This is an optimization exercise on Yosys and OpenROAD, whose aim is small area, not a production implementation.
In this exercise RTL edits were held to simulation tests only and were not proved equivalent to the original.
The series may have gaps, and a smaller design here may also do less where the tests do not look.
Power figures rest on the tool's default switching activity, not on a simulated workload.

==> flow/design.v <==
module controller #(
    parameter [19:0] IDLE_CYCLES = 20'd351832    
)(
    input logic clk, 
    input logic rst, 
    output logic load_sreg, 
    output logic transmit_pixel, 
    output logic [5:0] pixel, 
    output logic [4:0] frame,
    output logic idle
);
    localparam TRANSMIT_FRAME       = 1'b0;
    localparam IDLE                 = 1'b1;
    localparam [2:0] READ_CH_VALS   = 3'b001;
    localparam [2:0] LOAD_SREG      = 3'b010;
    localparam [2:0] TRANSMIT_PIXEL = 3'b100;
    localparam [8:0] TRANSMIT_CYCLES    = 9'd360;        
    logic state;
    logic next_state;
    logic [2:0] transmit_phase;
    logic [2:0] next_transmit_phase;
    logic [5:0] pixel_counter;
    logic [4:0] frame_counter;
    logic [8:0] transmit_counter;
    logic [19:0] idle_counter;
    logic transmit_pixel_done;
    logic idle_done;
    assign transmit_pixel_done = (transmit_counter == TRANSMIT_CYCLES - 1);
    assign idle_done = (idle_counter == IDLE_CYCLES - 1);
    always_ff @(negedge clk) begin
        if (rst) begin
            state <= TRANSMIT_FRAME;
            transmit_phase <= READ_CH_VALS;
        end
        else begin
            state <= next_state;
            transmit_phase <= next_transmit_phase;
        end
    end
    always_comb begin
        next_state = 1'bx;
        unique case (state)
            TRANSMIT_FRAME:
                if ((pixel_counter == 6'd0) && (transmit_pixel_done))
                    next_state = IDLE;
                else
                    next_state = TRANSMIT_FRAME;
            IDLE:
                if (idle_done)
                    next_state = TRANSMIT_FRAME;
                else
                    next_state = IDLE;
        endcase
    end
    always_comb begin
        next_transmit_phase = READ_CH_VALS;
        if (state == TRANSMIT_FRAME) begin
            case (transmit_phase)
                READ_CH_VALS:
                    next_transmit_phase = LOAD_SREG;
                LOAD_SREG:
                    next_transmit_phase = TRANSMIT_PIXEL;
                TRANSMIT_PIXEL:
                    next_transmit_phase = transmit_pixel_done ? READ_CH_VALS : TRANSMIT_PIXEL;
            endcase
        end
    end
    always_ff @(negedge clk) begin
        if (rst) begin
            pixel_counter <= 6'd63;
        end
        else if ((state == TRANSMIT_FRAME) && transmit_pixel_done) begin
            pixel_counter <= pixel_counter - 1;
        end
    end
    always_ff @(negedge clk) begin
        if (rst) begin
            frame_counter <= 5'd0;
        end
        else if (idle_done) begin
            frame_counter <= frame_counter + 1;
        end
    end
    always_ff @(negedge clk) begin
        if (rst) begin
            transmit_counter <= 9'd0;
        end
        else if (transmit_phase == TRANSMIT_PIXEL) begin
            transmit_counter <= transmit_counter + 1;
        end
        else begin
            transmit_counter <= 9'd0;
        end
    end
    always_ff @(negedge clk) begin
        if (rst) begin
            idle_counter <= 20'd0;
        end
        else if (state == IDLE) begin
            idle_counter <= idle_counter + 1;
        end
        else begin
            idle_counter <= 20'd0;
        end
    end
    assign pixel = pixel_counter;
    assign frame = frame_counter;
    assign load_sreg = (transmit_phase == LOAD_SREG);
    assign transmit_pixel = (transmit_phase == TRANSMIT_PIXEL);
    assign idle = (state == IDLE);
endmodule
module ws2812b(
    input logic clk, 
    input logic rst, 
    input logic serial_in, 
    input logic transmit, 
    output logic ws2812b_out, 
    output logic shift
);
    localparam IDLE = 1'b0;
    localparam TRANSMITTING = 1'b1;
    localparam T0_CYCLE_COUNT = 4'd5;
    localparam T1_CYCLE_COUNT = 4'd10;
    localparam MAX_CYCLE_COUNT = 4'd15;
    logic state;
    logic [3:0] cycle_count;
    logic bit_being_sent;
    always_ff @(posedge clk) begin
        if (rst) begin
            state <= IDLE;
            cycle_count <= 4'd0;
            bit_being_sent <= 1'b0;
        end
        else unique case (state)
            IDLE:
                if (transmit == 1'b1) begin
                    state <= TRANSMITTING;
                    cycle_count <= 4'd0;
                    bit_being_sent <= serial_in;
                end
            TRANSMITTING:
                if (transmit == 1'b0) begin
                    state <= IDLE;
                end
                else if (cycle_count == MAX_CYCLE_COUNT - 1) begin
                    cycle_count <= 4'd0;
                    bit_being_sent <= serial_in;
                end
                else begin
                    cycle_count <= cycle_count + 1;
                end
        endcase
    end
    always_comb begin
        if (state == TRANSMITTING)
            if (bit_being_sent == 1'b0)
                ws2812b_out = (cycle_count < T0_CYCLE_COUNT);
            else
                ws2812b_out = (cycle_count < T1_CYCLE_COUNT);
        else
            ws2812b_out = 1'b0;
    end
    assign shift = (state == TRANSMITTING) && (cycle_count == 4'd0);
endmodule
module game_of_life (
    input logic clk,
    input logic update,
    input logic [63:0] current_bits,
    output logic [63:0] next_bits
);
    localparam num_rows = 8;
    localparam num_cols = 8;
    int idx;
    int neighbors;
    logic alive;
    int neighbor_row;
    int neighbor_col;
    int nidx;
    always_ff @(posedge clk) begin
        if (update) begin
            for (int row = 0; row < num_rows; row++) begin
                for (int col = 0; col < num_cols; col++) begin
                    idx = row * num_cols + col;
                    neighbors = 0;
                    for (int delta_row = -1; delta_row <= 1; delta_row++) begin
                        for (int delta_col = -1; delta_col <= 1; delta_col++) begin
                            if (!(delta_row == 0 && delta_col == 0)) begin
                                neighbor_row = (row + delta_row + num_rows) % num_rows;
                                neighbor_col = (col + delta_col + num_cols) % num_cols;
                                nidx = neighbor_row * num_cols + neighbor_col;
                                if (current_bits[nidx])
                                    neighbors = neighbors + 1;
                            end
                        end
                    end
                    alive = current_bits[idx];
                    if (alive) begin
                        if ((neighbors == 2) || (neighbors == 3))
                            next_bits[idx] <= 1'b1;
                        else
                            next_bits[idx] <= 1'b0;
                    end
                    else begin
                        if (neighbors == 3)
                            next_bits[idx] <= 1'b1;
                        else
                            next_bits[idx] <= 1'b0;
                    end
                end
            end
        end
    end
endmodule
module top(
    input logic clk,
    input logic rst,
    input logic [63:0] init_r,
    input logic [63:0] init_g,
    input logic [63:0] init_b,
    output logic _48b,
    output logic _45a
);
    logic [5:0] pixel;
    logic [4:0] frame;
    logic [10:0] address;
    logic [23:0] shift_reg;
    logic load_sreg;
    logic transmit_pixel;
    logic shift;
    logic ws2812b_out;
    logic ctrl_idle;
    localparam clock_rate = 12000000;
    assign address = { 5'd0, pixel };
    logic [7:0] frame_buffer_R [0:63];
    logic [7:0] frame_buffer_G [0:63];
    logic [7:0] frame_buffer_B [0:63];
    ws2812b u_ws (
        .clk                (clk),
        .rst                (rst),
        .serial_in          (shift_reg[23]),
        .transmit           (transmit_pixel),
        .ws2812b_out        (ws2812b_out),
        .shift              (shift)
    );
    controller #(
        .IDLE_CYCLES        (20'd1000)
    ) u_ctrl (
        .clk                (clk),
        .rst                (rst),
        .load_sreg          (load_sreg),
        .transmit_pixel     (transmit_pixel),
        .pixel              (pixel),
        .frame              (frame),
        .idle               (ctrl_idle)
    );
    localparam UPDATE_CYCLES = 30000;
    localparam logic [7:0] BRIGHTNESS = 8'h05;
    logic [63:0] frame_bits_R, frame_bits_G, frame_bits_B;
    logic [63:0] next_bits_R, next_bits_G, next_bits_B;
    logic auto_update_sig;
    always_comb begin
        for (int i = 0; i < 64; i++) begin
            frame_bits_R[i] = frame_buffer_R[i];
            frame_bits_G[i] = frame_buffer_G[i];
            frame_bits_B[i] = frame_buffer_B[i];
        end
    end
    game_of_life u_gol_R (
        .clk            (clk),
        .update         (auto_update_sig),
        .current_bits   (frame_bits_R),
        .next_bits      (next_bits_R)
    );
    game_of_life u_gol_G (
        .clk            (clk),
        .update         (auto_update_sig),
        .current_bits   (frame_bits_G),
        .next_bits      (next_bits_G)
    );
    game_of_life u_gol_B (
        .clk            (clk),
        .update         (auto_update_sig),
        .current_bits   (frame_bits_B),
        .next_bits      (next_bits_B)
    );
    logic [$clog2(clock_rate) - 1:0] copy_counter;
    logic update_pending;
    always_ff @(posedge clk) begin
        if (rst) begin
            copy_counter <= 0;
            auto_update_sig <= 1'b0;
            update_pending <= 1'b0;
            for (int i = 0; i < 64; i++) begin
                frame_buffer_R[i] <= init_r[i] ? BRIGHTNESS : 8'h00;
                frame_buffer_G[i] <= init_g[i] ? BRIGHTNESS : 8'h00;
                frame_buffer_B[i] <= init_b[i] ? BRIGHTNESS : 8'h00;
            end
        end
        else begin
            if (UPDATE_CYCLES != 0) begin
                if (copy_counter == UPDATE_CYCLES - 1) begin
                    copy_counter <= 0;
                    auto_update_sig <= 1'b1;
                    update_pending <= 1'b1;
                end else begin
                    copy_counter <= copy_counter + 1;
                    auto_update_sig <= 1'b0;
                end
            end else begin
                auto_update_sig <= 1'b0;
            end
            if (update_pending && ctrl_idle && !auto_update_sig) begin
                update_pending <= 1'b0;
                for (int i = 0; i < 64; i++) begin
                    frame_buffer_R[i] <= next_bits_R[i] ? BRIGHTNESS : 8'h00;
                    frame_buffer_G[i] <= next_bits_G[i] ? BRIGHTNESS : 8'h00;
                    frame_buffer_B[i] <= next_bits_B[i] ? BRIGHTNESS : 8'h00;
                end
            end
        end
    end
    always_ff @(posedge clk) begin
        if (rst) begin
            shift_reg <= 24'd0;
        end
        else if (load_sreg) begin
            shift_reg <= { frame_buffer_G[address], frame_buffer_R[address], frame_buffer_B[address] };
        end
        else if (shift) begin
            shift_reg <= { shift_reg[22:0], 1'b0 };
        end
    end
    assign _48b = ws2812b_out;
    assign _45a = ~ws2812b_out;
endmodule
==> flow/run.sh <==
#!/bin/bash
# synth_recipe.tcl (not shown) runs the flow's synth.tcl, then flattens the netlist and writes it again
# the make line also repeats each setting of config.mk as NAME=value (left out here)
make -C /OpenROAD-flow-scripts/flow DESIGN_CONFIG=/design/flow/config.mk WORK_HOME=/design/flow/orfs CLKGATE_MAP_FILE= SYNTH_SCRIPT=/design/flow/synth_recipe.tcl finish
==> flow/config.mk <==
export PLATFORM = sky130hd
export DESIGN_NAME = top
export DESIGN_NICKNAME = top
export VERILOG_FILES = /design/flow/design.v
export SDC_FILE = /design/flow/constraint.sdc
export NUM_CORES = 4
export LEC_CHECK = 0
export CAP_MARGIN = 20
export CORE_MARGIN = 2
export CORE_UTILIZATION = 40
export SLEW_MARGIN = 20
==> flow/constraint.sdc <==
create_clock -name core_clock -period 10.0 [get_ports {clk}]
set_input_delay 2.0000 -clock core_clock [delete_from_list [all_inputs] [get_ports {clk}]]
set_output_delay 2.0000 -clock core_clock [all_outputs]
set_load 0.01 [all_outputs]
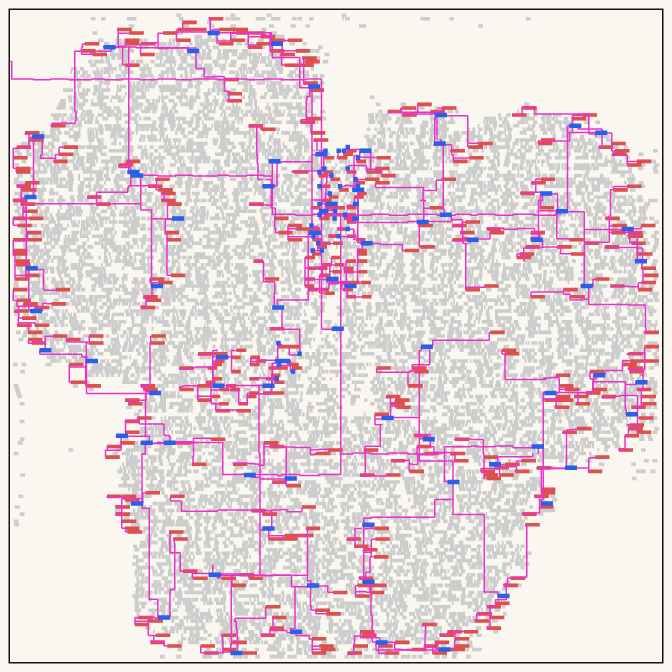
**Above:** run 1 (clock network drawn from the DEF).
legend:
  magenta:
    item: clock wires
    length: 11,300 um
  blue:
    item: clock drivers
    count: 113
  red:
    item: flip-flops
    count: 479
flops lie: widely spread

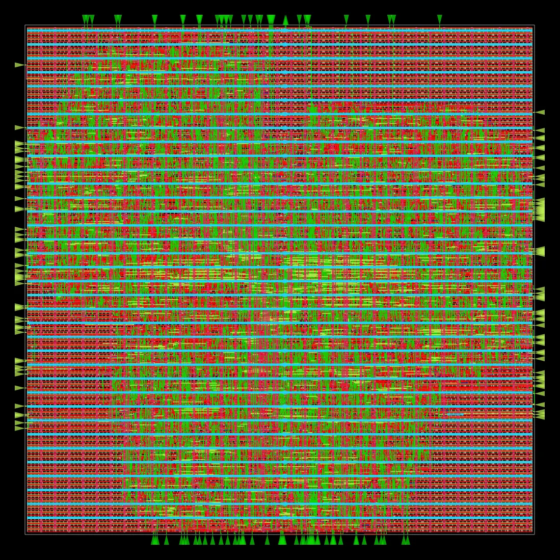
**Above:** run 1 (final layout).
die area: 248,000 um^2
Finished Layout Cells: 15,300
die width: 498 um

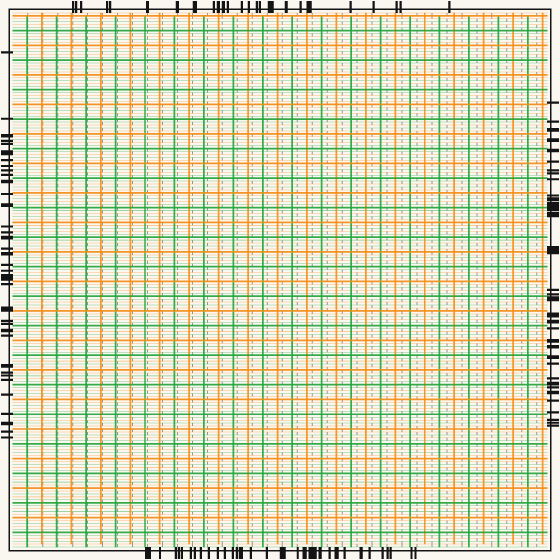
**Above:** run 1 (PDN straps and rails).
Pins as bars on the die edge. Tap cells in gray.
legend:
  green:
    net: VSS
  orange:
    net: VDD
met4 straps: 36
tap cells: 3,202
peak supply drop: 0.119 mV
Chip Height: 498 um
Core ar.: 243,000 um^2

==> metrics.md, run 1 <==
| Metric | Value |
|---|---|
| Multi-input logic area | 79,100 um^2 |
| Placed Area | 103,000 um^2 |
| Clock latency on the worst-skew pair | 750 ps |
| CP startpoint kind | flip-flop |
| DR DRC count | 0 |
| Top cell category | multi-input combinational cells |
| Detailed placement HPWL | 212 mm |
| First-pass GRT wire length | 454 mm |
| CP delay by family, top | compound AO/OA/AOI/OAI gates |
| Area leader, netlist | ha_1 |
| Maxcap violations | 0 |
| Vias post-DR | 86,900 |
| Via density | 5.66 |
| Worst slew margin | 0.296 |
| Synth Area in Simple Gates | 0.201 |
| Sequential share of cell area | 0.128 |
| Syn nets | 13,700 |
| Mapped cell area | 97,500 um^2 |
| Max Slew Vio Count | 0 |
| Post-synth top flop | edfxtp_1 |
| Highest routing layer actually used | met5 |
| Gr ovfl total | 0 |
| DP Worst Slack | 1340 ps |
| Register bit count reported by yosys | 479 |
| CLK BUF | 91 |
| Pwr top | combinational cells |
| Sw Pwr | 7.53 mW |
| Max Clock Skew | 59.0 ps |
| Pint | 8.96 mW |
| Status | complete, no violations |
| Area contributors post-synth | ha_1 (17%), xnor2_1 (12%), edfxtp_1 (12%) |
| Pwr dens | 156 nW/um^2 |
| Ports | 196 |
| Synth warn | 7 |
| R2R cell count | 8 |
| GR Layer Usage met1 | 0.316 |
| Largest net degree at the start of global routing | 109 |
| Syn_area_per_cell | 8.01 um^2 |
| Multiplexer share of the synthesized area | 0.0838 |
| Leakage | 42.7 nW |
| Register area share after synthesis | 0.138 |
| Tot Pwr | 16.5 mW |
| Clock power share | 0.178 |
| TritonCTS buffer count | 74 |
| Buffers added on ports | 195 |
| Critical path cell sequence | nor2b_2 -> nand2_1 -> a21oi_1 -> a2111oi_0 -> o2111ai_1 -> o2111ai_1 -> o211ai_1 -> o21ai_0 |
| Synth unique cells | 98 |
| Final wirelength | 292 mm |
| Sequential power | 2.36 mW |
| Row cnt | 181 |
| Post-Synthesis Cells | 12,200 |
| Reg-to-Reg End | shift_reg[0] |
| Reg area | 13,400 um^2 |
| CP endpoint | shift_reg[0] |
| Inverter count | 662 |
| Utilization after layout | 0.434 |
| Hold WC Path Type | flip-flop to flip-flop |
| WL met2 | 129 mm |
| Layout non-clock buf frac | 0.0343 |
| Gr usage total | 0.227 |
| Post-synth ARST share | 0 |
| Met1 WL | 137 mm |
| Fraction of layout cells with a size suffix above 1 | 0.0920 |
| #MultiIn Comb | 10,400 |
| Clock Sinks | 479 |
| GRT busiest layer | met2 |
| Worst Path Required | 10,600 ps |
| Comb pwr share | 0.679 |
| Vias in the first global route | 79,900 |
| FFs & Latches | 479 |
| Clock group | 2.93 mW |
| Met3 Use GR | 0.0211 |
| Ant. Diodes | 2 |
| P&R area growth vs syn | 8.08% |
| R2R Path Start | u_ctrl.pixel_counter[5] |
| CTS root buf | clkbuf_16 |
| Cts repair resizes | 0 |
| Nature of the critical path endpoint | flip-flop |
| Commonest non-fill, non-tap cell in the layout | nand2_1 |
| Layout fillers | 24,400 |
| Tap Count | 3,202 |
| Reg power frac | 0.143 |
| Hold endpoint | u_ctrl.transmit_counter[0] |
| Setup bufs post-CTS | 0 |
| Clock-pin slew on the worst setup and hold paths | 60 ps |
| Placed cells | 15,200 |
| Max Buffers Root-to-Sink | 3 |
| Non-clk bufs | 411 |
| Initial Util | 0.402 |
| H-tree depth | 3 |
| Reg2reg setup slack | 1550 ps |
| Most frequent cells in the layout | nand2_1 (1,653), xnor2_1 (1,386), ha_1 (1,348) |
| Critical path class | flip-flop to flip-flop |
| Synth top cells by count | nand2_1 (1,653), xnor2_1 (1,386), ha_1 (1,352), nor2_1 (715), xor2_1 (684) |
| Count leader, synth | nand2_1 |
| Combinational gate power | 11.2 mW |
| Final Hold Violating Endpoints | 0 |
| RSZ-0062 raised after global routing | false |
| Final setup margin | 1550 ps |
**Run 1: routed metal, one color a layer**

Bar = 100 um. Only two layers are drawn.
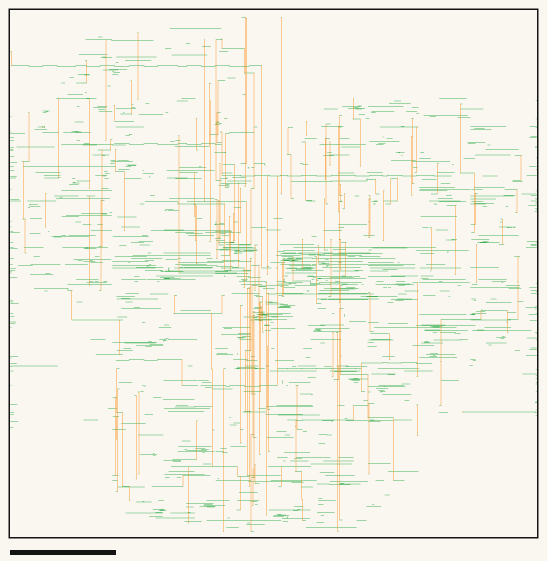

==> run 2: changes to the inputs <==
==> flow/design.v (replaced) <==
module top(
    input  logic        clk,
    input  logic        rst,
    input  logic [63:0] init_r,
    input  logic [63:0] init_g,
    input  logic [63:0] init_b,
    output logic        _48b,
    output logic        _45a
);
    logic [3:0] m;       
    logic [4:0] b;       
    logic [5:0] p;       
    logic       idle;
    logic m_end, b_last, jump;
    assign m_end  = (m == 4'd14);
    assign b_last = (b == 5'd23);
    assign jump   = idle && (p == 6'd61) && (b == 5'd18) && (m == 4'd3);
    always_ff @(posedge clk) begin
        if (rst || jump) begin
            m <= 4'd13; b <= 5'd24; p <= 6'd63; idle <= 1'b0;
        end else if (m_end) begin
            if (b_last) begin
                m <= 4'd13; b <= 5'd24; p <= p - 6'd1;
                if (p == 6'd0) idle <= 1'b1;
            end else begin
                m <= 4'd0;
                b <= (b == 5'd24) ? 5'd0 : b + 5'd1;
            end
        end else begin
            m <= m + 4'd1;
        end
    end
    logic [14:0] uc;
    logic pend, nxt, w;
    logic uc_end;
    assign uc_end = (uc == 15'd29999);
    logic [5:0] ct;
    logic wr;
    assign wr = nxt && idle && (w || ct == 6'd63);
    always_ff @(posedge clk) begin
        if (rst) begin
            uc <= 15'd0; pend <= 1'b0; nxt <= 1'b0; w <= 1'b0; ct <= 6'd63;
        end else begin
            uc <= uc_end ? 15'd0 : uc + 15'd1;
            ct <= ct - 6'd1;
            w  <= wr && (ct != 6'd0);
            if (uc_end) pend <= 1'b1;
            else if (jump) pend <= 1'b0;
            if (jump) nxt <= pend;
            else if (wr && ct == 6'd0) nxt <= 1'b0;
        end
    end
    logic [2:0] k, r;
    assign k = ct[2:0];
    assign r = ct[5:3];
    logic [63:0] S  [3];
    logic [14:0] D  [3];
    logic [7:0]  R8 [3];
    logic [2:0]  nw;         
    logic [2:0]  L;          
    logic [63:0] init [3];
    assign init[0] = init_g;
    assign init[1] = init_r;
    assign init[2] = init_b;
    for (genvar c = 0; c < 3; c++) begin : ch
        logic n1, n2, n3, n4, n5, n6, n7, n8;
        assign n1 = (k == 3'd0) ? D[c][6]  : S[c][62];
        assign n2 = (k == 3'd7) ? S[c][56] : D[c][0];
        assign n3 = D[c][7];
        assign n4 = (k == 3'd0) ? D[c][14] : D[c][6];
        assign n5 = (k == 3'd7) ? D[c][0]  : D[c][8];
        assign n6 = (r == 3'd0) ? R8[c][7] : S[c][55];
        assign n7 = (r == 3'd0) ? R8[c][6] : ((k == 3'd0) ? S[c][62] : S[c][54]);
        assign n8 = (r == 3'd0) ? R8[c][0] : ((k == 3'd7) ? S[c][48] : S[c][56]);
        logic [3:0] cnt;
        assign cnt = n1 + n2 + n3 + n4 + n5 + n6 + n7 + n8;
        assign nw[c] = (cnt == 4'd3) || (S[c][63] && cnt == 4'd2);
        always_ff @(posedge clk) begin
            if (rst) S[c] <= init[c];
            else     S[c] <= {S[c][62:0], wr ? nw[c] : S[c][63]};
            D[c]  <= {D[c][13:0], S[c][63]};
            R8[c] <= {R8[c][6:0], (r == 3'd7) ? S[c][63] : R8[c][7]};
            if (ct == p) L[c] <= nxt ? nw[c] : S[c][63];
        end
    end
    logic bitval, o;
    always_comb begin
        case (b[4:3])
            2'd0:    bitval = L[0];
            2'd1:    bitval = L[1];
            default: bitval = L[2];
        endcase
        bitval = bitval && b[2] && b[0];
        o = !idle && (b != 5'd24) && ((m < 4'd5) || ((m < 4'd10) && bitval));
    end
    assign _48b = o;
    assign _45a = ~o;
endmodule
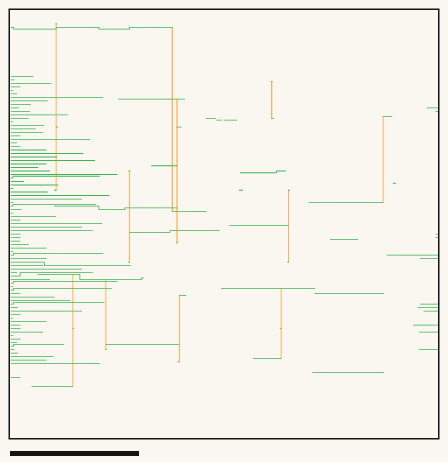
**Above:** run 2 (routed metal, one color a layer).
Bar = 50 um. Only two layers are drawn.
legend:
  green:
    layer: metal 3
    wire_length: 1,780 um
  orange:
    layer: metal 4
    wire_length: 426 um
final wirelength: 20.5 mm
wire length per cell: 15.0 um

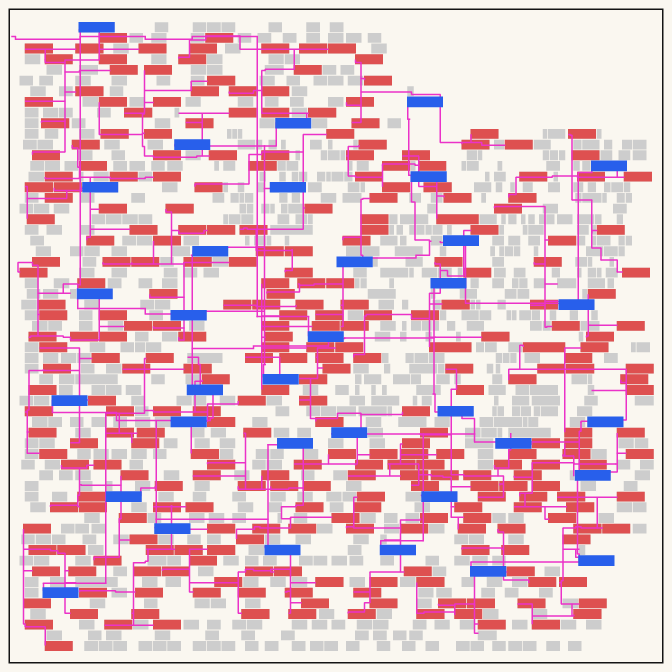
**Above:** run 2 (clock network drawn from the DEF).
legend:
  magenta:
    item: clock wires
    length: 3,690 um
  blue:
    item: clock drivers
    count: 34
  red:
    item: flip-flops
    count: 304
routed clock nets: 35
Max Clock Skew: 19.7 ps
Clock group: 1.28 mW
clock power share: 0.423
clock latency on the worst-skew pair: 500 ps

==> metrics.md, run 2 <==
| Metric | Value |
|---|---|
| GRT busiest layer | met2 |
| Post-Synthesis Cells | 811 (-93%) |
| Count leader, synth | dfxtp_1 |
| Final Hold Violating Endpoints | 0 (unchanged) |
| Layout non-clock buf frac | 0.142 (+0.107) |
| CP startpoint kind | flip-flop |
| GR Layer Usage met1 | 0.180 (-0.136) |
| Nature of the critical path endpoint | flip-flop |
| Status | complete, no violations |
| Largest net degree at the start of global routing | 138 (+27%) |
| Reg power frac | 0.457 (+0.314) |
| Synth unique cells | 52 (-47%) |
| Ports | 196 (unchanged) |
| Most frequent cells in the layout | dfxtp_1 (301), mux2_2 (210), clkdlybuf4s50_1 (194) |
| Final setup margin | 5210 ps (+3660 ps) |
| Pwr dens | 217 nW/um^2 (+38%) |
| Detailed placement HPWL | 14.2 mm (-93%) |
| Non-clk bufs | 197 (-52%) |
| Critical path cell sequence | inv_1 -> ha_1 -> nor2b_2 -> mux2_2 -> fa_1 -> inv_1 -> fa_1 -> inv_1 -> fa_1 -> ha_1 -> fa_1 -> or2_2 -> a211oi_1 -> mux2i_1 -> o21ai_0 |
| Combinational gate power | 0.362 mW (-97%) |
| Pint | 2.36 mW (-74%) |
| Clock-pin slew on the worst setup and hold paths | 60 ps (about the same) |
| Highest routing layer actually used | met4 |
| Inverter count | 22 (-97%) |
| Commonest non-fill, non-tap cell in the layout | dfxtp_1 |
| RSZ-0062 raised after global routing | false |
| Comb pwr share | 0.120 (-0.559) |
| FFs & Latches | 304 (-37%) |
| P&R area growth vs syn | 32.3% |
| Synth Area in Simple Gates | 0.0648 (-0.136) |
| Initial Util | 0.405 (+0.00354) |
| Buffers added on ports | 195 (unchanged) |
| Layout fillers | 2,286 (-91%) |
| Syn nets | 1,038 (-92%) |
| Peak supply drop | 0.148 mV (+24%) |
| Max Buffers Root-to-Sink | 3 (unchanged) |
| Chip Height | 166 um (-67%) |
| Met3 Use GR | 0.0624 (+0.0414) |
| Leakage | 5.49 nW (-87%) |
| Hold endpoint | R8[0][3] |
| Placed Area | 12,800 um^2 (-88%) |
| Placed cells | 1,309 (-91%) |
| Post-synth top flop | dfxtp_1 |
| Post-synth ARST share | 0 (unchanged) |
| Synth warn | 5 (-2) |
| Sequential power | 1.38 mW (-42%) |
| First-pass GRT wire length | 33.8 mm (-93%) |
| Clock Sinks | 304 (-37%) |
| Maxcap violations | 0 (unchanged) |
| Via density | 4.62 (-18%) |
| R2R cell count | 15 (+7) |
| Sequential share of cell area | 0.439 (+0.312) |
| Register area share after synthesis | 0.581 (+0.443) |
| Setup bufs post-CTS | 0 (unchanged) |
| Area contributors post-synth | dfxtp_1 (57%), mux2_2 (22%), ha_1 (2.5%) |
| Top cell category | flip-flops and latches |
| Critical path class | flip-flop to flip-flop |
| WL met2 | 9.49 mm (-93%) |
| Finished Layout Cells | 1,370 (-91%) |
| Fraction of layout cells with a size suffix above 1 | 0.266 (+0.174) |
| Tap Count | 335 (-90%) |
| Ant. Diodes | 1 (-1) |
| Mapped cell area | 10,500 um^2 (-89%) |
| Multiplexer share of the synthesized area | 0.230 (+0.147) |
| Met1 WL | 8.84 mm (-94%) |
| Gr ovfl total | 0 (unchanged) |
| Gr usage total | 0.150 (-0.0773) |
| R2R Path Start | ct[0] |
**Run 2: final layout**

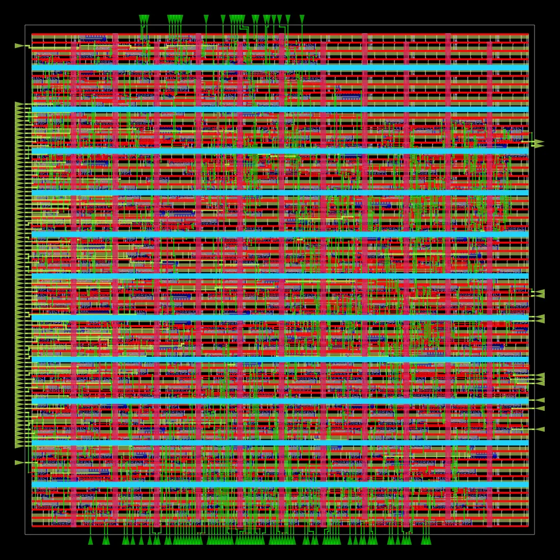

==> run 3: a larger rewrite; changed files in full <==
removed: flow/run.sh
==> flow/design.v <==
module top(
    input  logic        clk,
    input  logic        rst,
    input  logic [63:0] init_r,
    input  logic [63:0] init_g,
    input  logic [63:0] init_b,
    output logic        _48b,
    output logic        _45a
);
    logic [3:0] m;       
    logic [4:0] b;       
    logic [5:0] p;       
    logic       idle;
    logic jump, frame_end;
    assign jump = idle && (p == 6'd61) && (b == 5'd18) && (m == 4'd3);
    assign frame_end = !idle && (p == 6'd0) && (b == 5'd23) && (m == 4'd14);
    always_ff @(posedge clk) begin
        if (rst || jump) begin
            m <= 4'd13; b <= 5'd24; p <= 6'd63; idle <= 1'b0;
        end else if (m == 4'd14) begin
            if (b == 5'd23) begin
                m <= 4'd13; b <= 5'd24; p <= p - 6'd1;
                if (p == 6'd0) idle <= 1'b1;
            end else begin
                m <= 4'd0;
                b <= (b == 5'd24) ? 5'd0 : b + 5'd1;
            end
        end else begin
            m <= m + 4'd1;
        end
    end
    logic [14:0] uc;
    logic uc_end;
    assign uc_end = (uc == 15'h32a6);
    logic due;           
    logic a;             
    logic [2:0] q;       
    logic [5:0] ct;      
    always_ff @(posedge clk) begin
        if (rst) begin
            uc <= 15'h4cf5; due <= 1'b0; a <= 1'b0; q <= 3'd0;
            ct <= 6'd63;
        end else begin
            uc <= uc_end ? 15'd0 : {uc[13:0], ~(uc[14] ^ uc[13])};
            ct <= ct - 6'd1;
            if (frame_end && due) begin
                due <= 1'b0;
                a <= 1'b1;
                q <= 3'd1;
            end else begin
                if (uc_end) due <= 1'b1;
                if (a && ct == 6'd0) begin
                    if (q == 3'd7) a <= 1'b0;
                    q <= q + 3'd1;
                end
            end
        end
    end
    localparam logic [63:0] POL = 64'hAAAA_AAAA_AAAA_AAAA;
    logic [2:0] k, r;
    assign k = ct[2:0];
    assign r = ct[5:3];
    logic [2:0] sel;
    logic wr;
    assign sel = {q[2] & q[1], q[2] & ~q[1], ~q[2] & q[1]};
    assign wr  = a && q[0] && (q[2] || q[1]);
    logic [63:0] Sp [3];     
    logic [63:0] S  [3];     
    logic [63:0] Ss;         
    logic [63:0] init [3];
    assign init[0] = init_g;
    assign init[1] = init_r;
    assign init[2] = init_b;
    logic nw;                
    logic [2:0] L;           
    for (genvar c = 0; c < 3; c++) begin : ch
        assign S[c] = Sp[c] ^ POL;
        logic feed;
        assign feed = (wr && sel[c]) ? nw : S[c][63];
        ring64 u_ring (
            .clk(clk), .rst(rst), .rstn(~rst), .init(init[c]), .feed(feed), .Sp(Sp[c])
        );
        always_ff @(posedge clk) begin
            if (ct == p) L[c] <= S[c][63];
        end
    end
    assign Ss = ({64{sel[0]}} & S[0]) | ({64{sel[1]}} & S[1]) | ({64{sel[2]}} & S[2]);
    logic [8:0] D;
    logic E1, E2;
    logic [7:0] R8;
    always_ff @(posedge clk) begin
        D  <= {D[7:0], Ss[63]};
        R8 <= {R8[6:0], (r == 3'd7) ? Ss[63] : R8[7]};
        if (k == 3'd7) begin
            E1 <= Ss[63];
            E2 <= E1;
        end
    end
    logic n1, n2, n3, n4, n5, n6, n7, n8;
    logic r0;
    assign r0 = (r == 3'd0);
    assign n1 = (k == 3'd0) ? D[6] : Ss[62];
    assign n2 = (k == 3'd7) ? Ss[56] : D[0];
    assign n3 = D[7];
    assign n4 = (k == 3'd0) ? E2 : D[6];
    assign n5 = (k == 3'd7) ? D[0] : D[8];
    assign n6 = r0 ? R8[7] : Ss[55];
    assign n7 = r0 ? R8[6] : ((k == 3'd0) ? Ss[62] : Ss[54]);
    assign n8 = r0 ? R8[0] : ((k == 3'd7) ? Ss[48] : Ss[56]);
    logic [3:0] cnt;
    assign cnt = n1 + n2 + n3 + n4 + n5 + n6 + n7 + n8;
    assign nw = (cnt == 4'd3) || (Ss[63] && cnt == 4'd2);
    logic bitval, o;
    always_comb begin
        case (b[4:3])
            2'd0:    bitval = L[0];
            2'd1:    bitval = L[1];
            default: bitval = L[2];
        endcase
        bitval = bitval && b[2] && b[0];
        o = !idle && (b != 5'd24) && ((m < 4'd5) || ((m < 4'd10) && bitval));
    end
    assign _48b = o;
    assign _45a = ~o;
endmodule
module ring64 (
    input  logic        clk,
    input  logic        rst,
    input  logic        rstn,
    input  logic [63:0] init,
    input  logic        feed,
    output logic [63:0] Sp
);
    logic [63:0] d;
    always_comb begin
        d[0] = rst ? init[0] : feed;
        for (int i = 1; i < 64; i++) begin
            if (i % 2 == 1)
                d[i] = ~((rst | Sp[i-1]) & (rstn | init[i]));
            else
                d[i] = (rst & init[i]) | ~(rst | Sp[i-1]);
        end
    end
    always_ff @(posedge clk) Sp <= d;
endmodule
==> flow/flow/run.sh <==
#!/bin/bash
# Layout: the standard flow (standard.sh: standard synthesis, floorplan,
# placement, CTS, routing), with two changes to how cells are chosen:
#  - the buffer that every input and output port gets is buf_1;
#  - CTS clusters up to 10 sinks within 50 um per clkbuf_4 and adds no
#    dummy loads.
# make's full output goes to flow_make.log in this folder; ORFS's per-step
# logs stay under orfs/logs/.
set -euo pipefail
bash standard.sh \
  "BUFFER_PORTS_ARGS=-buffer_cell sky130_fd_sc_hd__buf_1" \
  "CTS_ARGS=-sink_clustering_enable -repair_clock_nets -dont_use_dummy_load -sink_clustering_size 10 -sink_clustering_max_diameter 50 -buf_list sky130_fd_sc_hd__clkbuf_4" \
  finish > flow_make.log 2>&1
==> flow/standard.sh <==
#!/bin/bash
# synth_recipe.tcl (not shown) runs the flow's synth.tcl, then flattens the netlist and writes it again
# the make line also repeats each setting of config.mk as NAME=value (left out here)
make -C /OpenROAD-flow-scripts/flow DESIGN_CONFIG=/design/flow/config.mk WORK_HOME=/design/flow/orfs CLKGATE_MAP_FILE= SYNTH_SCRIPT=/design/flow/synth_recipe.tcl "${@:-finish}"
==> flow/config.mk <==
export PLATFORM = sky130hd
export DESIGN_NAME = top
export DESIGN_NICKNAME = top
export VERILOG_FILES = /design/flow/design.v
export SDC_FILE = /design/flow/constraint.sdc
export NUM_CORES = 4
export LEC_CHECK = 0
export CAP_MARGIN = 20
export CORE_MARGIN = 2
export CORE_UTILIZATION = 40
export SLEW_MARGIN = 20
export SYNTH_HIERARCHICAL = 1
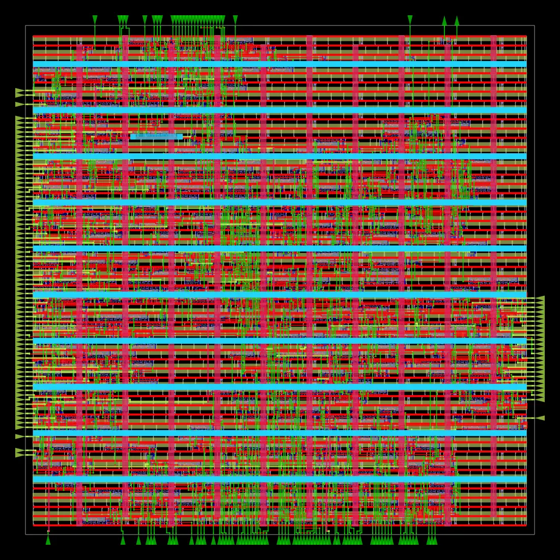
**Above:** run 3 (final layout).
Ports: 196
die area: 22,500 um^2
utilization after layout: 0.454
final instance area: 9520 um^2
final wirelength: 17.5 mm

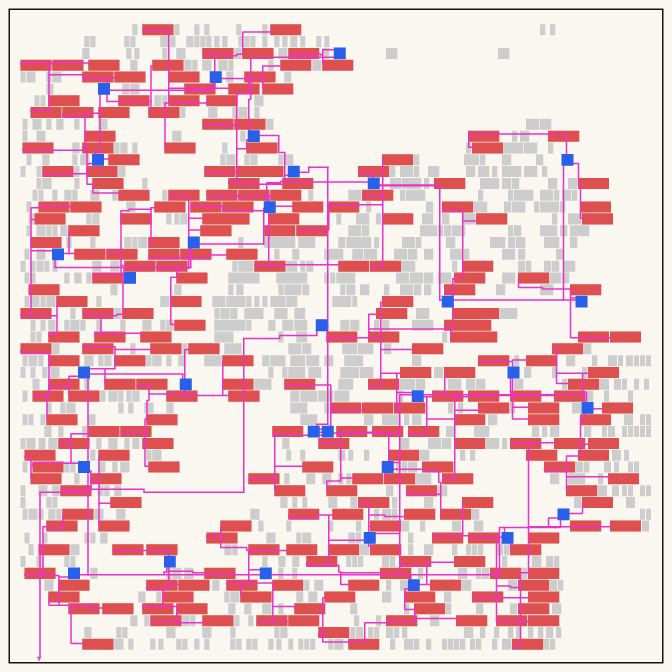
**Above:** run 3 (clock network drawn from the DEF).
legend:
  red:
    item: flip-flops
    count: 256
  blue:
    item: clock drivers
    count: 31
  magenta:
    item: clock wires
    length: 2,850 um
flops lie: widely spread

==> metrics.md, run 3 <==
| Metric | Value |
|---|---|
| Status | complete, no violations |
| RSZ-0062 raised after global routing | false |
| Synth unique cells | 54 (+3.8%) |
| Critical path cell sequence | nor2b_1 -> a22oi_1 -> mux2_2 -> fa_1 -> fa_1 -> fa_1 -> inv_1 -> ha_1 -> fa_1 -> and3_1 -> o221ai_1 -> o21ai_0 -> mux2_2 |
| Synth warn | 13 (+8) |
| Highest routing layer actually used | met5 |
| Max Buffers Root-to-Sink | 3 (unchanged) |
| Register area share after synthesis | 0.606 (+0.0253) |
| Clock-pin slew on the worst setup and hold paths | 100 ps (+40 ps) |
| Count leader, synth | dfxtp_1 |
| Largest net degree at the start of global routing | 130 (-5.8%) |
| Clock Sinks | 256 (-16%) |
| Sequential share of cell area | 0.544 (+0.105) |
| Final Hold Violating Endpoints | 0 (unchanged) |
| P&R area growth vs syn | 11.5% |
| Reg power frac | 0.662 (+0.205) |
| Finished Layout Cells | 1,262 (-7.9%) |
| FFs & Latches | 256 (-16%) |
| Hold_buf cts | 0 |
| Pint | 1.32 mW (-44%) |
| WL met2 | 7.60 mm (-20%) |
| Top cell category | flip-flops and latches |
| Tap Count | 275 (-18%) |
| First-pass GRT wire length | 28.1 mm (-17%) |
| Layout non-clock buf frac | 0.0813 (-0.0603) |
| Mapped cell area | 8540 um^2 (-19%) |
| Syn nets | 1,023 (-1.4%) |
| CP startpoint kind | flip-flop |
| Reg-to-Reg End | ch[1].u_ring.Sp[0] |
| Pwr dens | 181 nW/um^2 (-16%) |
| Area contributors post-synth | dfxtp_1 (59%), o22ai_1 (7.0%), nand2_1 (5.5%) |
| Hold endpoint | R8[6] |
| Leakage | 3.69 nW (-33%) |
| Synth Area in Simple Gates | 0.113 (+0.0480) |
| Clock power share | 0.258 (-0.165) |
| Fraction of layout cells with a size suffix above 1 | 0.0598 (-0.206) |
| Multiplexer share of the synthesized area | 0.0214 (-0.209) |
| Non-clk bufs | 199 (+1.0%) |
| Initial Util | 0.407 (+0.00219) |
| Gr ovfl total | 0 (unchanged) |
| Combinational gate power | 0.138 mW (-62%) |
| Clock latency on the worst-skew pair | 680 ps (+180 ps) |
| Commonest non-fill, non-tap cell in the layout | dfxtp_1 |
| Most frequent cells in the layout | dfxtp_1 (251), buf_1 (194), nand2_1 (125) |
| Critical path's slowest cell | dfxtp_1 |
| Maxcap violations | 0 (unchanged) |
| Met3 Use GR | 0.0515 (-0.0109) |
| Net count, final | 1,202 |
| Chip Height | 150 um (-9.7%) |
| Via density | 4.82 (+4.5%) |
| Critical path class | flip-flop to flip-flop |
| Setup bufs post-CTS | 0 (unchanged) |
| Inverter count | 22 (unchanged) |
| Layout fillers | 2,130 (-6.8%) |
| Post-synth ARST share | 0 (unchanged) |
| Post-synth top flop | dfxtp_1 |
| GRT busiest layer | met2 |
| Final setup margin | 5390 ps (+184 ps) |
| R2R Path Start | q[2] |
| Nature of the critical path endpoint | flip-flop |
| R2R cell count | 13 (-2) |
| Wire length per cell | 13.9 um (-7.3%) |
| Post-Synthesis Cells | 809 (-0.25%) |
| Comb pwr share | 0.080 (-0.040) |
| Max Clock Skew | 56.7 ps (+37.0 ps) |
| Met1 WL | 8.22 mm (-7.0%) |
| Buffers added on ports | 195 (unchanged) |
| Peak supply drop | 0.0963 mV (-35%) |
| Die width | 150 um |
| Placed cells | 1,230 (-6.0%) |
| Register bit count reported by yosys | 256 |
| Clock group | 0.446 mW (-65%) |
| Gr usage total | 0.154 (+0.00399) |
| GR Layer Usage met1 | 0.201 (+0.0212) |
| Ant. Diodes | 1 (unchanged) |
**Run 3: PDN straps and rails**

Pins as bars on the die edge. Tap cells in gray.
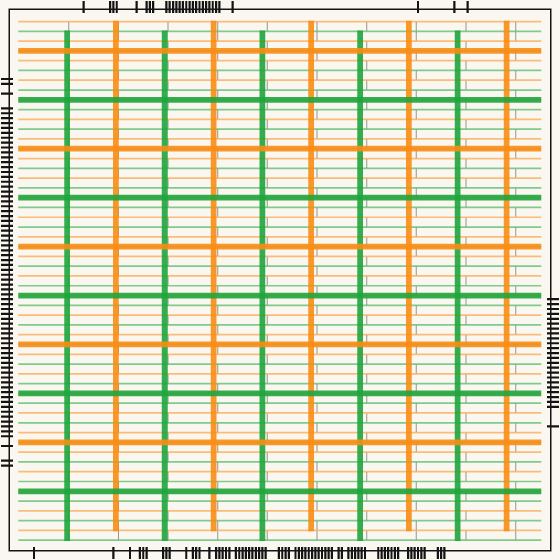

==> run 4: changes to the inputs <==
--- a/flow/design.v
+++ b/flow/design.v
@@ -12,18 +12,17 @@
     logic [5:0] p;       
     logic       idle;
-    logic jump, frame_end;
-    assign jump = idle && (p == 6'd61) && (b == 5'd18) && (m == 4'd3);
-    assign frame_end = !idle && (p == 6'd0) && (b == 5'd23) && (m == 4'd14);
+    logic jump, bend, pend, frame_end;
+    assign jump = idle && !p[1] && b[4] && b[1] && (m == 4'd3);
+    assign bend = (m == 4'd14);                  
+    assign pend = bend && (b == 5'd23);          
+    assign frame_end = pend && !idle && (p == 6'd0);
     always_ff @(posedge clk) begin
         if (rst || jump) begin
-            m <= 4'd13; b <= 5'd24; p <= 6'd63; idle <= 1'b0;
-        end else if (m == 4'd14) begin
-            if (b == 5'd23) begin
-                m <= 4'd13; b <= 5'd24; p <= p - 6'd1;
-                if (p == 6'd0) idle <= 1'b1;
-            end else begin
-                m <= 4'd0;
-                b <= (b == 5'd24) ? 5'd0 : b + 5'd1;
-            end
+            m <= 4'd13; b <= 5'd31; p <= 6'd63; idle <= 1'b0;
+        end else if (pend) begin
+            m <= 4'd13; b <= 5'd31; p <= p - 6'd1;
+            if (p == 6'd0) idle <= 1'b1;
+        end else if (bend) begin
+            m <= 4'd0; b <= b + 5'd1;
         end else begin
             m <= m + 4'd1;
@@ -34,10 +33,9 @@
     assign uc_end = (uc == 15'h32a6);
     logic due;           
-    logic a;             
     logic [2:0] q;       
     logic [5:0] ct;      
     always_ff @(posedge clk) begin
         if (rst) begin
-            uc <= 15'h4cf5; due <= 1'b0; a <= 1'b0; q <= 3'd0;
+            uc <= 15'h4cf5; due <= 1'b0; q <= 3'd0;
             ct <= 6'd63;
         end else begin
@@ -46,12 +44,8 @@
             if (frame_end && due) begin
                 due <= 1'b0;
-                a <= 1'b1;
                 q <= 3'd1;
             end else begin
                 if (uc_end) due <= 1'b1;
-                if (a && ct == 6'd0) begin
-                    if (q == 3'd7) a <= 1'b0;
-                    q <= q + 3'd1;
-                end
+                if (q != 3'd0 && ct == 6'd0) q <= q + 3'd1;
             end
         end
@@ -64,5 +58,5 @@
     logic wr;
     assign sel = {q[2] & q[1], q[2] & ~q[1], ~q[2] & q[1]};
-    assign wr  = a && q[0] && (q[2] || q[1]);
+    assign wr  = q[0] && (q[2] || q[1]);
     logic [63:0] Sp [3];     
     logic [63:0] S  [3];     
@@ -119,5 +113,5 @@
         endcase
         bitval = bitval && b[2] && b[0];
-        o = !idle && (b != 5'd24) && ((m < 4'd5) || ((m < 4'd10) && bitval));
+        o = !idle && ((m < 4'd5) || ((m < 4'd10) && bitval));    
     end
     assign _48b = o;
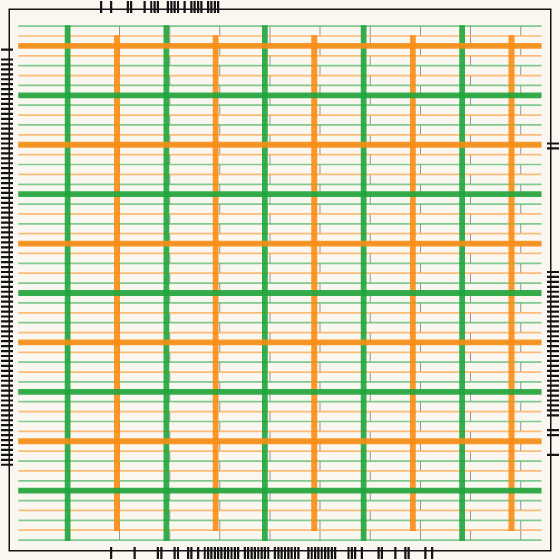
**Above:** run 4 (PDN straps and rails).
Pins as bars on the die edge. Tap cells in gray.
legend:
  green:
    net: VSS
  orange:
    net: VDD
met1 rails: 53
rows: 52
met4 straps: 10
met5 straps: 10
signal pins: 196
Core ar.: 20,400 um^2
Chip Height: 149 um
die width: 149 um
peak supply drop: 0.107 mV

==> metrics.md, run 4 <==
| Metric | Value |
|---|---|
| Maxcap violations | 0 (unchanged) |
| Wire length per cell | 14.4 um (+3.4%) |
| Post-synth top flop | dfxtp_1 |
| Combinational gate power | 0.144 mW (+4%) |
| R2R Path Start | q[2] |
| Initial Util | 0.411 (+0.00333) |
| Buffers added on ports | 195 (unchanged) |
| Inverter count | 22 (unchanged) |
| Tap Count | 270 (-1.8%) |
| Ant. Diodes | 1 (unchanged) |
| FFs & Latches | 255 (-0.39%) |
| Leakage | 3.65 nW (-1.0%) |
| WL met2 | 7.49 mm (-1.4%) |
| Critical path's slowest cell | dfxtp_1 |
| Clock group | 0.441 mW (-1%) |
| Post-synth ARST share | 0 (unchanged) |
| Status | complete, no violations |
| GRT busiest layer | met2 |
| Die area | 22,100 um^2 (-2.0%) |
| Commonest non-fill, non-tap cell in the layout | dfxtp_1 |
| Hold_buf cts | 0 (unchanged) |
| Mapped cell area | 8360 um^2 (-2.0%) |
| GR Layer Usage met1 | 0.219 (+0.0179) |
| Fraction of layout cells with a size suffix above 1 | 0.0549 (-0.00497) |
| Gr usage total | 0.161 (+0.00689) |
| Met1 WL | 8.27 mm (+0.64%) |
| Met3 Use GR | 0.0601 (+0.00860) |
| Critical path cell sequence | nor2b_1 -> a22oi_1 -> mux2_2 -> fa_1 -> fa_1 -> fa_1 -> inv_1 -> ha_1 -> fa_1 -> and3_1 -> o221ai_1 -> o21ai_0 -> mux2_2 |
| Non-clk bufs | 199 (unchanged) |
| R2R cell count | 13 (unchanged) |
| Sequential share of cell area | 0.551 (+0.00717) |
| Reg power frac | 0.661 (about the same) |
| Finished Layout Cells | 1,237 (-2.0%) |
| Max Clock Skew | 47.4 ps (-9.27 ps) |
| CP startpoint kind | flip-flop |
| Layout fillers | 2,011 (-5.6%) |
| Most frequent cells in the layout | dfxtp_1 (250), buf_1 (194), nand2_1 (112) |
| Synth Area in Simple Gates | 0.103 (-0.0101) |
| Pwr dens | 185 nW/um^2 (+1.8%) |
| RSZ-0062 raised after global routing | false |
| Max Buffers Root-to-Sink | 3 (unchanged) |
| Via density | 4.84 (+0.24%) |
| Nature of the critical path endpoint | flip-flop |
| Layout non-clock buf frac | 0.0819 (+0.000589) |
| Pint | 1.31 mW (-0.33%) |
| Ports | 196 (unchanged) |
| Synth warn | 13 (unchanged) |
| Setup bufs post-CTS | 0 (unchanged) |
| Final wirelength | 17.8 mm (+1.4%) |
| Final instance area | 9360 um^2 (-1.7%) |
| Utilization after layout | 0.459 (+0.00530) |
| Clock power share | 0.255 (-0.003) |
| Post-Synthesis Cells | 787 (-2.7%) |
| Reg-to-Reg End | ch[0].u_ring.Sp[0] |
| Synth unique cells | 50 (-7.4%) |
| Area contributors post-synth | dfxtp_1 (60%), o22ai_1 (7.2%), o21ai_0 (5.3%) |
| Clock Sinks | 255 (-0.39%) |
| First-pass GRT wire length | 29.1 mm (+3.7%) |
| Register area share after synthesis | 0.616 (+0.0101) |
| Highest routing layer actually used | met4 |
| Top cell category | flip-flops and latches |
| Final setup margin | 5310 ps (-84.6 ps) |
| Register bit count reported by yosys | 255 (-0.39%) |
| Gr ovfl total | 0 (unchanged) |
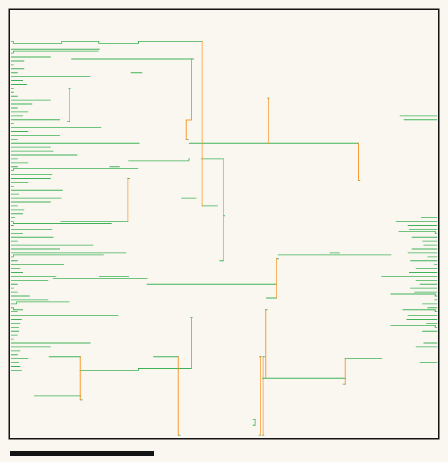
**Above:** run 4 (routed metal, one color a layer).
Bar = 50 um. Only two layers are drawn.
legend:
  orange:
    layer: metal 4
    wire_length: 338 um
  green:
    layer: metal 3
    wire_length: 1,680 um

**Run 4: cell classes on the final placement**

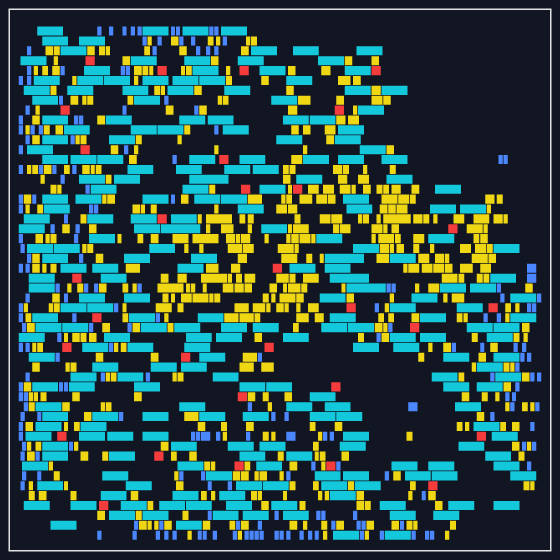

## Run 5: files that changed since run 4, shown whole
==> flow/design.v <==
module top(
    input  logic        clk,
    input  logic        rst,
    input  logic [63:0] init_r,
    input  logic [63:0] init_g,
    input  logic [63:0] init_b,
    output logic        _48b,
    output logic        _45a
);
    logic [3:0] m;       
    logic [4:0] b;       
    logic [5:0] p;       
    logic       idle;
    logic jump, bend, pend, frame_end;
    assign jump = idle && !p[1] && b[4] && b[1] && (m == 4'd3);
    assign bend = (m == 4'd14);                  
    assign pend = bend && (b == 5'd23);          
    assign frame_end = pend && !idle && (p == 6'd0);
    always_ff @(posedge clk) begin
        if (rst || jump) begin
            m <= 4'd13; b <= 5'd31; p <= 6'd63; idle <= 1'b0;
        end else if (pend) begin
            m <= 4'd13; b <= 5'd31; p <= p - 6'd1;
            if (p == 6'd0) idle <= 1'b1;
        end else if (bend) begin
            m <= 4'd0; b <= b + 5'd1;
        end else begin
            m <= m + 4'd1;
        end
    end
    logic [14:0] uc;
    logic uc_end;
    assign uc_end = (uc == 15'h32a6);
    logic due;           
    logic [2:0] q;       
    logic [5:0] ct;      
    always_ff @(posedge clk) begin
        if (rst) begin
            uc <= 15'h4cf5; due <= 1'b0; q <= 3'd0;
            ct <= 6'd63;
        end else begin
            uc <= uc_end ? 15'd0 : {uc[13:0], ~(uc[14] ^ uc[13])};
            ct <= ct - 6'd1;
            if (frame_end && due) begin
                due <= 1'b0;
                q <= 3'd1;
            end else begin
                if (uc_end) due <= 1'b1;
                if (q != 3'd0 && ct == 6'd0) q <= q + 3'd1;
            end
        end
    end
    logic [2:0] k, r;
    logic ph;            
    assign k  = ct[2:0];
    assign r  = ct[5:3];
    assign ph = ct[0];
    logic [2:0] sel;
    logic wr;
    assign sel = {q[2] & q[1], q[2] & ~q[1], ~q[2] & q[1]};
    assign wr  = q[0] && (q[2] || q[1]);
    logic [63:0] S [3];      
    logic [63:0] Ss;         
    logic [63:0] init [3];
    assign init[0] = init_g;
    assign init[1] = init_r;
    assign init[2] = init_b;
    logic xw;                
    logic [2:0] L;           
    for (genvar c = 0; c < 3; c++) begin : ch
        logic feed;
        assign feed = (wr && sel[c]) ? xw : S[c][63];
        ring64 u_ring (
            .clk(clk), .rst(rst), .rstn(~rst), .init(init[c]), .feed(feed), .S(S[c])
        );
        always_ff @(posedge clk) begin
            if (ct == p) L[c] <= S[c][63];
        end
    end
    assign Ss = ({64{sel[0]}} & S[0]) | ({64{sel[1]}} & S[1]) | ({64{sel[2]}} & S[2]);
    logic [8:0] D;
    logic E1, E2;
    logic [7:0] R8;
    always_ff @(posedge clk) begin
        D  <= {D[7:0], Ss[63]};
        R8 <= {R8[6:0], (r == 3'd7) ? Ss[63] : R8[7]};
        if (k == 3'd7) begin
            E1 <= Ss[63];
            E2 <= E1;
        end
    end
    logic n1, n2, n3, n4, n5, n6, n7, n8, ns;
    logic r0;
    assign r0 = (r == 3'd0);
    assign n1 = (k == 3'd0) ? ~D[6] : Ss[62];
    assign n2 = (k == 3'd7) ? Ss[56] : ~D[0];
    assign n3 = D[7];
    assign n4 = (k == 3'd0) ? ~E2 : ~D[6];
    assign n5 = (k == 3'd7) ? ~D[0] : ~D[8];
    assign n6 = r0 ? R8[7] : Ss[55];
    assign n7 = r0 ? ~R8[6] : ((k == 3'd0) ? Ss[62] : Ss[54]);
    assign n8 = r0 ? ~R8[0] : ((k == 3'd7) ? Ss[48] : Ss[56]);
    assign ns = Ss[63];
    logic [3:0] cnt;
    logic nw0, nw1;
    assign cnt = n1 + n2 + n3 + n4 + n5 + n6 + n7 + n8;
    assign nw0 = (cnt == 4'd3) || ( ns && cnt == 4'd2);
    assign nw1 = (cnt == 4'd5) || (!ns && cnt == 4'd6);
    assign xw = ph ? ~nw1 : nw0;
    logic bitval, o;
    always_comb begin
        case (b[4:3])
            2'd0:    bitval = L[0];
            2'd1:    bitval = L[1];
            default: bitval = L[2];
        endcase
        bitval = (bitval ^ p[0]) && b[2] && b[0];
        o = !idle && ((m < 4'd5) || ((m < 4'd10) && bitval));    
    end
    assign _48b = o;
    assign _45a = ~o;
endmodule
module ring64 (
    input  logic        clk,
    input  logic        rst,
    input  logic        rstn,
    input  logic [63:0] init,
    input  logic        feed,
    output logic [63:0] S
);
    logic [63:0] d;
    assign d = ~((({64{rst}}) | {S[62:0], feed}) & (({64{rstn}}) | init));
    always_ff @(posedge clk) S <= d;
endmodule
==> flow/flow/run.sh <==
#!/bin/bash
# Layout: the standard flow (standard.sh: standard synthesis, floorplan,
# placement, CTS, routing), with three changes to how cells are chosen:
#  - after floorplanning, combinational cells that synthesis sized up are
#    put back at their smallest drive strength (flow/downsize.tcl); the
#    later repair steps size up again where slew or load needs it;
#  - the buffer that every input and output port gets is buf_1;
#  - CTS clusters up to 10 sinks within 50 um per clkbuf_4 and adds no
#    dummy loads.
# make's full output goes to flow_make.log in this folder; ORFS's per-step
# logs stay under orfs/logs/.
set -euo pipefail
bash standard.sh \
  "POST_FLOORPLAN_TCL=$PWD/flow/downsize.tcl" \
  "BUFFER_PORTS_ARGS=-buffer_cell sky130_fd_sc_hd__buf_1" \
  "CTS_ARGS=-sink_clustering_enable -repair_clock_nets -dont_use_dummy_load -sink_clustering_size 10 -sink_clustering_max_diameter 50 -buf_list sky130_fd_sc_hd__clkbuf_4" \
  finish > flow_make.log 2>&1
==> flow/flow/downsize.tcl <==
# Swap each combinational cell that synthesis gave a larger drive strength
# for the same function at its smallest drive strength; flip-flops keep
# theirs. Later repair steps size cells up again where slew or load needs it.
set db [ord::get_db]
set lib [lindex [$db getLibs] 0]
set n 0
foreach inst [[ord::get_db_block] getInsts] {
  set mname [[$inst getMaster] getName]
  if {![regexp {^(sky130_fd_sc_hd__([a-z0-9]+))_([0-9]+)$} $mname -> base func drive]} { continue }
  if {[regexp {^(df|edf|sdf|sedf|dl|sdl|clk|tap|fill|decap|diode|conb|lpflow|macro|probe)} $func]} { continue }
  set best ""
  foreach d {0 1 2} {
    if {$d >= $drive} { break }
    set cand [$db findMaster ${base}_$d]
    if {$cand != "NULL"} { set best $cand; break }
  }
  if {$best != ""} {
    set lc [get_lib_cells */[$best getName]]
    if {[llength $lc] > 0} {
      replace_cell [get_cells [$inst getName]] [lindex $lc 0]
      incr n
    }
  }
}
puts "downsize: $n cells swapped to a smaller drive strength"
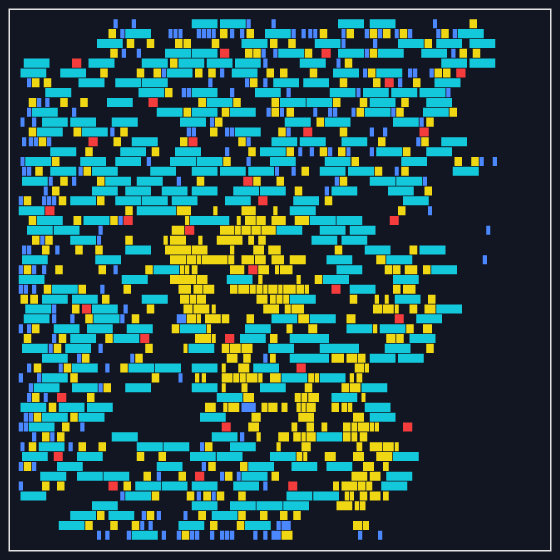
**Above:** run 5 (cell classes on the final placement).
legend:
  yellow:
    class: combinational and other logic
    cells: 397
  cyan:
    class: sequential cells
    cells: 255
  red:
    class: clock drivers
    cells: 30
  blue:
    class: remaining buffers and delay cells
    cells: 198
sequential share of cell area: 0.564
final instance area: 9140 um^2

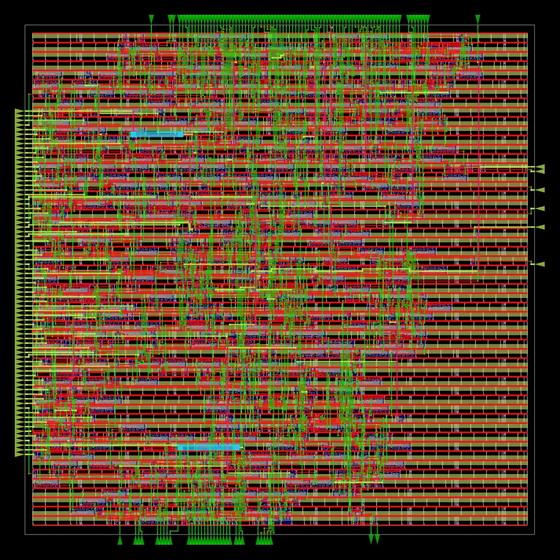
**Above:** run 5 (wires after detailed routing).
WL met2: 8.30 mm
wire length per cell: 15.7 um

==> metrics.md, run 5 <==
| Metric | Value |
|---|---|
| RSZ-0062 raised after global routing | false |
| Hold path startpoint | R8[2] |
| CP startpoint kind | flip-flop |
| Max incr delay on CP | 650 ps |
| Hold_buf cts | 0 (unchanged) |
| DP Worst Slack | 4850 ps |
| Post-Synthesis Cells | 706 (-10%) |
| Nature of the critical path endpoint | flip-flop |
| Clock latency on the worst-skew pair | 710 ps |
| CP delay by family, top | adder cells |
| Reg-to-Reg End | ch[0].u_ring.S[0] |
| Buffers added on ports | 195 (unchanged) |
| Post-synthesis adder-cell area fraction | 0.0287 |
| Min cycle time layout | 5230 ps |
| Vias post-DR | 5,861 |
| Gr ovfl total | 0 (unchanged) |
| Leakage | 3.40 nW (-6.9%) |
| Chip Height | 149 um (+0.49%) |
| Layout fillers | 2,025 (+0.70%) |
| Detailed placement HPWL | 12.2 mm |
| Inverter count | 20 (-9.1%) |
| Clock group | 0.442 mW (about the same) |
| Post-synth top area share | 0.592 |
| Mapped cell area | 8450 um^2 (+1.0%) |
| Post-synth ARST share | 0 (unchanged) |
| Tot Pwr | 1.74 mW |
| Top cell category | flip-flops and latches |
| Fmax | 0.191 GHz |
| Post-synth EDFFs | 5 |
| P&R area growth vs syn | 8.21% |
| Buf+Inv Stages, Crit Path | 1 |
| GR Layer Usage met1 | 0.204 (-0.0152) |
| Count leader, synth | dfxtp_1 |
| Post-synth top flop | dfxtp_1 |
| Critical path class | flip-flop to flip-flop |
| Gr usage total | 0.156 (-0.00461) |
| Area contributors post-synth | dfxtp_1 (59%), o22ai_1 (12%), o22ai_2 (4.9%) |
| Period utilisation layout | 0.523 |
| Syn_area_per_cell | 12.0 um^2 |
| Status | complete, no violations |
| Routed Antenna Nets | 0 |
| Largest family of logic cells by synthesized area | compound AO/OA/AOI/OAI gates |
| Placed cells | 1,125 |
| Worst-Margin Slew | 970 ps |
| Maxcap violations | 0 (unchanged) |
| Most flops, register | ch.u_ring.S |
| Reg area | 5150 um^2 |
| Crit path from | q[2] |
| Clock-pin slew on the worst setup and hold paths | 110 ps |
| Fraction of area in multi-input gates | 0.281 |
| Worst slew margin | 0.353 |
| Max Buffers Root-to-Sink | 3 (unchanged) |
| Net Sw Frac | 0.242 |
| CTS root buf | clkbuf_4 |
| Synth unique cells | 57 (+14%) |
| Worst Path Max Fanout | 14 |
| TritonCTS buffer count | 30 |
| Critical path depth in cells | 14 |
| Layout clock area frac | 0.0246 |
| Clock Sinks | 255 (unchanged) |
| Net count, final | 1,093 |
| CP endpoint | ch[0].u_ring.S[0] |
| Sequential power | 1.15 mW |
| Vias in the first global route | 5,654 |
| Hold Crit Depth | 0 |
| Register bit count reported by yosys | 255 (unchanged) |
| Met3 Use GR | 0.0489 (-0.0112) |
| Final wirelength | 18.1 mm (+1.8%) |
| Final setup margin | 4770 ps (-540 ps) |
| CLK BUF | 30 |
| Pwr dens | 190 nW/um^2 (+3.1%) |
| Setup violators final | 0 |
| Starting DRC count in detailed routing | 243 |
| Top flop regs | ch.u_ring.S: 192 flops, uc: 15 flops, D: 9 flops |
| Final Hold Violating Endpoints | 0 |
| Met3 WL post-DR | 1.27 mm |
| Final setup TNS | 0 ps |
| Most frequent cells in the layout | dfxtp_1 (250), buf_1 (194), o22ai_1 (192) |
| #MultiIn Comb | 377 |
| Cts repair resizes | 0 |
| Ports | 196 (unchanged) |
| CTS tree | built |
| GRT busiest layer | met2 |
| First-pass GRT wire length | 28.3 mm (-2.8%) |
| Non-clk bufs | 198 (-0.50%) |
| Met2 global-route usage | 0.248 |
| Critical path's slowest cell | dfxtp_1 |
| Largest net degree at the start of global routing | 121 |
| Commonest non-fill, non-tap cell in the layout | dfxtp_1 |
| Clock power share | 0.254 (about the same) |
| H-tree depth | 1 |
| Finished Layout Cells | 1,156 (-6.5%) |
| Die area | 22,300 um^2 (+0.99%) |
| Fraction of layout cells with a size suffix above 1 | 0.0398 (-0.0151) |
| Initial antenna violation count | 3 |
| Placed Area | 8910 um^2 |
| Via density | 5.07 (+4.8%) |
| Worst path most repeated cell | fa_1 |
| Multi-input logic area | 2570 um^2 |
| R2R cell count | 14 (+1) |
| Layout non-clock buf frac | 0.0834 (+0.00151) |
| Core ar. | 20,900 um^2 (+2.6%) |
| Ant. Diodes | 1 (unchanged) |
| Combinational gate power | 0.153 mW (+6%) |
| Xor-xnor portion of the synthesized cell area | 0.0197 |
| CP arrival | 5710 ps |
| Max Clock Skew | 116 ps (+68.3 ps) |
| Worst Path Required | 10,480 ps |
| Pwr top | sequential cells |
| Hold slack final | 329 ps |
| Routability congestion estimate | 0.798 |
| Peak supply drop | 0.110 mV (+2.7%) |
| Highest routing layer actually used | met5 |
| R2R Path Start | q[2] |
| Critical path cell sequence | nor2b_1 -> o2bb2ai_1 -> o21ai_0 -> fa_1 -> fa_1 -> fa_1 -> inv_1 -> ha_1 -> fa_1 -> nor3b_1 -> and3_1 -> or4_1 -> o41ai_1 -> o22ai_1 |
| Hold endpoint | R8[3] |
| Synth Area in Simple Gates | 0.0628 (-0.0398) |
| Reg2reg setup slack | 4770 ps |
| DRT Pass-1 Iters | 6 |
| Synth Area in Compound Gates | 0.200 |
| Synth top cells by count | dfxtp_1 (250), o22ai_1 (159), o22ai_2 (33), nand2_1 (25), buf_6 (22) |
| Synth warn | 11 (-2) |
| Max FFs per register | 192 |
| Syn nets | 917 |
| Sw Pwr | 0.420 mW |
| Met1 WL | 8.01 mm (-3.2%) |
| Register area share after synthesis | 0.610 (-0.00621) |
| Setup bufs post-CTS | 0 (unchanged) |
| Max Slew Vio Count | 0 |
| Hold WC Path Type | flip-flop to flip-flop |
| Pint | 1.32 mW (+0.58%) |
| Reg power frac | 0.658 (-0.003) |
| Tap Count | 275 (+1.9%) |
| DR DRC count | 0 |
| Utilization after layout | 0.438 (-0.0218) |
| Area leader, netlist | dfxtp_1 |
| Comb pwr share | 0.088 |
| FFs & Latches | 255 (unchanged) |
| Initial Util | 0.404 (-0.00623) |
| Multiplexer share of the synthesized area | 0.0200 |
| Row cnt | 53 |
| Die width | 149 um (+0.49%) |
**Run 5: clock network drawn from the DEF**

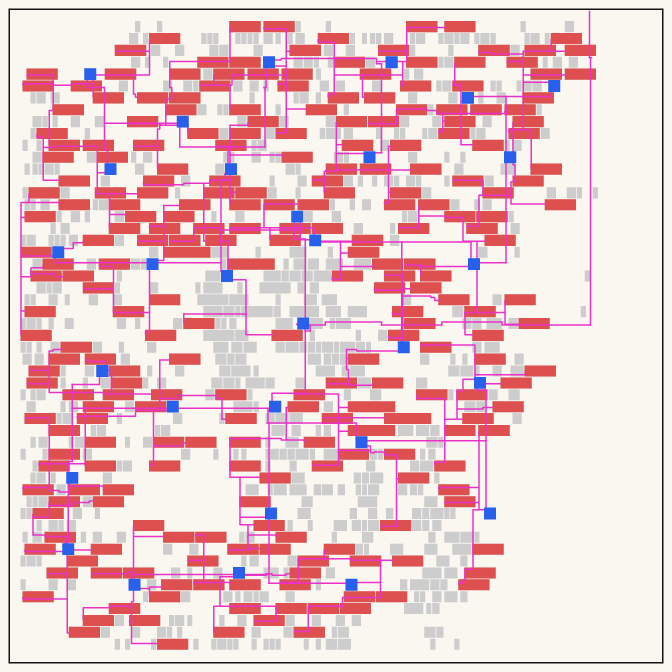

==> run 6: changes to the inputs <==
--- a/flow/design.v
+++ b/flow/design.v
@@ -31,21 +31,28 @@
     logic [14:0] uc;
     logic uc_end;
-    assign uc_end = (uc == 15'h32a6);
+    assign uc_end = (uc == 15'h5589);
     logic due;           
-    logic [2:0] q;       
+    logic wb;            
+    logic w;             
+    logic [5:0] cu;      
     logic [5:0] ct;      
+    assign ct = ~cu;
+    logic win, wr;
+    assign win = (b[4:2] == 3'b001) || (b == 5'd8 && m[3:2] == 2'b00);
+    assign wr  = idle && wb && (w || (win && ct == 6'd63));
     always_ff @(posedge clk) begin
         if (rst) begin
-            uc <= 15'h4cf5; due <= 1'b0; q <= 3'd0;
-            ct <= 6'd63;
+            uc <= 15'h0e0a; due <= 1'b0; wb <= 1'b0; w <= 1'b0;
+            cu <= 6'd0;
         end else begin
-            uc <= uc_end ? 15'd0 : {uc[13:0], ~(uc[14] ^ uc[13])};
-            ct <= ct - 6'd1;
+            uc <= uc_end ? 15'h2e0a : {uc[13:0], ~(uc[14] ^ uc[13])};
+            cu <= cu + 6'd1;
+            w  <= wr && (ct != 6'd0);
             if (frame_end && due) begin
                 due <= 1'b0;
-                q <= 3'd1;
+                wb <= 1'b1;
             end else begin
                 if (uc_end) due <= 1'b1;
-                if (q != 3'd0 && ct == 6'd0) q <= q + 3'd1;
+                if (jump) wb <= 1'b0;
             end
         end
@@ -57,7 +64,5 @@
     assign ph = ct[0];
     logic [2:0] sel;
-    logic wr;
-    assign sel = {q[2] & q[1], q[2] & ~q[1], ~q[2] & q[1]};
-    assign wr  = q[0] && (q[2] || q[1]);
+    assign sel = {~p[1], p[1] & ~p[0], p[1] & p[0]};
     logic [63:0] S [3];      
     logic [63:0] Ss;         
@@ -91,14 +96,16 @@
     end
     logic n1, n2, n3, n4, n5, n6, n7, n8, ns;
-    logic r0;
+    logic r0, k0, k7;
     assign r0 = (r == 3'd0);
-    assign n1 = (k == 3'd0) ? ~D[6] : Ss[62];
-    assign n2 = (k == 3'd7) ? Ss[56] : ~D[0];
-    assign n3 = D[7];
-    assign n4 = (k == 3'd0) ? ~E2 : ~D[6];
-    assign n5 = (k == 3'd7) ? ~D[0] : ~D[8];
-    assign n6 = r0 ? R8[7] : Ss[55];
-    assign n7 = r0 ? ~R8[6] : ((k == 3'd0) ? Ss[62] : Ss[54]);
-    assign n8 = r0 ? ~R8[0] : ((k == 3'd7) ? Ss[48] : Ss[56]);
+    assign k0 = (k == 3'd0);
+    assign k7 = (k == 3'd7);
+    assign n1 = ~D[6];
+    assign n2 = r0 ? ~R8[6] : Ss[62];
+    assign n3 = k0 ? ~E2 : (r0 ? Ss[62] : Ss[54]);
+    assign n4 = D[7];
+    assign n5 = r0 ? R8[7] : Ss[55];
+    assign n6 = ~D[0];
+    assign n7 = r0 ? ~R8[0] : Ss[56];
+    assign n8 = k7 ? (r0 ? Ss[56] : Ss[48]) : ~D[8];
     assign ns = Ss[63];
     logic [3:0] cnt;
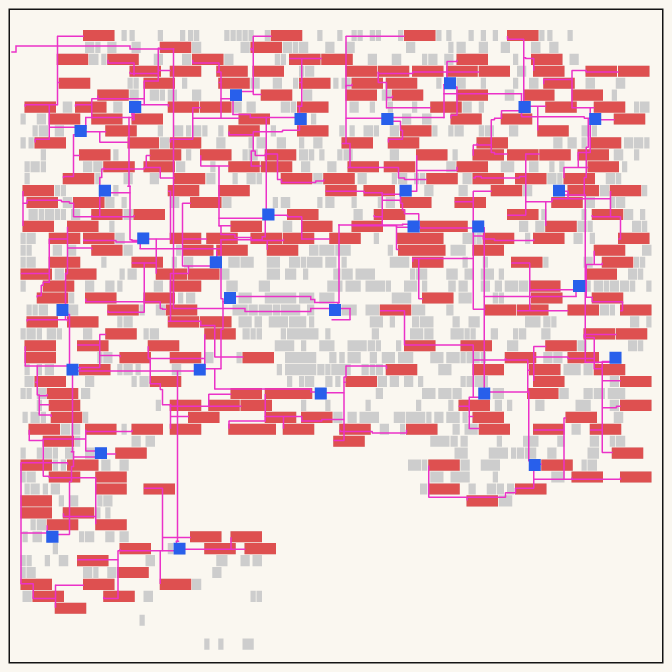
**Above:** run 6 (clock network drawn from the DEF).
legend:
  red:
    item: flip-flops
    count: 254
  magenta:
    item: clock wires
    length: 2,730 um
  blue:
    item: clock drivers
    count: 29
routed clock nets: 30
flops lie: widely spread

==> metrics.md, run 6 <==
| Metric | Value |
|---|---|
| Starting DRC count in detailed routing | 239 (-1.6%) |
| Inverter count | 23 (+15%) |
| Highest routing layer actually used | met4 |
| R2R cell count | 17 (+3) |
| Fraction of layout cells with a size suffix above 1 | 0.0389 (-0.000871) |
| Fmax | 0.200 GHz (+4.7%) |
| Final Hold Violating Endpoints | 0 (unchanged) |
| Status | complete, no violations |
| Reg area | 5130 um^2 (-0.39%) |
| Reg power frac | 0.640 (-0.018) |
| Critical path class | flip-flop to flip-flop |
| CLK BUF | 29 (-3.3%) |
| Buf+Inv Stages, Crit Path | 3 (+2) |
| Top cell category | flip-flops and latches |
| Xor-xnor portion of the synthesized cell area | 0.0188 (-0.000850) |
| Post-synth top area share | 0.596 (+0.00354) |
| Clock group | 0.431 mW (-2%) |
| Final setup TNS | 0 ps (unchanged) |
| Net count, final | 1,089 (-0.37%) |
| DRT Pass-1 Iters | 7 (+1) |
| Setup bufs post-CTS | 0 (unchanged) |
| Clock-pin slew on the worst setup and hold paths | 110 ps (about the same) |
| Largest family of logic cells by synthesized area | compound AO/OA/AOI/OAI gates |
| Via density | 5.11 (+0.70%) |
| Pwr dens | 199 nW/um^2 (+4.3%) |
| Final wirelength | 18.1 mm (about the same) |
| Syn nets | 913 (-0.44%) |
| Largest net degree at the start of global routing | 106 (-12%) |
| Chip Height | 149 um (-0.49%) |
| CP delay by family, top | adder cells |
| Net Sw Frac | 0.252 (+0.0107) |
| Met3 WL post-DR | 1.50 mm (+17%) |
| Worst-Margin Slew | 1080 ps (+110 ps) |
| Hold_buf cts | 0 (unchanged) |
| Maxcap violations | 0 (unchanged) |
| Ports | 196 (unchanged) |
| Multiplexer share of the synthesized area | 0.00733 (-0.0127) |
| Routability congestion estimate | 0.838 (+5.0%) |
| FFs & Latches | 254 (-0.39%) |
| Clock latency on the worst-skew pair | 670 ps (-40 ps) |
| Die width | 149 um (-0.49%) |
| Layout fillers | 2,000 (-1.2%) |
| Buffers added on ports | 195 (unchanged) |
| GR Layer Usage met1 | 0.213 (+0.00954) |
| First-pass GRT wire length | 28.8 mm (+2.0%) |
| TritonCTS buffer count | 29 (-3.3%) |
| Pwr top | sequential cells |
| CP startpoint kind | flip-flop |
| Placed cells | 1,115 (-0.89%) |
| Critical path's slowest cell | dfxtp_1 |
| Most frequent cells in the layout | dfxtp_1 (249), buf_1 (194), o22ai_1 (192) |
| Combinational gate power | 0.217 mW (+42%) |
| Ant. Diodes | 2 (+1) |
| CTS root buf | clkbuf_4 |
| Synth top cells by count | dfxtp_1 (249), o22ai_1 (159), o22ai_2 (33), inv_1 (23), buf_6 (21) |
| Sequential share of cell area | 0.566 (+0.00246) |
| Max Buffers Root-to-Sink | 3 (unchanged) |
| Area leader, netlist | dfxtp_1 |
| Mapped cell area | 8360 um^2 (-0.99%) |
| Top flop regs | ch.u_ring.S: 192 flops, uc: 15 flops, D: 9 flops |
| Met3 Use GR | 0.0518 (+0.00291) |
| Post-Synthesis Cells | 700 (-0.85%) |
| Hold endpoint | D[6] |
| Post-synthesis adder-cell area fraction | 0.0320 (+0.00328) |
| Crit path from | p[1] |
| Initial antenna violation count | 1 (-2) |
| Vias post-DR | 5,851 (-0.17%) |
| Clock Sinks | 254 (-0.39%) |
| Area contributors post-synth | dfxtp_1 (60%), o22ai_1 (12%), o22ai_2 (4.9%) |
| Post-synth ARST share | 0 (unchanged) |
| Hold WC Path Type | flip-flop to flip-flop |
| Count leader, synth | dfxtp_1 |
| Hold Crit Depth | 0 (unchanged) |
| Synth unique cells | 55 (-3.5%) |
| Post-synth EDFFs | 5 (unchanged) |
| Tot Pwr | 1.80 mW (+3.4%) |
| Met2 global-route usage | 0.244 (-0.00418) |
| Worst slew margin | 0.271 (-0.0828) |
| H-tree depth | 1 (unchanged) |
| Max Clock Skew | 76.1 ps (-39.7 ps) |
| Routed Antenna Nets | 0 (unchanged) |
| Layout clock area frac | 0.0240 (-0.000624) |
| Worst Path Required | 10,520 ps (+40 ps) |
| P&R area growth vs syn | 8.39% |
| Die area | 22,100 um^2 (-0.97%) |
| Reg-to-Reg End | ch[1].u_ring.S[0] |
| Synth Area in Simple Gates | 0.0622 (-0.000567) |
| CP arrival | 5520 ps (-190 ps) |
| Pint | 1.35 mW (+1.9%) |
| Peak supply drop | 0.101 mV (-8.4%) |
| Syn_area_per_cell | 11.9 um^2 (-0.14%) |
| RSZ-0062 raised after global routing | false |
| Critical path depth in cells | 17 (+3) |
| Sw Pwr | 0.454 mW (+8.0%) |
| Final instance area | 9070 um^2 (-0.82%) |
| CTS tree | built |
| Setup violators final | 0 (unchanged) |
| Commonest non-fill, non-tap cell in the layout | dfxtp_1 |
| WL met2 | 8.07 mm (-2.8%) |
| Final setup margin | 5000 ps (+236 ps) |
| Non-clk bufs | 198 (unchanged) |
| Register area share after synthesis | 0.614 (+0.00372) |
| DP Worst Slack | 5010 ps (+158 ps) |
| Layout non-clock buf frac | 0.0836 (+0.000276) |
| Synth Area in Compound Gates | 0.208 (+0.00784) |
| Max incr delay on CP | 590 ps (-60 ps) |
| Detailed placement HPWL | 12.3 mm (+0.86%) |
| Placed Area | 8840 um^2 (-0.74%) |
| Clock power share | 0.239 (-0.015) |
| Core ar. | 20,400 um^2 (-2.5%) |
| Fraction of area in multi-input gates | 0.278 (-0.00333) |
| Synth warn | 11 (unchanged) |
| Max FFs per register | 192 (unchanged) |
| Finished Layout Cells | 1,146 (-0.87%) |
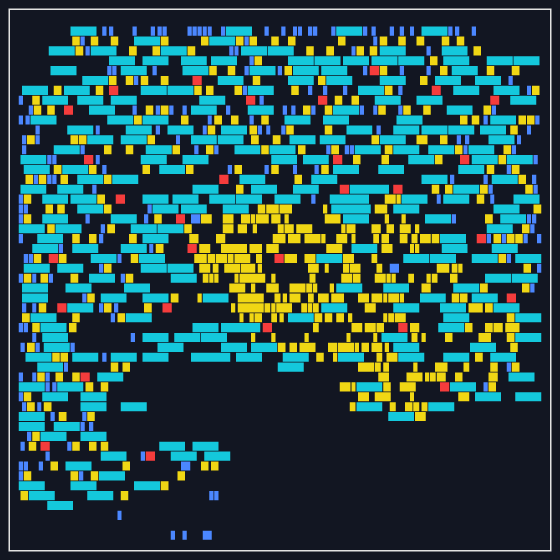
**Above:** run 6 (cell classes on the final placement).
legend:
  blue:
    class: remaining buffers and delay cells
    cells: 198
  red:
    class: clock drivers
    cells: 29
  cyan:
    class: sequential cells
    cells: 254
  yellow:
    class: combinational and other logic
    cells: 393

**Run 6: wires after detailed routing**

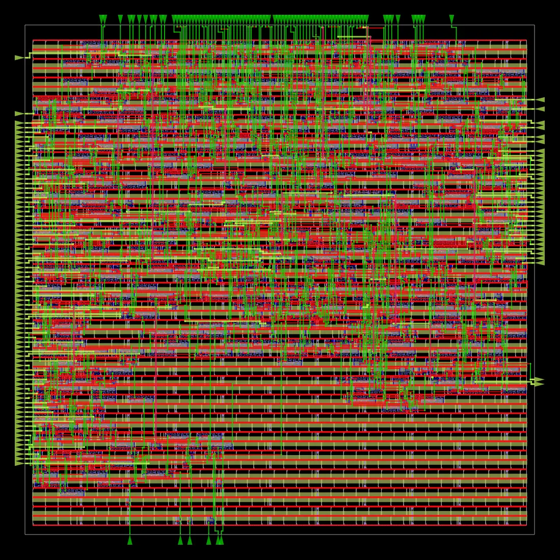

==> run 7: changes to the inputs <==
--- a/flow/design.v
+++ b/flow/design.v
@@ -72,5 +72,4 @@
     assign init[2] = init_b;
     logic xw;                
-    logic [2:0] L;           
     for (genvar c = 0; c < 3; c++) begin : ch
         logic feed;
@@ -79,7 +78,4 @@
             .clk(clk), .rst(rst), .rstn(~rst), .init(init[c]), .feed(feed), .S(S[c])
         );
-        always_ff @(posedge clk) begin
-            if (ct == p) L[c] <= S[c][63];
-        end
     end
     assign Ss = ({64{sel[0]}} & S[0]) | ({64{sel[1]}} & S[1]) | ({64{sel[2]}} & S[2]);
@@ -115,14 +111,18 @@
     assign nw1 = (cnt == 4'd5) || (!ns && cnt == 4'd6);
     assign xw = ph ? ~nw1 : nw0;
-    logic bitval, o;
+    logic L, tap;
     always_comb begin
         case (b[4:3])
-            2'd0:    bitval = L[0];
-            2'd1:    bitval = L[1];
-            default: bitval = L[2];
+            2'd0:    tap = S[0][63];
+            2'd1:    tap = S[1][63];
+            default: tap = S[2][63];
         endcase
-        bitval = (bitval ^ p[0]) && b[2] && b[0];
-        o = !idle && ((m < 4'd5) || ((m < 4'd10) && bitval));    
     end
+    always_ff @(posedge clk) begin
+        if (ct == p && !(b[2] && (b[1] || b[0]))) L <= tap;
+    end
+    logic bitval, o;
+    assign bitval = (L ^ p[0]) && b[2] && b[0];
+    assign o = !idle && ((m < 4'd5) || ((m < 4'd10) && bitval));    
     assign _48b = o;
     assign _45a = ~o;
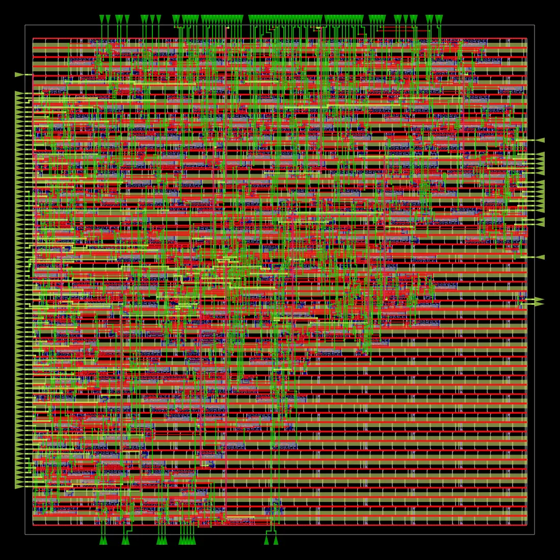
**Above:** run 7 (wires after detailed routing).
highest routing layer actually used: met4
met3 WL post-DR: 1.55 mm
met1 WL: 8.06 mm
vias post-DR: 5,803
gr usage total: 0.161

==> metrics.md, run 7 <==
| Metric | Value |
|---|---|
| Status | complete, no violations |
| DP Worst Slack | 4860 ps (-151 ps) |
| FFs & Latches | 252 (-0.79%) |
| Non-clk bufs | 198 (unchanged) |
| Pwr dens | 198 nW/um^2 (-0.12%) |
| Crit path from | p[0] |
| Register area share after synthesis | 0.611 (-0.00252) |
| Area leader, netlist | dfxtp_1 |
| Sequential share of cell area | 0.564 (-0.00273) |
| Routed Antenna Nets | 0 (unchanged) |
| Met2 global-route usage | 0.248 (+0.00463) |
| R2R cell count | 18 (+1) |
| CLK BUF | 29 (unchanged) |
| Max Clock Skew | 90.6 ps (+14.5 ps) |
| Peak supply drop | 0.107 mV (+6.0%) |
| Die area | 21,900 um^2 (-0.75%) |
| Maxcap violations | 0 (unchanged) |
| Worst-Margin Slew | 1080 ps (-3.00 ps) |
| H-tree depth | 1 (unchanged) |
| Reg power frac | 0.639 (about the same) |
| Pwr top | sequential cells |
| Clock Sinks | 252 (-0.79%) |
| Detailed placement HPWL | 12.3 mm (-0.24%) |
| Setup bufs post-CTS | 0 (unchanged) |
| First-pass GRT wire length | 28.9 mm (+0.17%) |
| Worst slew margin | 0.282 (+0.0115) |
| Placed Area | 8780 um^2 (-0.74%) |
| Fraction of layout cells with a size suffix above 1 | 0.0389 (-0.0000445) |
| Layout non-clock buf frac | 0.0842 (+0.000581) |
| Hold Crit Depth | 0 (unchanged) |
| Net Sw Frac | 0.254 (+0.00227) |
| Initial antenna violation count | 1 (unchanged) |
| Reg area | 5070 um^2 (-1.2%) |
| Clock group | 0.436 mW (+1%) |
| Final setup TNS | 0 ps (unchanged) |
| Critical path depth in cells | 18 (+1) |
| Reg-to-Reg End | ch[2].u_ring.S[0] |
| Pint | 1.33 mW (-1.1%) |
| Finished Layout Cells | 1,148 (+0.17%) |
| CTS tree | built |
| CP arrival | 5690 ps (+170 ps) |
| Most frequent cells in the layout | dfxtp_1 (249), buf_1 (194), o22ai_1 (192) |
| Top flop regs | ch.u_ring.S: 192 flops, uc: 15 flops, D: 9 flops |
| Hold WC Path Type | flip-flop to flip-flop |
| CP startpoint kind | flip-flop |
| Tot Pwr | 1.79 mW (-0.81%) |
| Clock latency on the worst-skew pair | 700 ps (+30 ps) |
| Final Hold Violating Endpoints | 0 (unchanged) |
| Max FFs per register | 192 (unchanged) |
| Fraction of area in multi-input gates | 0.279 (+0.000543) |
| CP delay by family, top | adder cells |
| Layout clock area frac | 0.0242 (+0.000167) |
| Multiplexer share of the synthesized area | 0.00739 (+0.0000563) |
| Critical path's slowest cell | fa_1 |
| Count leader, synth | dfxtp_1 |
| TritonCTS buffer count | 29 (unchanged) |
| Ant. Diodes | 3 (+1) |
| DRT Pass-1 Iters | 6 (-1) |
| Synth unique cells | 57 (+3.6%) |
| GR Layer Usage met1 | 0.208 (-0.00510) |
| WL met2 | 8.12 mm (+0.67%) |
| Largest net degree at the start of global routing | 108 (+1.9%) |
| Worst Path Required | 10,540 ps (+20 ps) |
| Combinational gate power | 0.208 mW (-4%) |
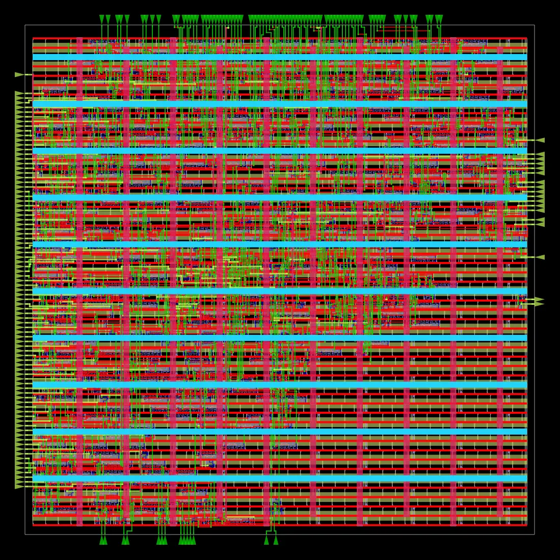
**Above:** run 7 (final layout).
die width: 148 um
row cnt: 52
final wirelength: 18.3 mm
final instance area: 9000 um^2
Chip Height: 148 um

**Run 7: clock network drawn from the DEF**

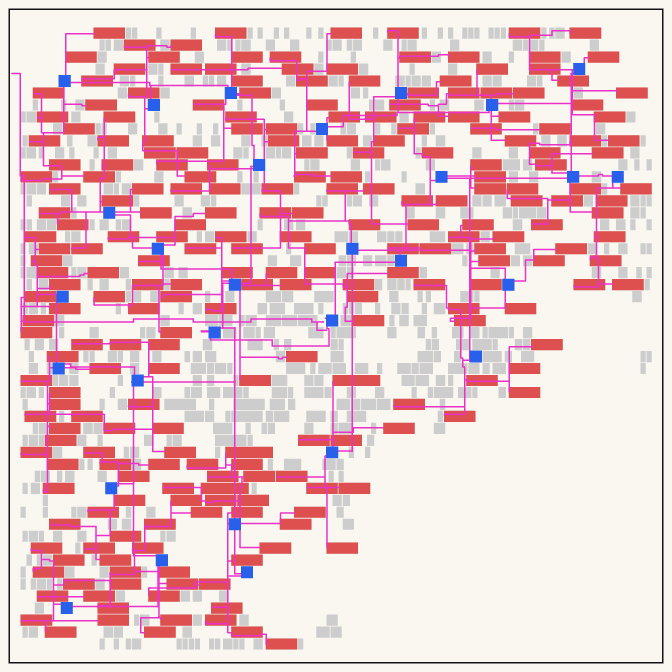

==> run 8: changes to the inputs <==
--- a/flow/design.v
+++ b/flow/design.v
@@ -81,13 +81,10 @@
     assign Ss = ({64{sel[0]}} & S[0]) | ({64{sel[1]}} & S[1]) | ({64{sel[2]}} & S[2]);
     logic [8:0] D;
-    logic E1, E2;
+    logic Z;
     logic [7:0] R8;
     always_ff @(posedge clk) begin
         D  <= {D[7:0], Ss[63]};
         R8 <= {R8[6:0], (r == 3'd7) ? Ss[63] : R8[7]};
-        if (k == 3'd7) begin
-            E1 <= Ss[63];
-            E2 <= E1;
-        end
+        if (k == 3'd6) Z <= D[8];
     end
     logic n1, n2, n3, n4, n5, n6, n7, n8, ns;
@@ -98,5 +95,5 @@
     assign n1 = ~D[6];
     assign n2 = r0 ? ~R8[6] : Ss[62];
-    assign n3 = k0 ? ~E2 : (r0 ? Ss[62] : Ss[54]);
+    assign n3 = k0 ? ~Z : (r0 ? Ss[62] : Ss[54]);
     assign n4 = D[7];
     assign n5 = r0 ? R8[7] : Ss[55];
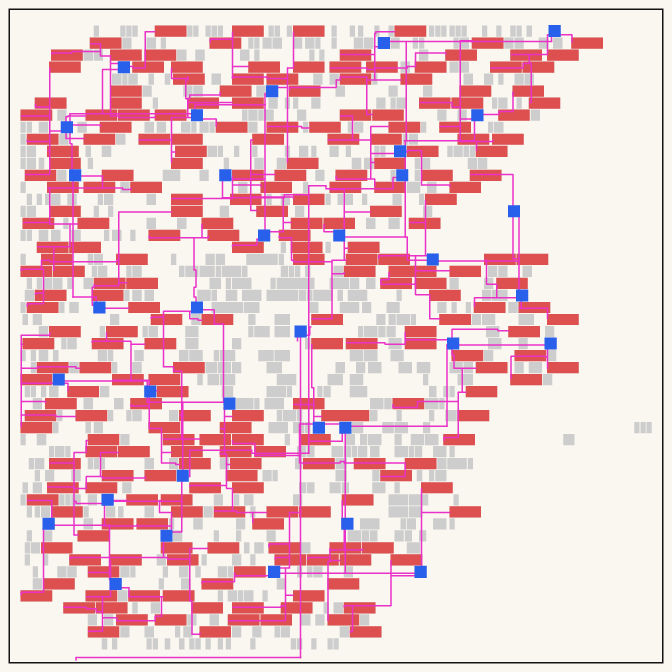
**Above:** run 8 (clock network drawn from the DEF).
legend:
  blue:
    item: clock drivers
    count: 34
  magenta:
    item: clock wires
    length: 2,850 um
  red:
    item: flip-flops
    count: 251
routed clock nets: 35
Clock group: 0.462 mW
clock latency on the worst-skew pair: 590 ps

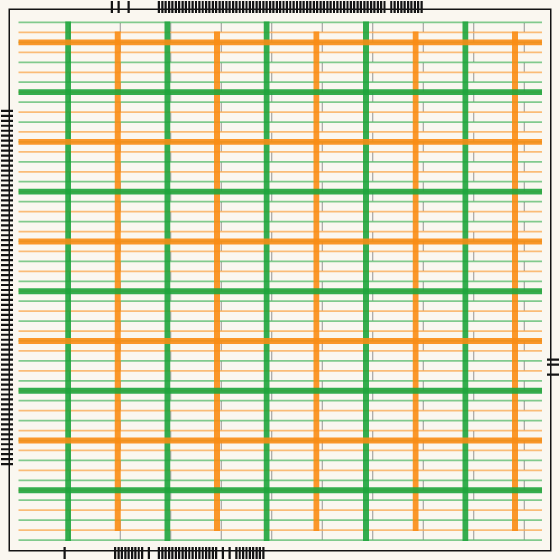
**Above:** run 8 (PDN straps and rails).
Pins as bars on the die edge. Tap cells in gray.
legend:
  green:
    net: VSS
  orange:
    net: VDD
signal pins: 196
met1 rails: 53
peak supply drop: 0.117 mV
Chip Height: 148 um

==> metrics.md, run 8 <==
| Metric | Value |
|---|---|
| Status | complete, no violations |
| Worst slew margin | 0.400 (+0.118) |
| Worst-Margin Slew | 899 ps (-178 ps) |
| Highest routing layer actually used | met4 |
| WL met2 | 8.01 mm (-1.4%) |
| Die width | 148 um (-0.32%) |
| Utilization after layout | 0.444 |
| Critical path cell sequence | inv_1 -> ha_1 -> a222oi_1 -> mux2i_1 -> o21ai_0 -> fa_1 -> inv_1 -> fa_1 -> inv_1 -> fa_1 -> inv_1 -> ha_1 -> fa_1 -> nor2_1 -> nor3b_1 -> o31a_1 -> o41ai_1 -> o22ai_1 |
| Ports | 196 |
| Synth top cells by count | dfxtp_1 (249), o22ai_1 (159), o22ai_2 (33), inv_1 (24), buf_6 (22) |
| Hold WC Path Type | flip-flop to flip-flop |
| Max FFs per register | 192 (unchanged) |
| Reg2reg setup slack | 5080 ps |
| H-tree depth | 2 (+1) |
| Max incr delay on CP | 440 ps |
| FFs & Latches | 251 (-0.40%) |
| Pwr dens | 200 nW/um^2 (+0.71%) |
| DRT Pass-1 Iters | 4 (-2) |
| Met3 Use GR | 0.0491 |
| Wire length per cell | 15.7 um |
| Max Slew Vio Count | 0 |
| Row cnt | 52 (unchanged) |
| Via density | 5.07 |
| Setup violators final | 0 |
| Register area share after synthesis | 0.612 (about the same) |
| Vias post-DR | 5,778 (-0.43%) |
| Initial antenna violation count | 1 (unchanged) |
| Buf+Inv Stages, Crit Path | 4 |
| Reg-to-Reg End | ch[1].u_ring.S[0] |
| Routability congestion estimate | 0.856 |
| Post-synth ARST share | 0 |
| Area leader, netlist | dfxtp_1 |
| Met2 global-route usage | 0.243 (-0.00536) |
| Fraction of layout cells with a size suffix above 1 | 0.0449 (+0.00607) |
| CP endpoint | ch[1].u_ring.S[0] |
| Setup bufs post-CTS | 0 (unchanged) |
| Met1 WL | 8.07 mm (about the same) |
| Register bit count reported by yosys | 251 |
| Final setup margin | 5080 ps |
| CP startpoint kind | flip-flop |
| R2R cell count | 18 (unchanged) |
| Tap Count | 270 |
| Clock power share | 0.257 |
| Critical path class | flip-flop to flip-flop |
| Area contributors post-synth | dfxtp_1 (60%), o22ai_1 (12%), o22ai_2 (5.0%) |
| Count leader, synth | dfxtp_1 |
| Post-Synthesis Cells | 688 |
| Final wirelength | 17.9 mm (-2.2%) |
| Sequential power | 1.14 mW |
| TritonCTS buffer count | 34 (+17%) |
| Clock Sinks | 251 (-0.40%) |
| Largest family of logic cells by synthesized area | compound AO/OA/AOI/OAI gates |
| Top flop regs | ch.u_ring.S: 192 flops, uc: 15 flops, D: 9 flops |
| Core ar. | 20,200 um^2 |
| Clock-pin slew on the worst setup and hold paths | 110 ps |
| Fraction of area in multi-input gates | 0.277 (-0.00138) |
| Sw Pwr | 0.449 mW |
| Starting DRC count in detailed routing | 347 |
| Most frequent cells in the layout | dfxtp_1 (249), buf_1 (194), o22ai_1 (192) |
| Fmax | 0.203 GHz |
| Detailed placement HPWL | 12.1 mm (-1.2%) |
| Hold endpoint | D[3] |
| Placed Area | 8730 um^2 (-0.57%) |
| Combinational gate power | 0.198 mW (-5%) |
| #MultiIn Comb | 361 |
| R2R Path Start | p[0] |
| CTS tree | built |
| Synth Area in Compound Gates | 0.212 |
| Initial Util | 0.407 |
| Layout non-clock buf frac | 0.0848 (+0.000547) |
| Min cycle time layout | 4920 ps |
| Pint | 1.35 mW (+1.2%) |
| Nature of the critical path endpoint | flip-flop |
| Mapped cell area | 8250 um^2 |
| Xor-xnor portion of the synthesized cell area | 0.0170 |
| Post-synth EDFFs | 2 |
| Final instance area | 8990 um^2 (-0.15%) |
| CP delay by family, top | adder cells |
| Ant. Diodes | 1 (-2) |
| Hold slack final | 325 ps |
| Commonest non-fill, non-tap cell in the layout | dfxtp_1 |
| GRT busiest layer | met2 |
| Sequential share of cell area | 0.561 (-0.00248) |
| P&R area growth vs syn | 9.03% |
| Critical path's slowest cell | dfxtp_1 |
| Layout clock area frac | 0.0284 (+0.00421) |
| Finished Layout Cells | 1,139 (-0.78%) |
| Largest net degree at the start of global routing | 113 (+4.6%) |
| First-pass GRT wire length | 28.4 mm (-1.7%) |
| Hold path startpoint | D[2] |
| Synth Area in Simple Gates | 0.0581 |
| Net count, final | 1,084 |
| CLK BUF | 34 (+17%) |
| Placed cells | 1,104 |
| Synth warn | 11 |
| Pwr top | sequential cells |
| CP arrival | 5380 ps (-310 ps) |
| Buffers added on ports | 195 |
| Comb pwr share | 0.110 |
| Non-clk bufs | 198 (unchanged) |
| Layout fillers | 1,949 |
| Met3 WL post-DR | 1.15 mm (-26%) |
| Vias in the first global route | 5,683 |
| Critical path depth in cells | 18 (unchanged) |
| GR Layer Usage met1 | 0.210 (+0.00239) |
| Net Sw Frac | 0.250 (-0.00455) |
| Maxcap violations | 0 (unchanged) |
| Post-synth top flop | dfxtp_1 |
| Hold Crit Depth | 0 (unchanged) |
| Top cell category | flip-flops and latches |
| Reg power frac | 0.632 (-0.007) |
| Cts repair resizes | 0 |
| Multi-input logic area | 2490 um^2 |
| Hold_buf cts | 0 |
| Period utilisation layout | 0.492 |
| Post-synth top area share | 0.605 |
| Reg area | 5040 um^2 (-0.59%) |
| Worst Path Required | 10,460 ps (-80 ps) |
| Synth unique cells | 52 (-8.8%) |
| Final Hold Violating Endpoints | 0 (unchanged) |
| Gr ovfl total | 0 |
| Crit path from | p[0] |
| Routed Antenna Nets | 0 (unchanged) |
| Tot Pwr | 1.80 mW (+0.56%) |
| Multiplexer share of the synthesized area | 0.00744 (+0.0000493) |
| Die area | 21,800 um^2 (-0.64%) |
| DP Worst Slack | 5050 ps (+187 ps) |
| Leakage | 3.39 nW |
| Final setup TNS | 0 ps (unchanged) |
| Gr usage total | 0.160 (-0.00147) |
| Max Clock Skew | 57.9 ps (-32.7 ps) |

==> gallery <==
Cell classes on the final placement.
picture 1
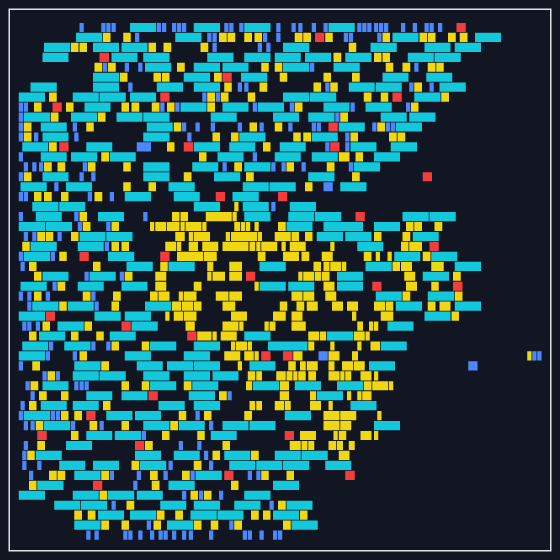
picture 2
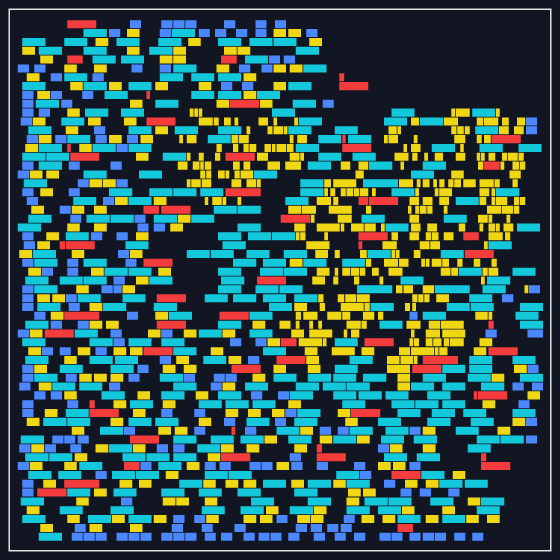
picture 3
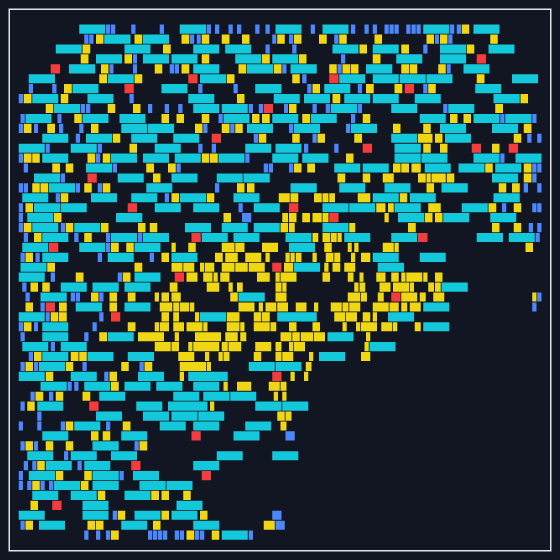
picture 4
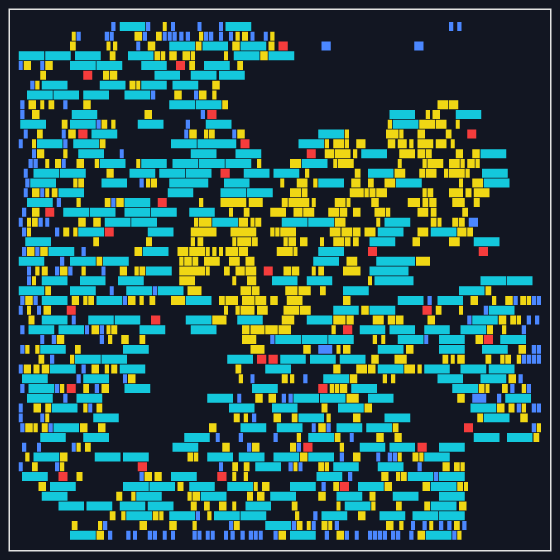
picture 5
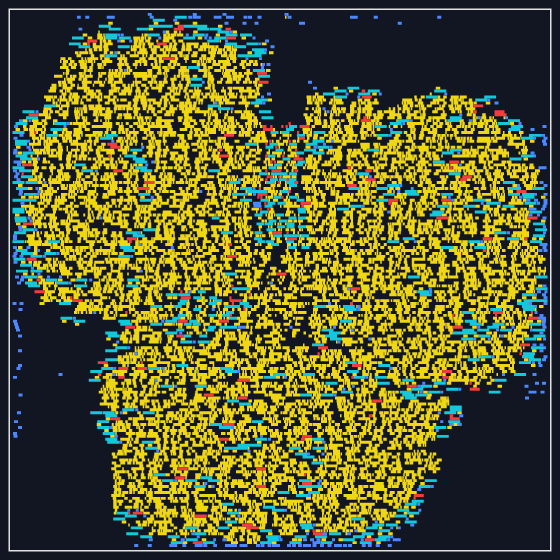
- most cells: picture 5
run 8 -> picture 1
run 1 -> picture 5
run 7 -> picture 3
run 2 -> picture 2
run 3 -> picture 4

Key to picture 3:
legend:
  yellow:
    class: combinational and other logic
    cells: 396
  cyan:
    class: sequential cells
    cells: 252
  red:
    class: clock drivers
    cells: 29
  blue:
    class: remaining buffers and delay cells
    cells: 198


==> layout pictures side by side <==
Final layout.
panel A
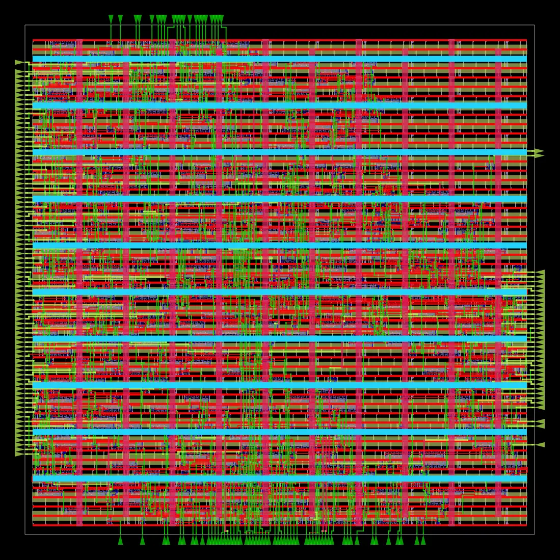
panel B
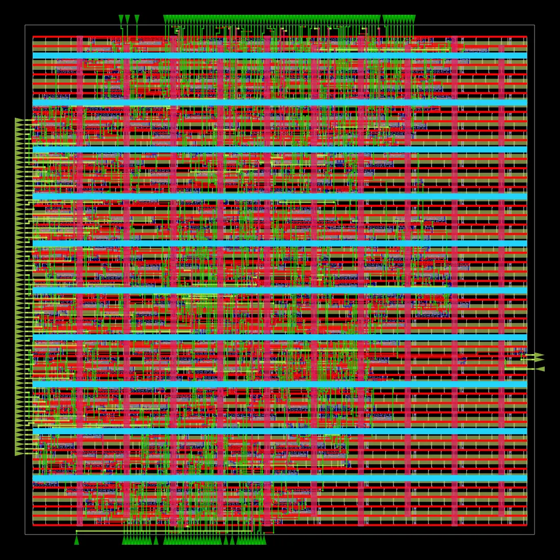
panel C
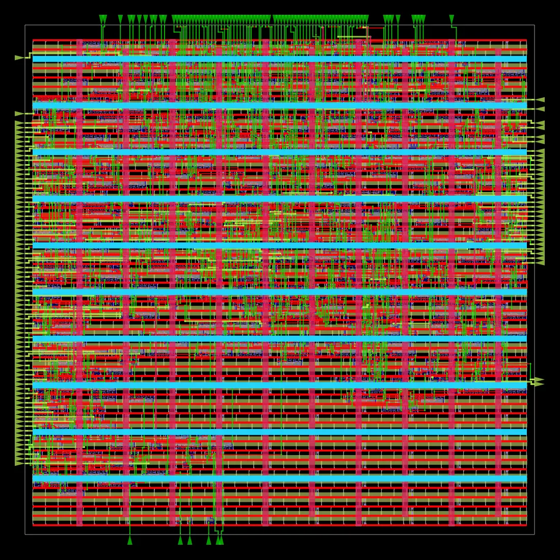
- run 4 = panel A
- run 6 = panel C
- run 8 = panel B

-- port drivers added, routing unchanged --
Ports are ideal in the flow. The routed layouts listed here were re-timed in OpenROAD.
Step 1, drivers: a clkbuf_16 drives clk and a buf_2 each remaining input, both assumed.
Step 2, shift: input delay + t, output delay - t, t = (earliest + latest rising clock arrival at the registers) / 2. This alone moves slack from input paths to output paths.
a / b / c = no drivers / after step 1 / after step 2; a / b = the first two.
run | shift t [ns] | slack for setup (ns) | clock arrival spread, ns | slew at the worst register clock pin (ns) | worst slew at a driven data input, ns
run 2 | 0.535 | 5.207 / 5.207 / 5.207 | 0.021 / 0.022 | 0.06 / 0.06 | 0.07
run 3 | 0.679 | 5.390 / 5.390 / 5.390 | 0.070 / 0.070 | 0.11 / 0.11 | 0.07
run 4 | 0.671 | 5.305 / 5.305 / 5.032 | 0.078 / 0.079 | 0.11 / 0.11 | 0.07
run 5 | 0.690 | 4.766 / 4.766 / 4.766 | 0.116 / 0.116 | 0.11 / 0.11 | 0.07
run 6 | 0.678 | 5.002 / 5.002 / 5.002 | 0.076 / 0.076 | 0.11 / 0.11 | 0.07
run 7 | 0.685 | 4.853 / 4.853 / 4.853 | 0.111 / 0.110 | 0.11 / 0.11 | 0.08
run 8 | 0.609 | 5.081 / 5.081 / 5.081 | 0.072 / 0.073 | 0.11 / 0.11 | 0.06
After both steps setup and hold are still met in every run listed. The setup slack of run 4, which loses most, moves by 0.000 ns with the drivers and by -0.273 ns with both steps.
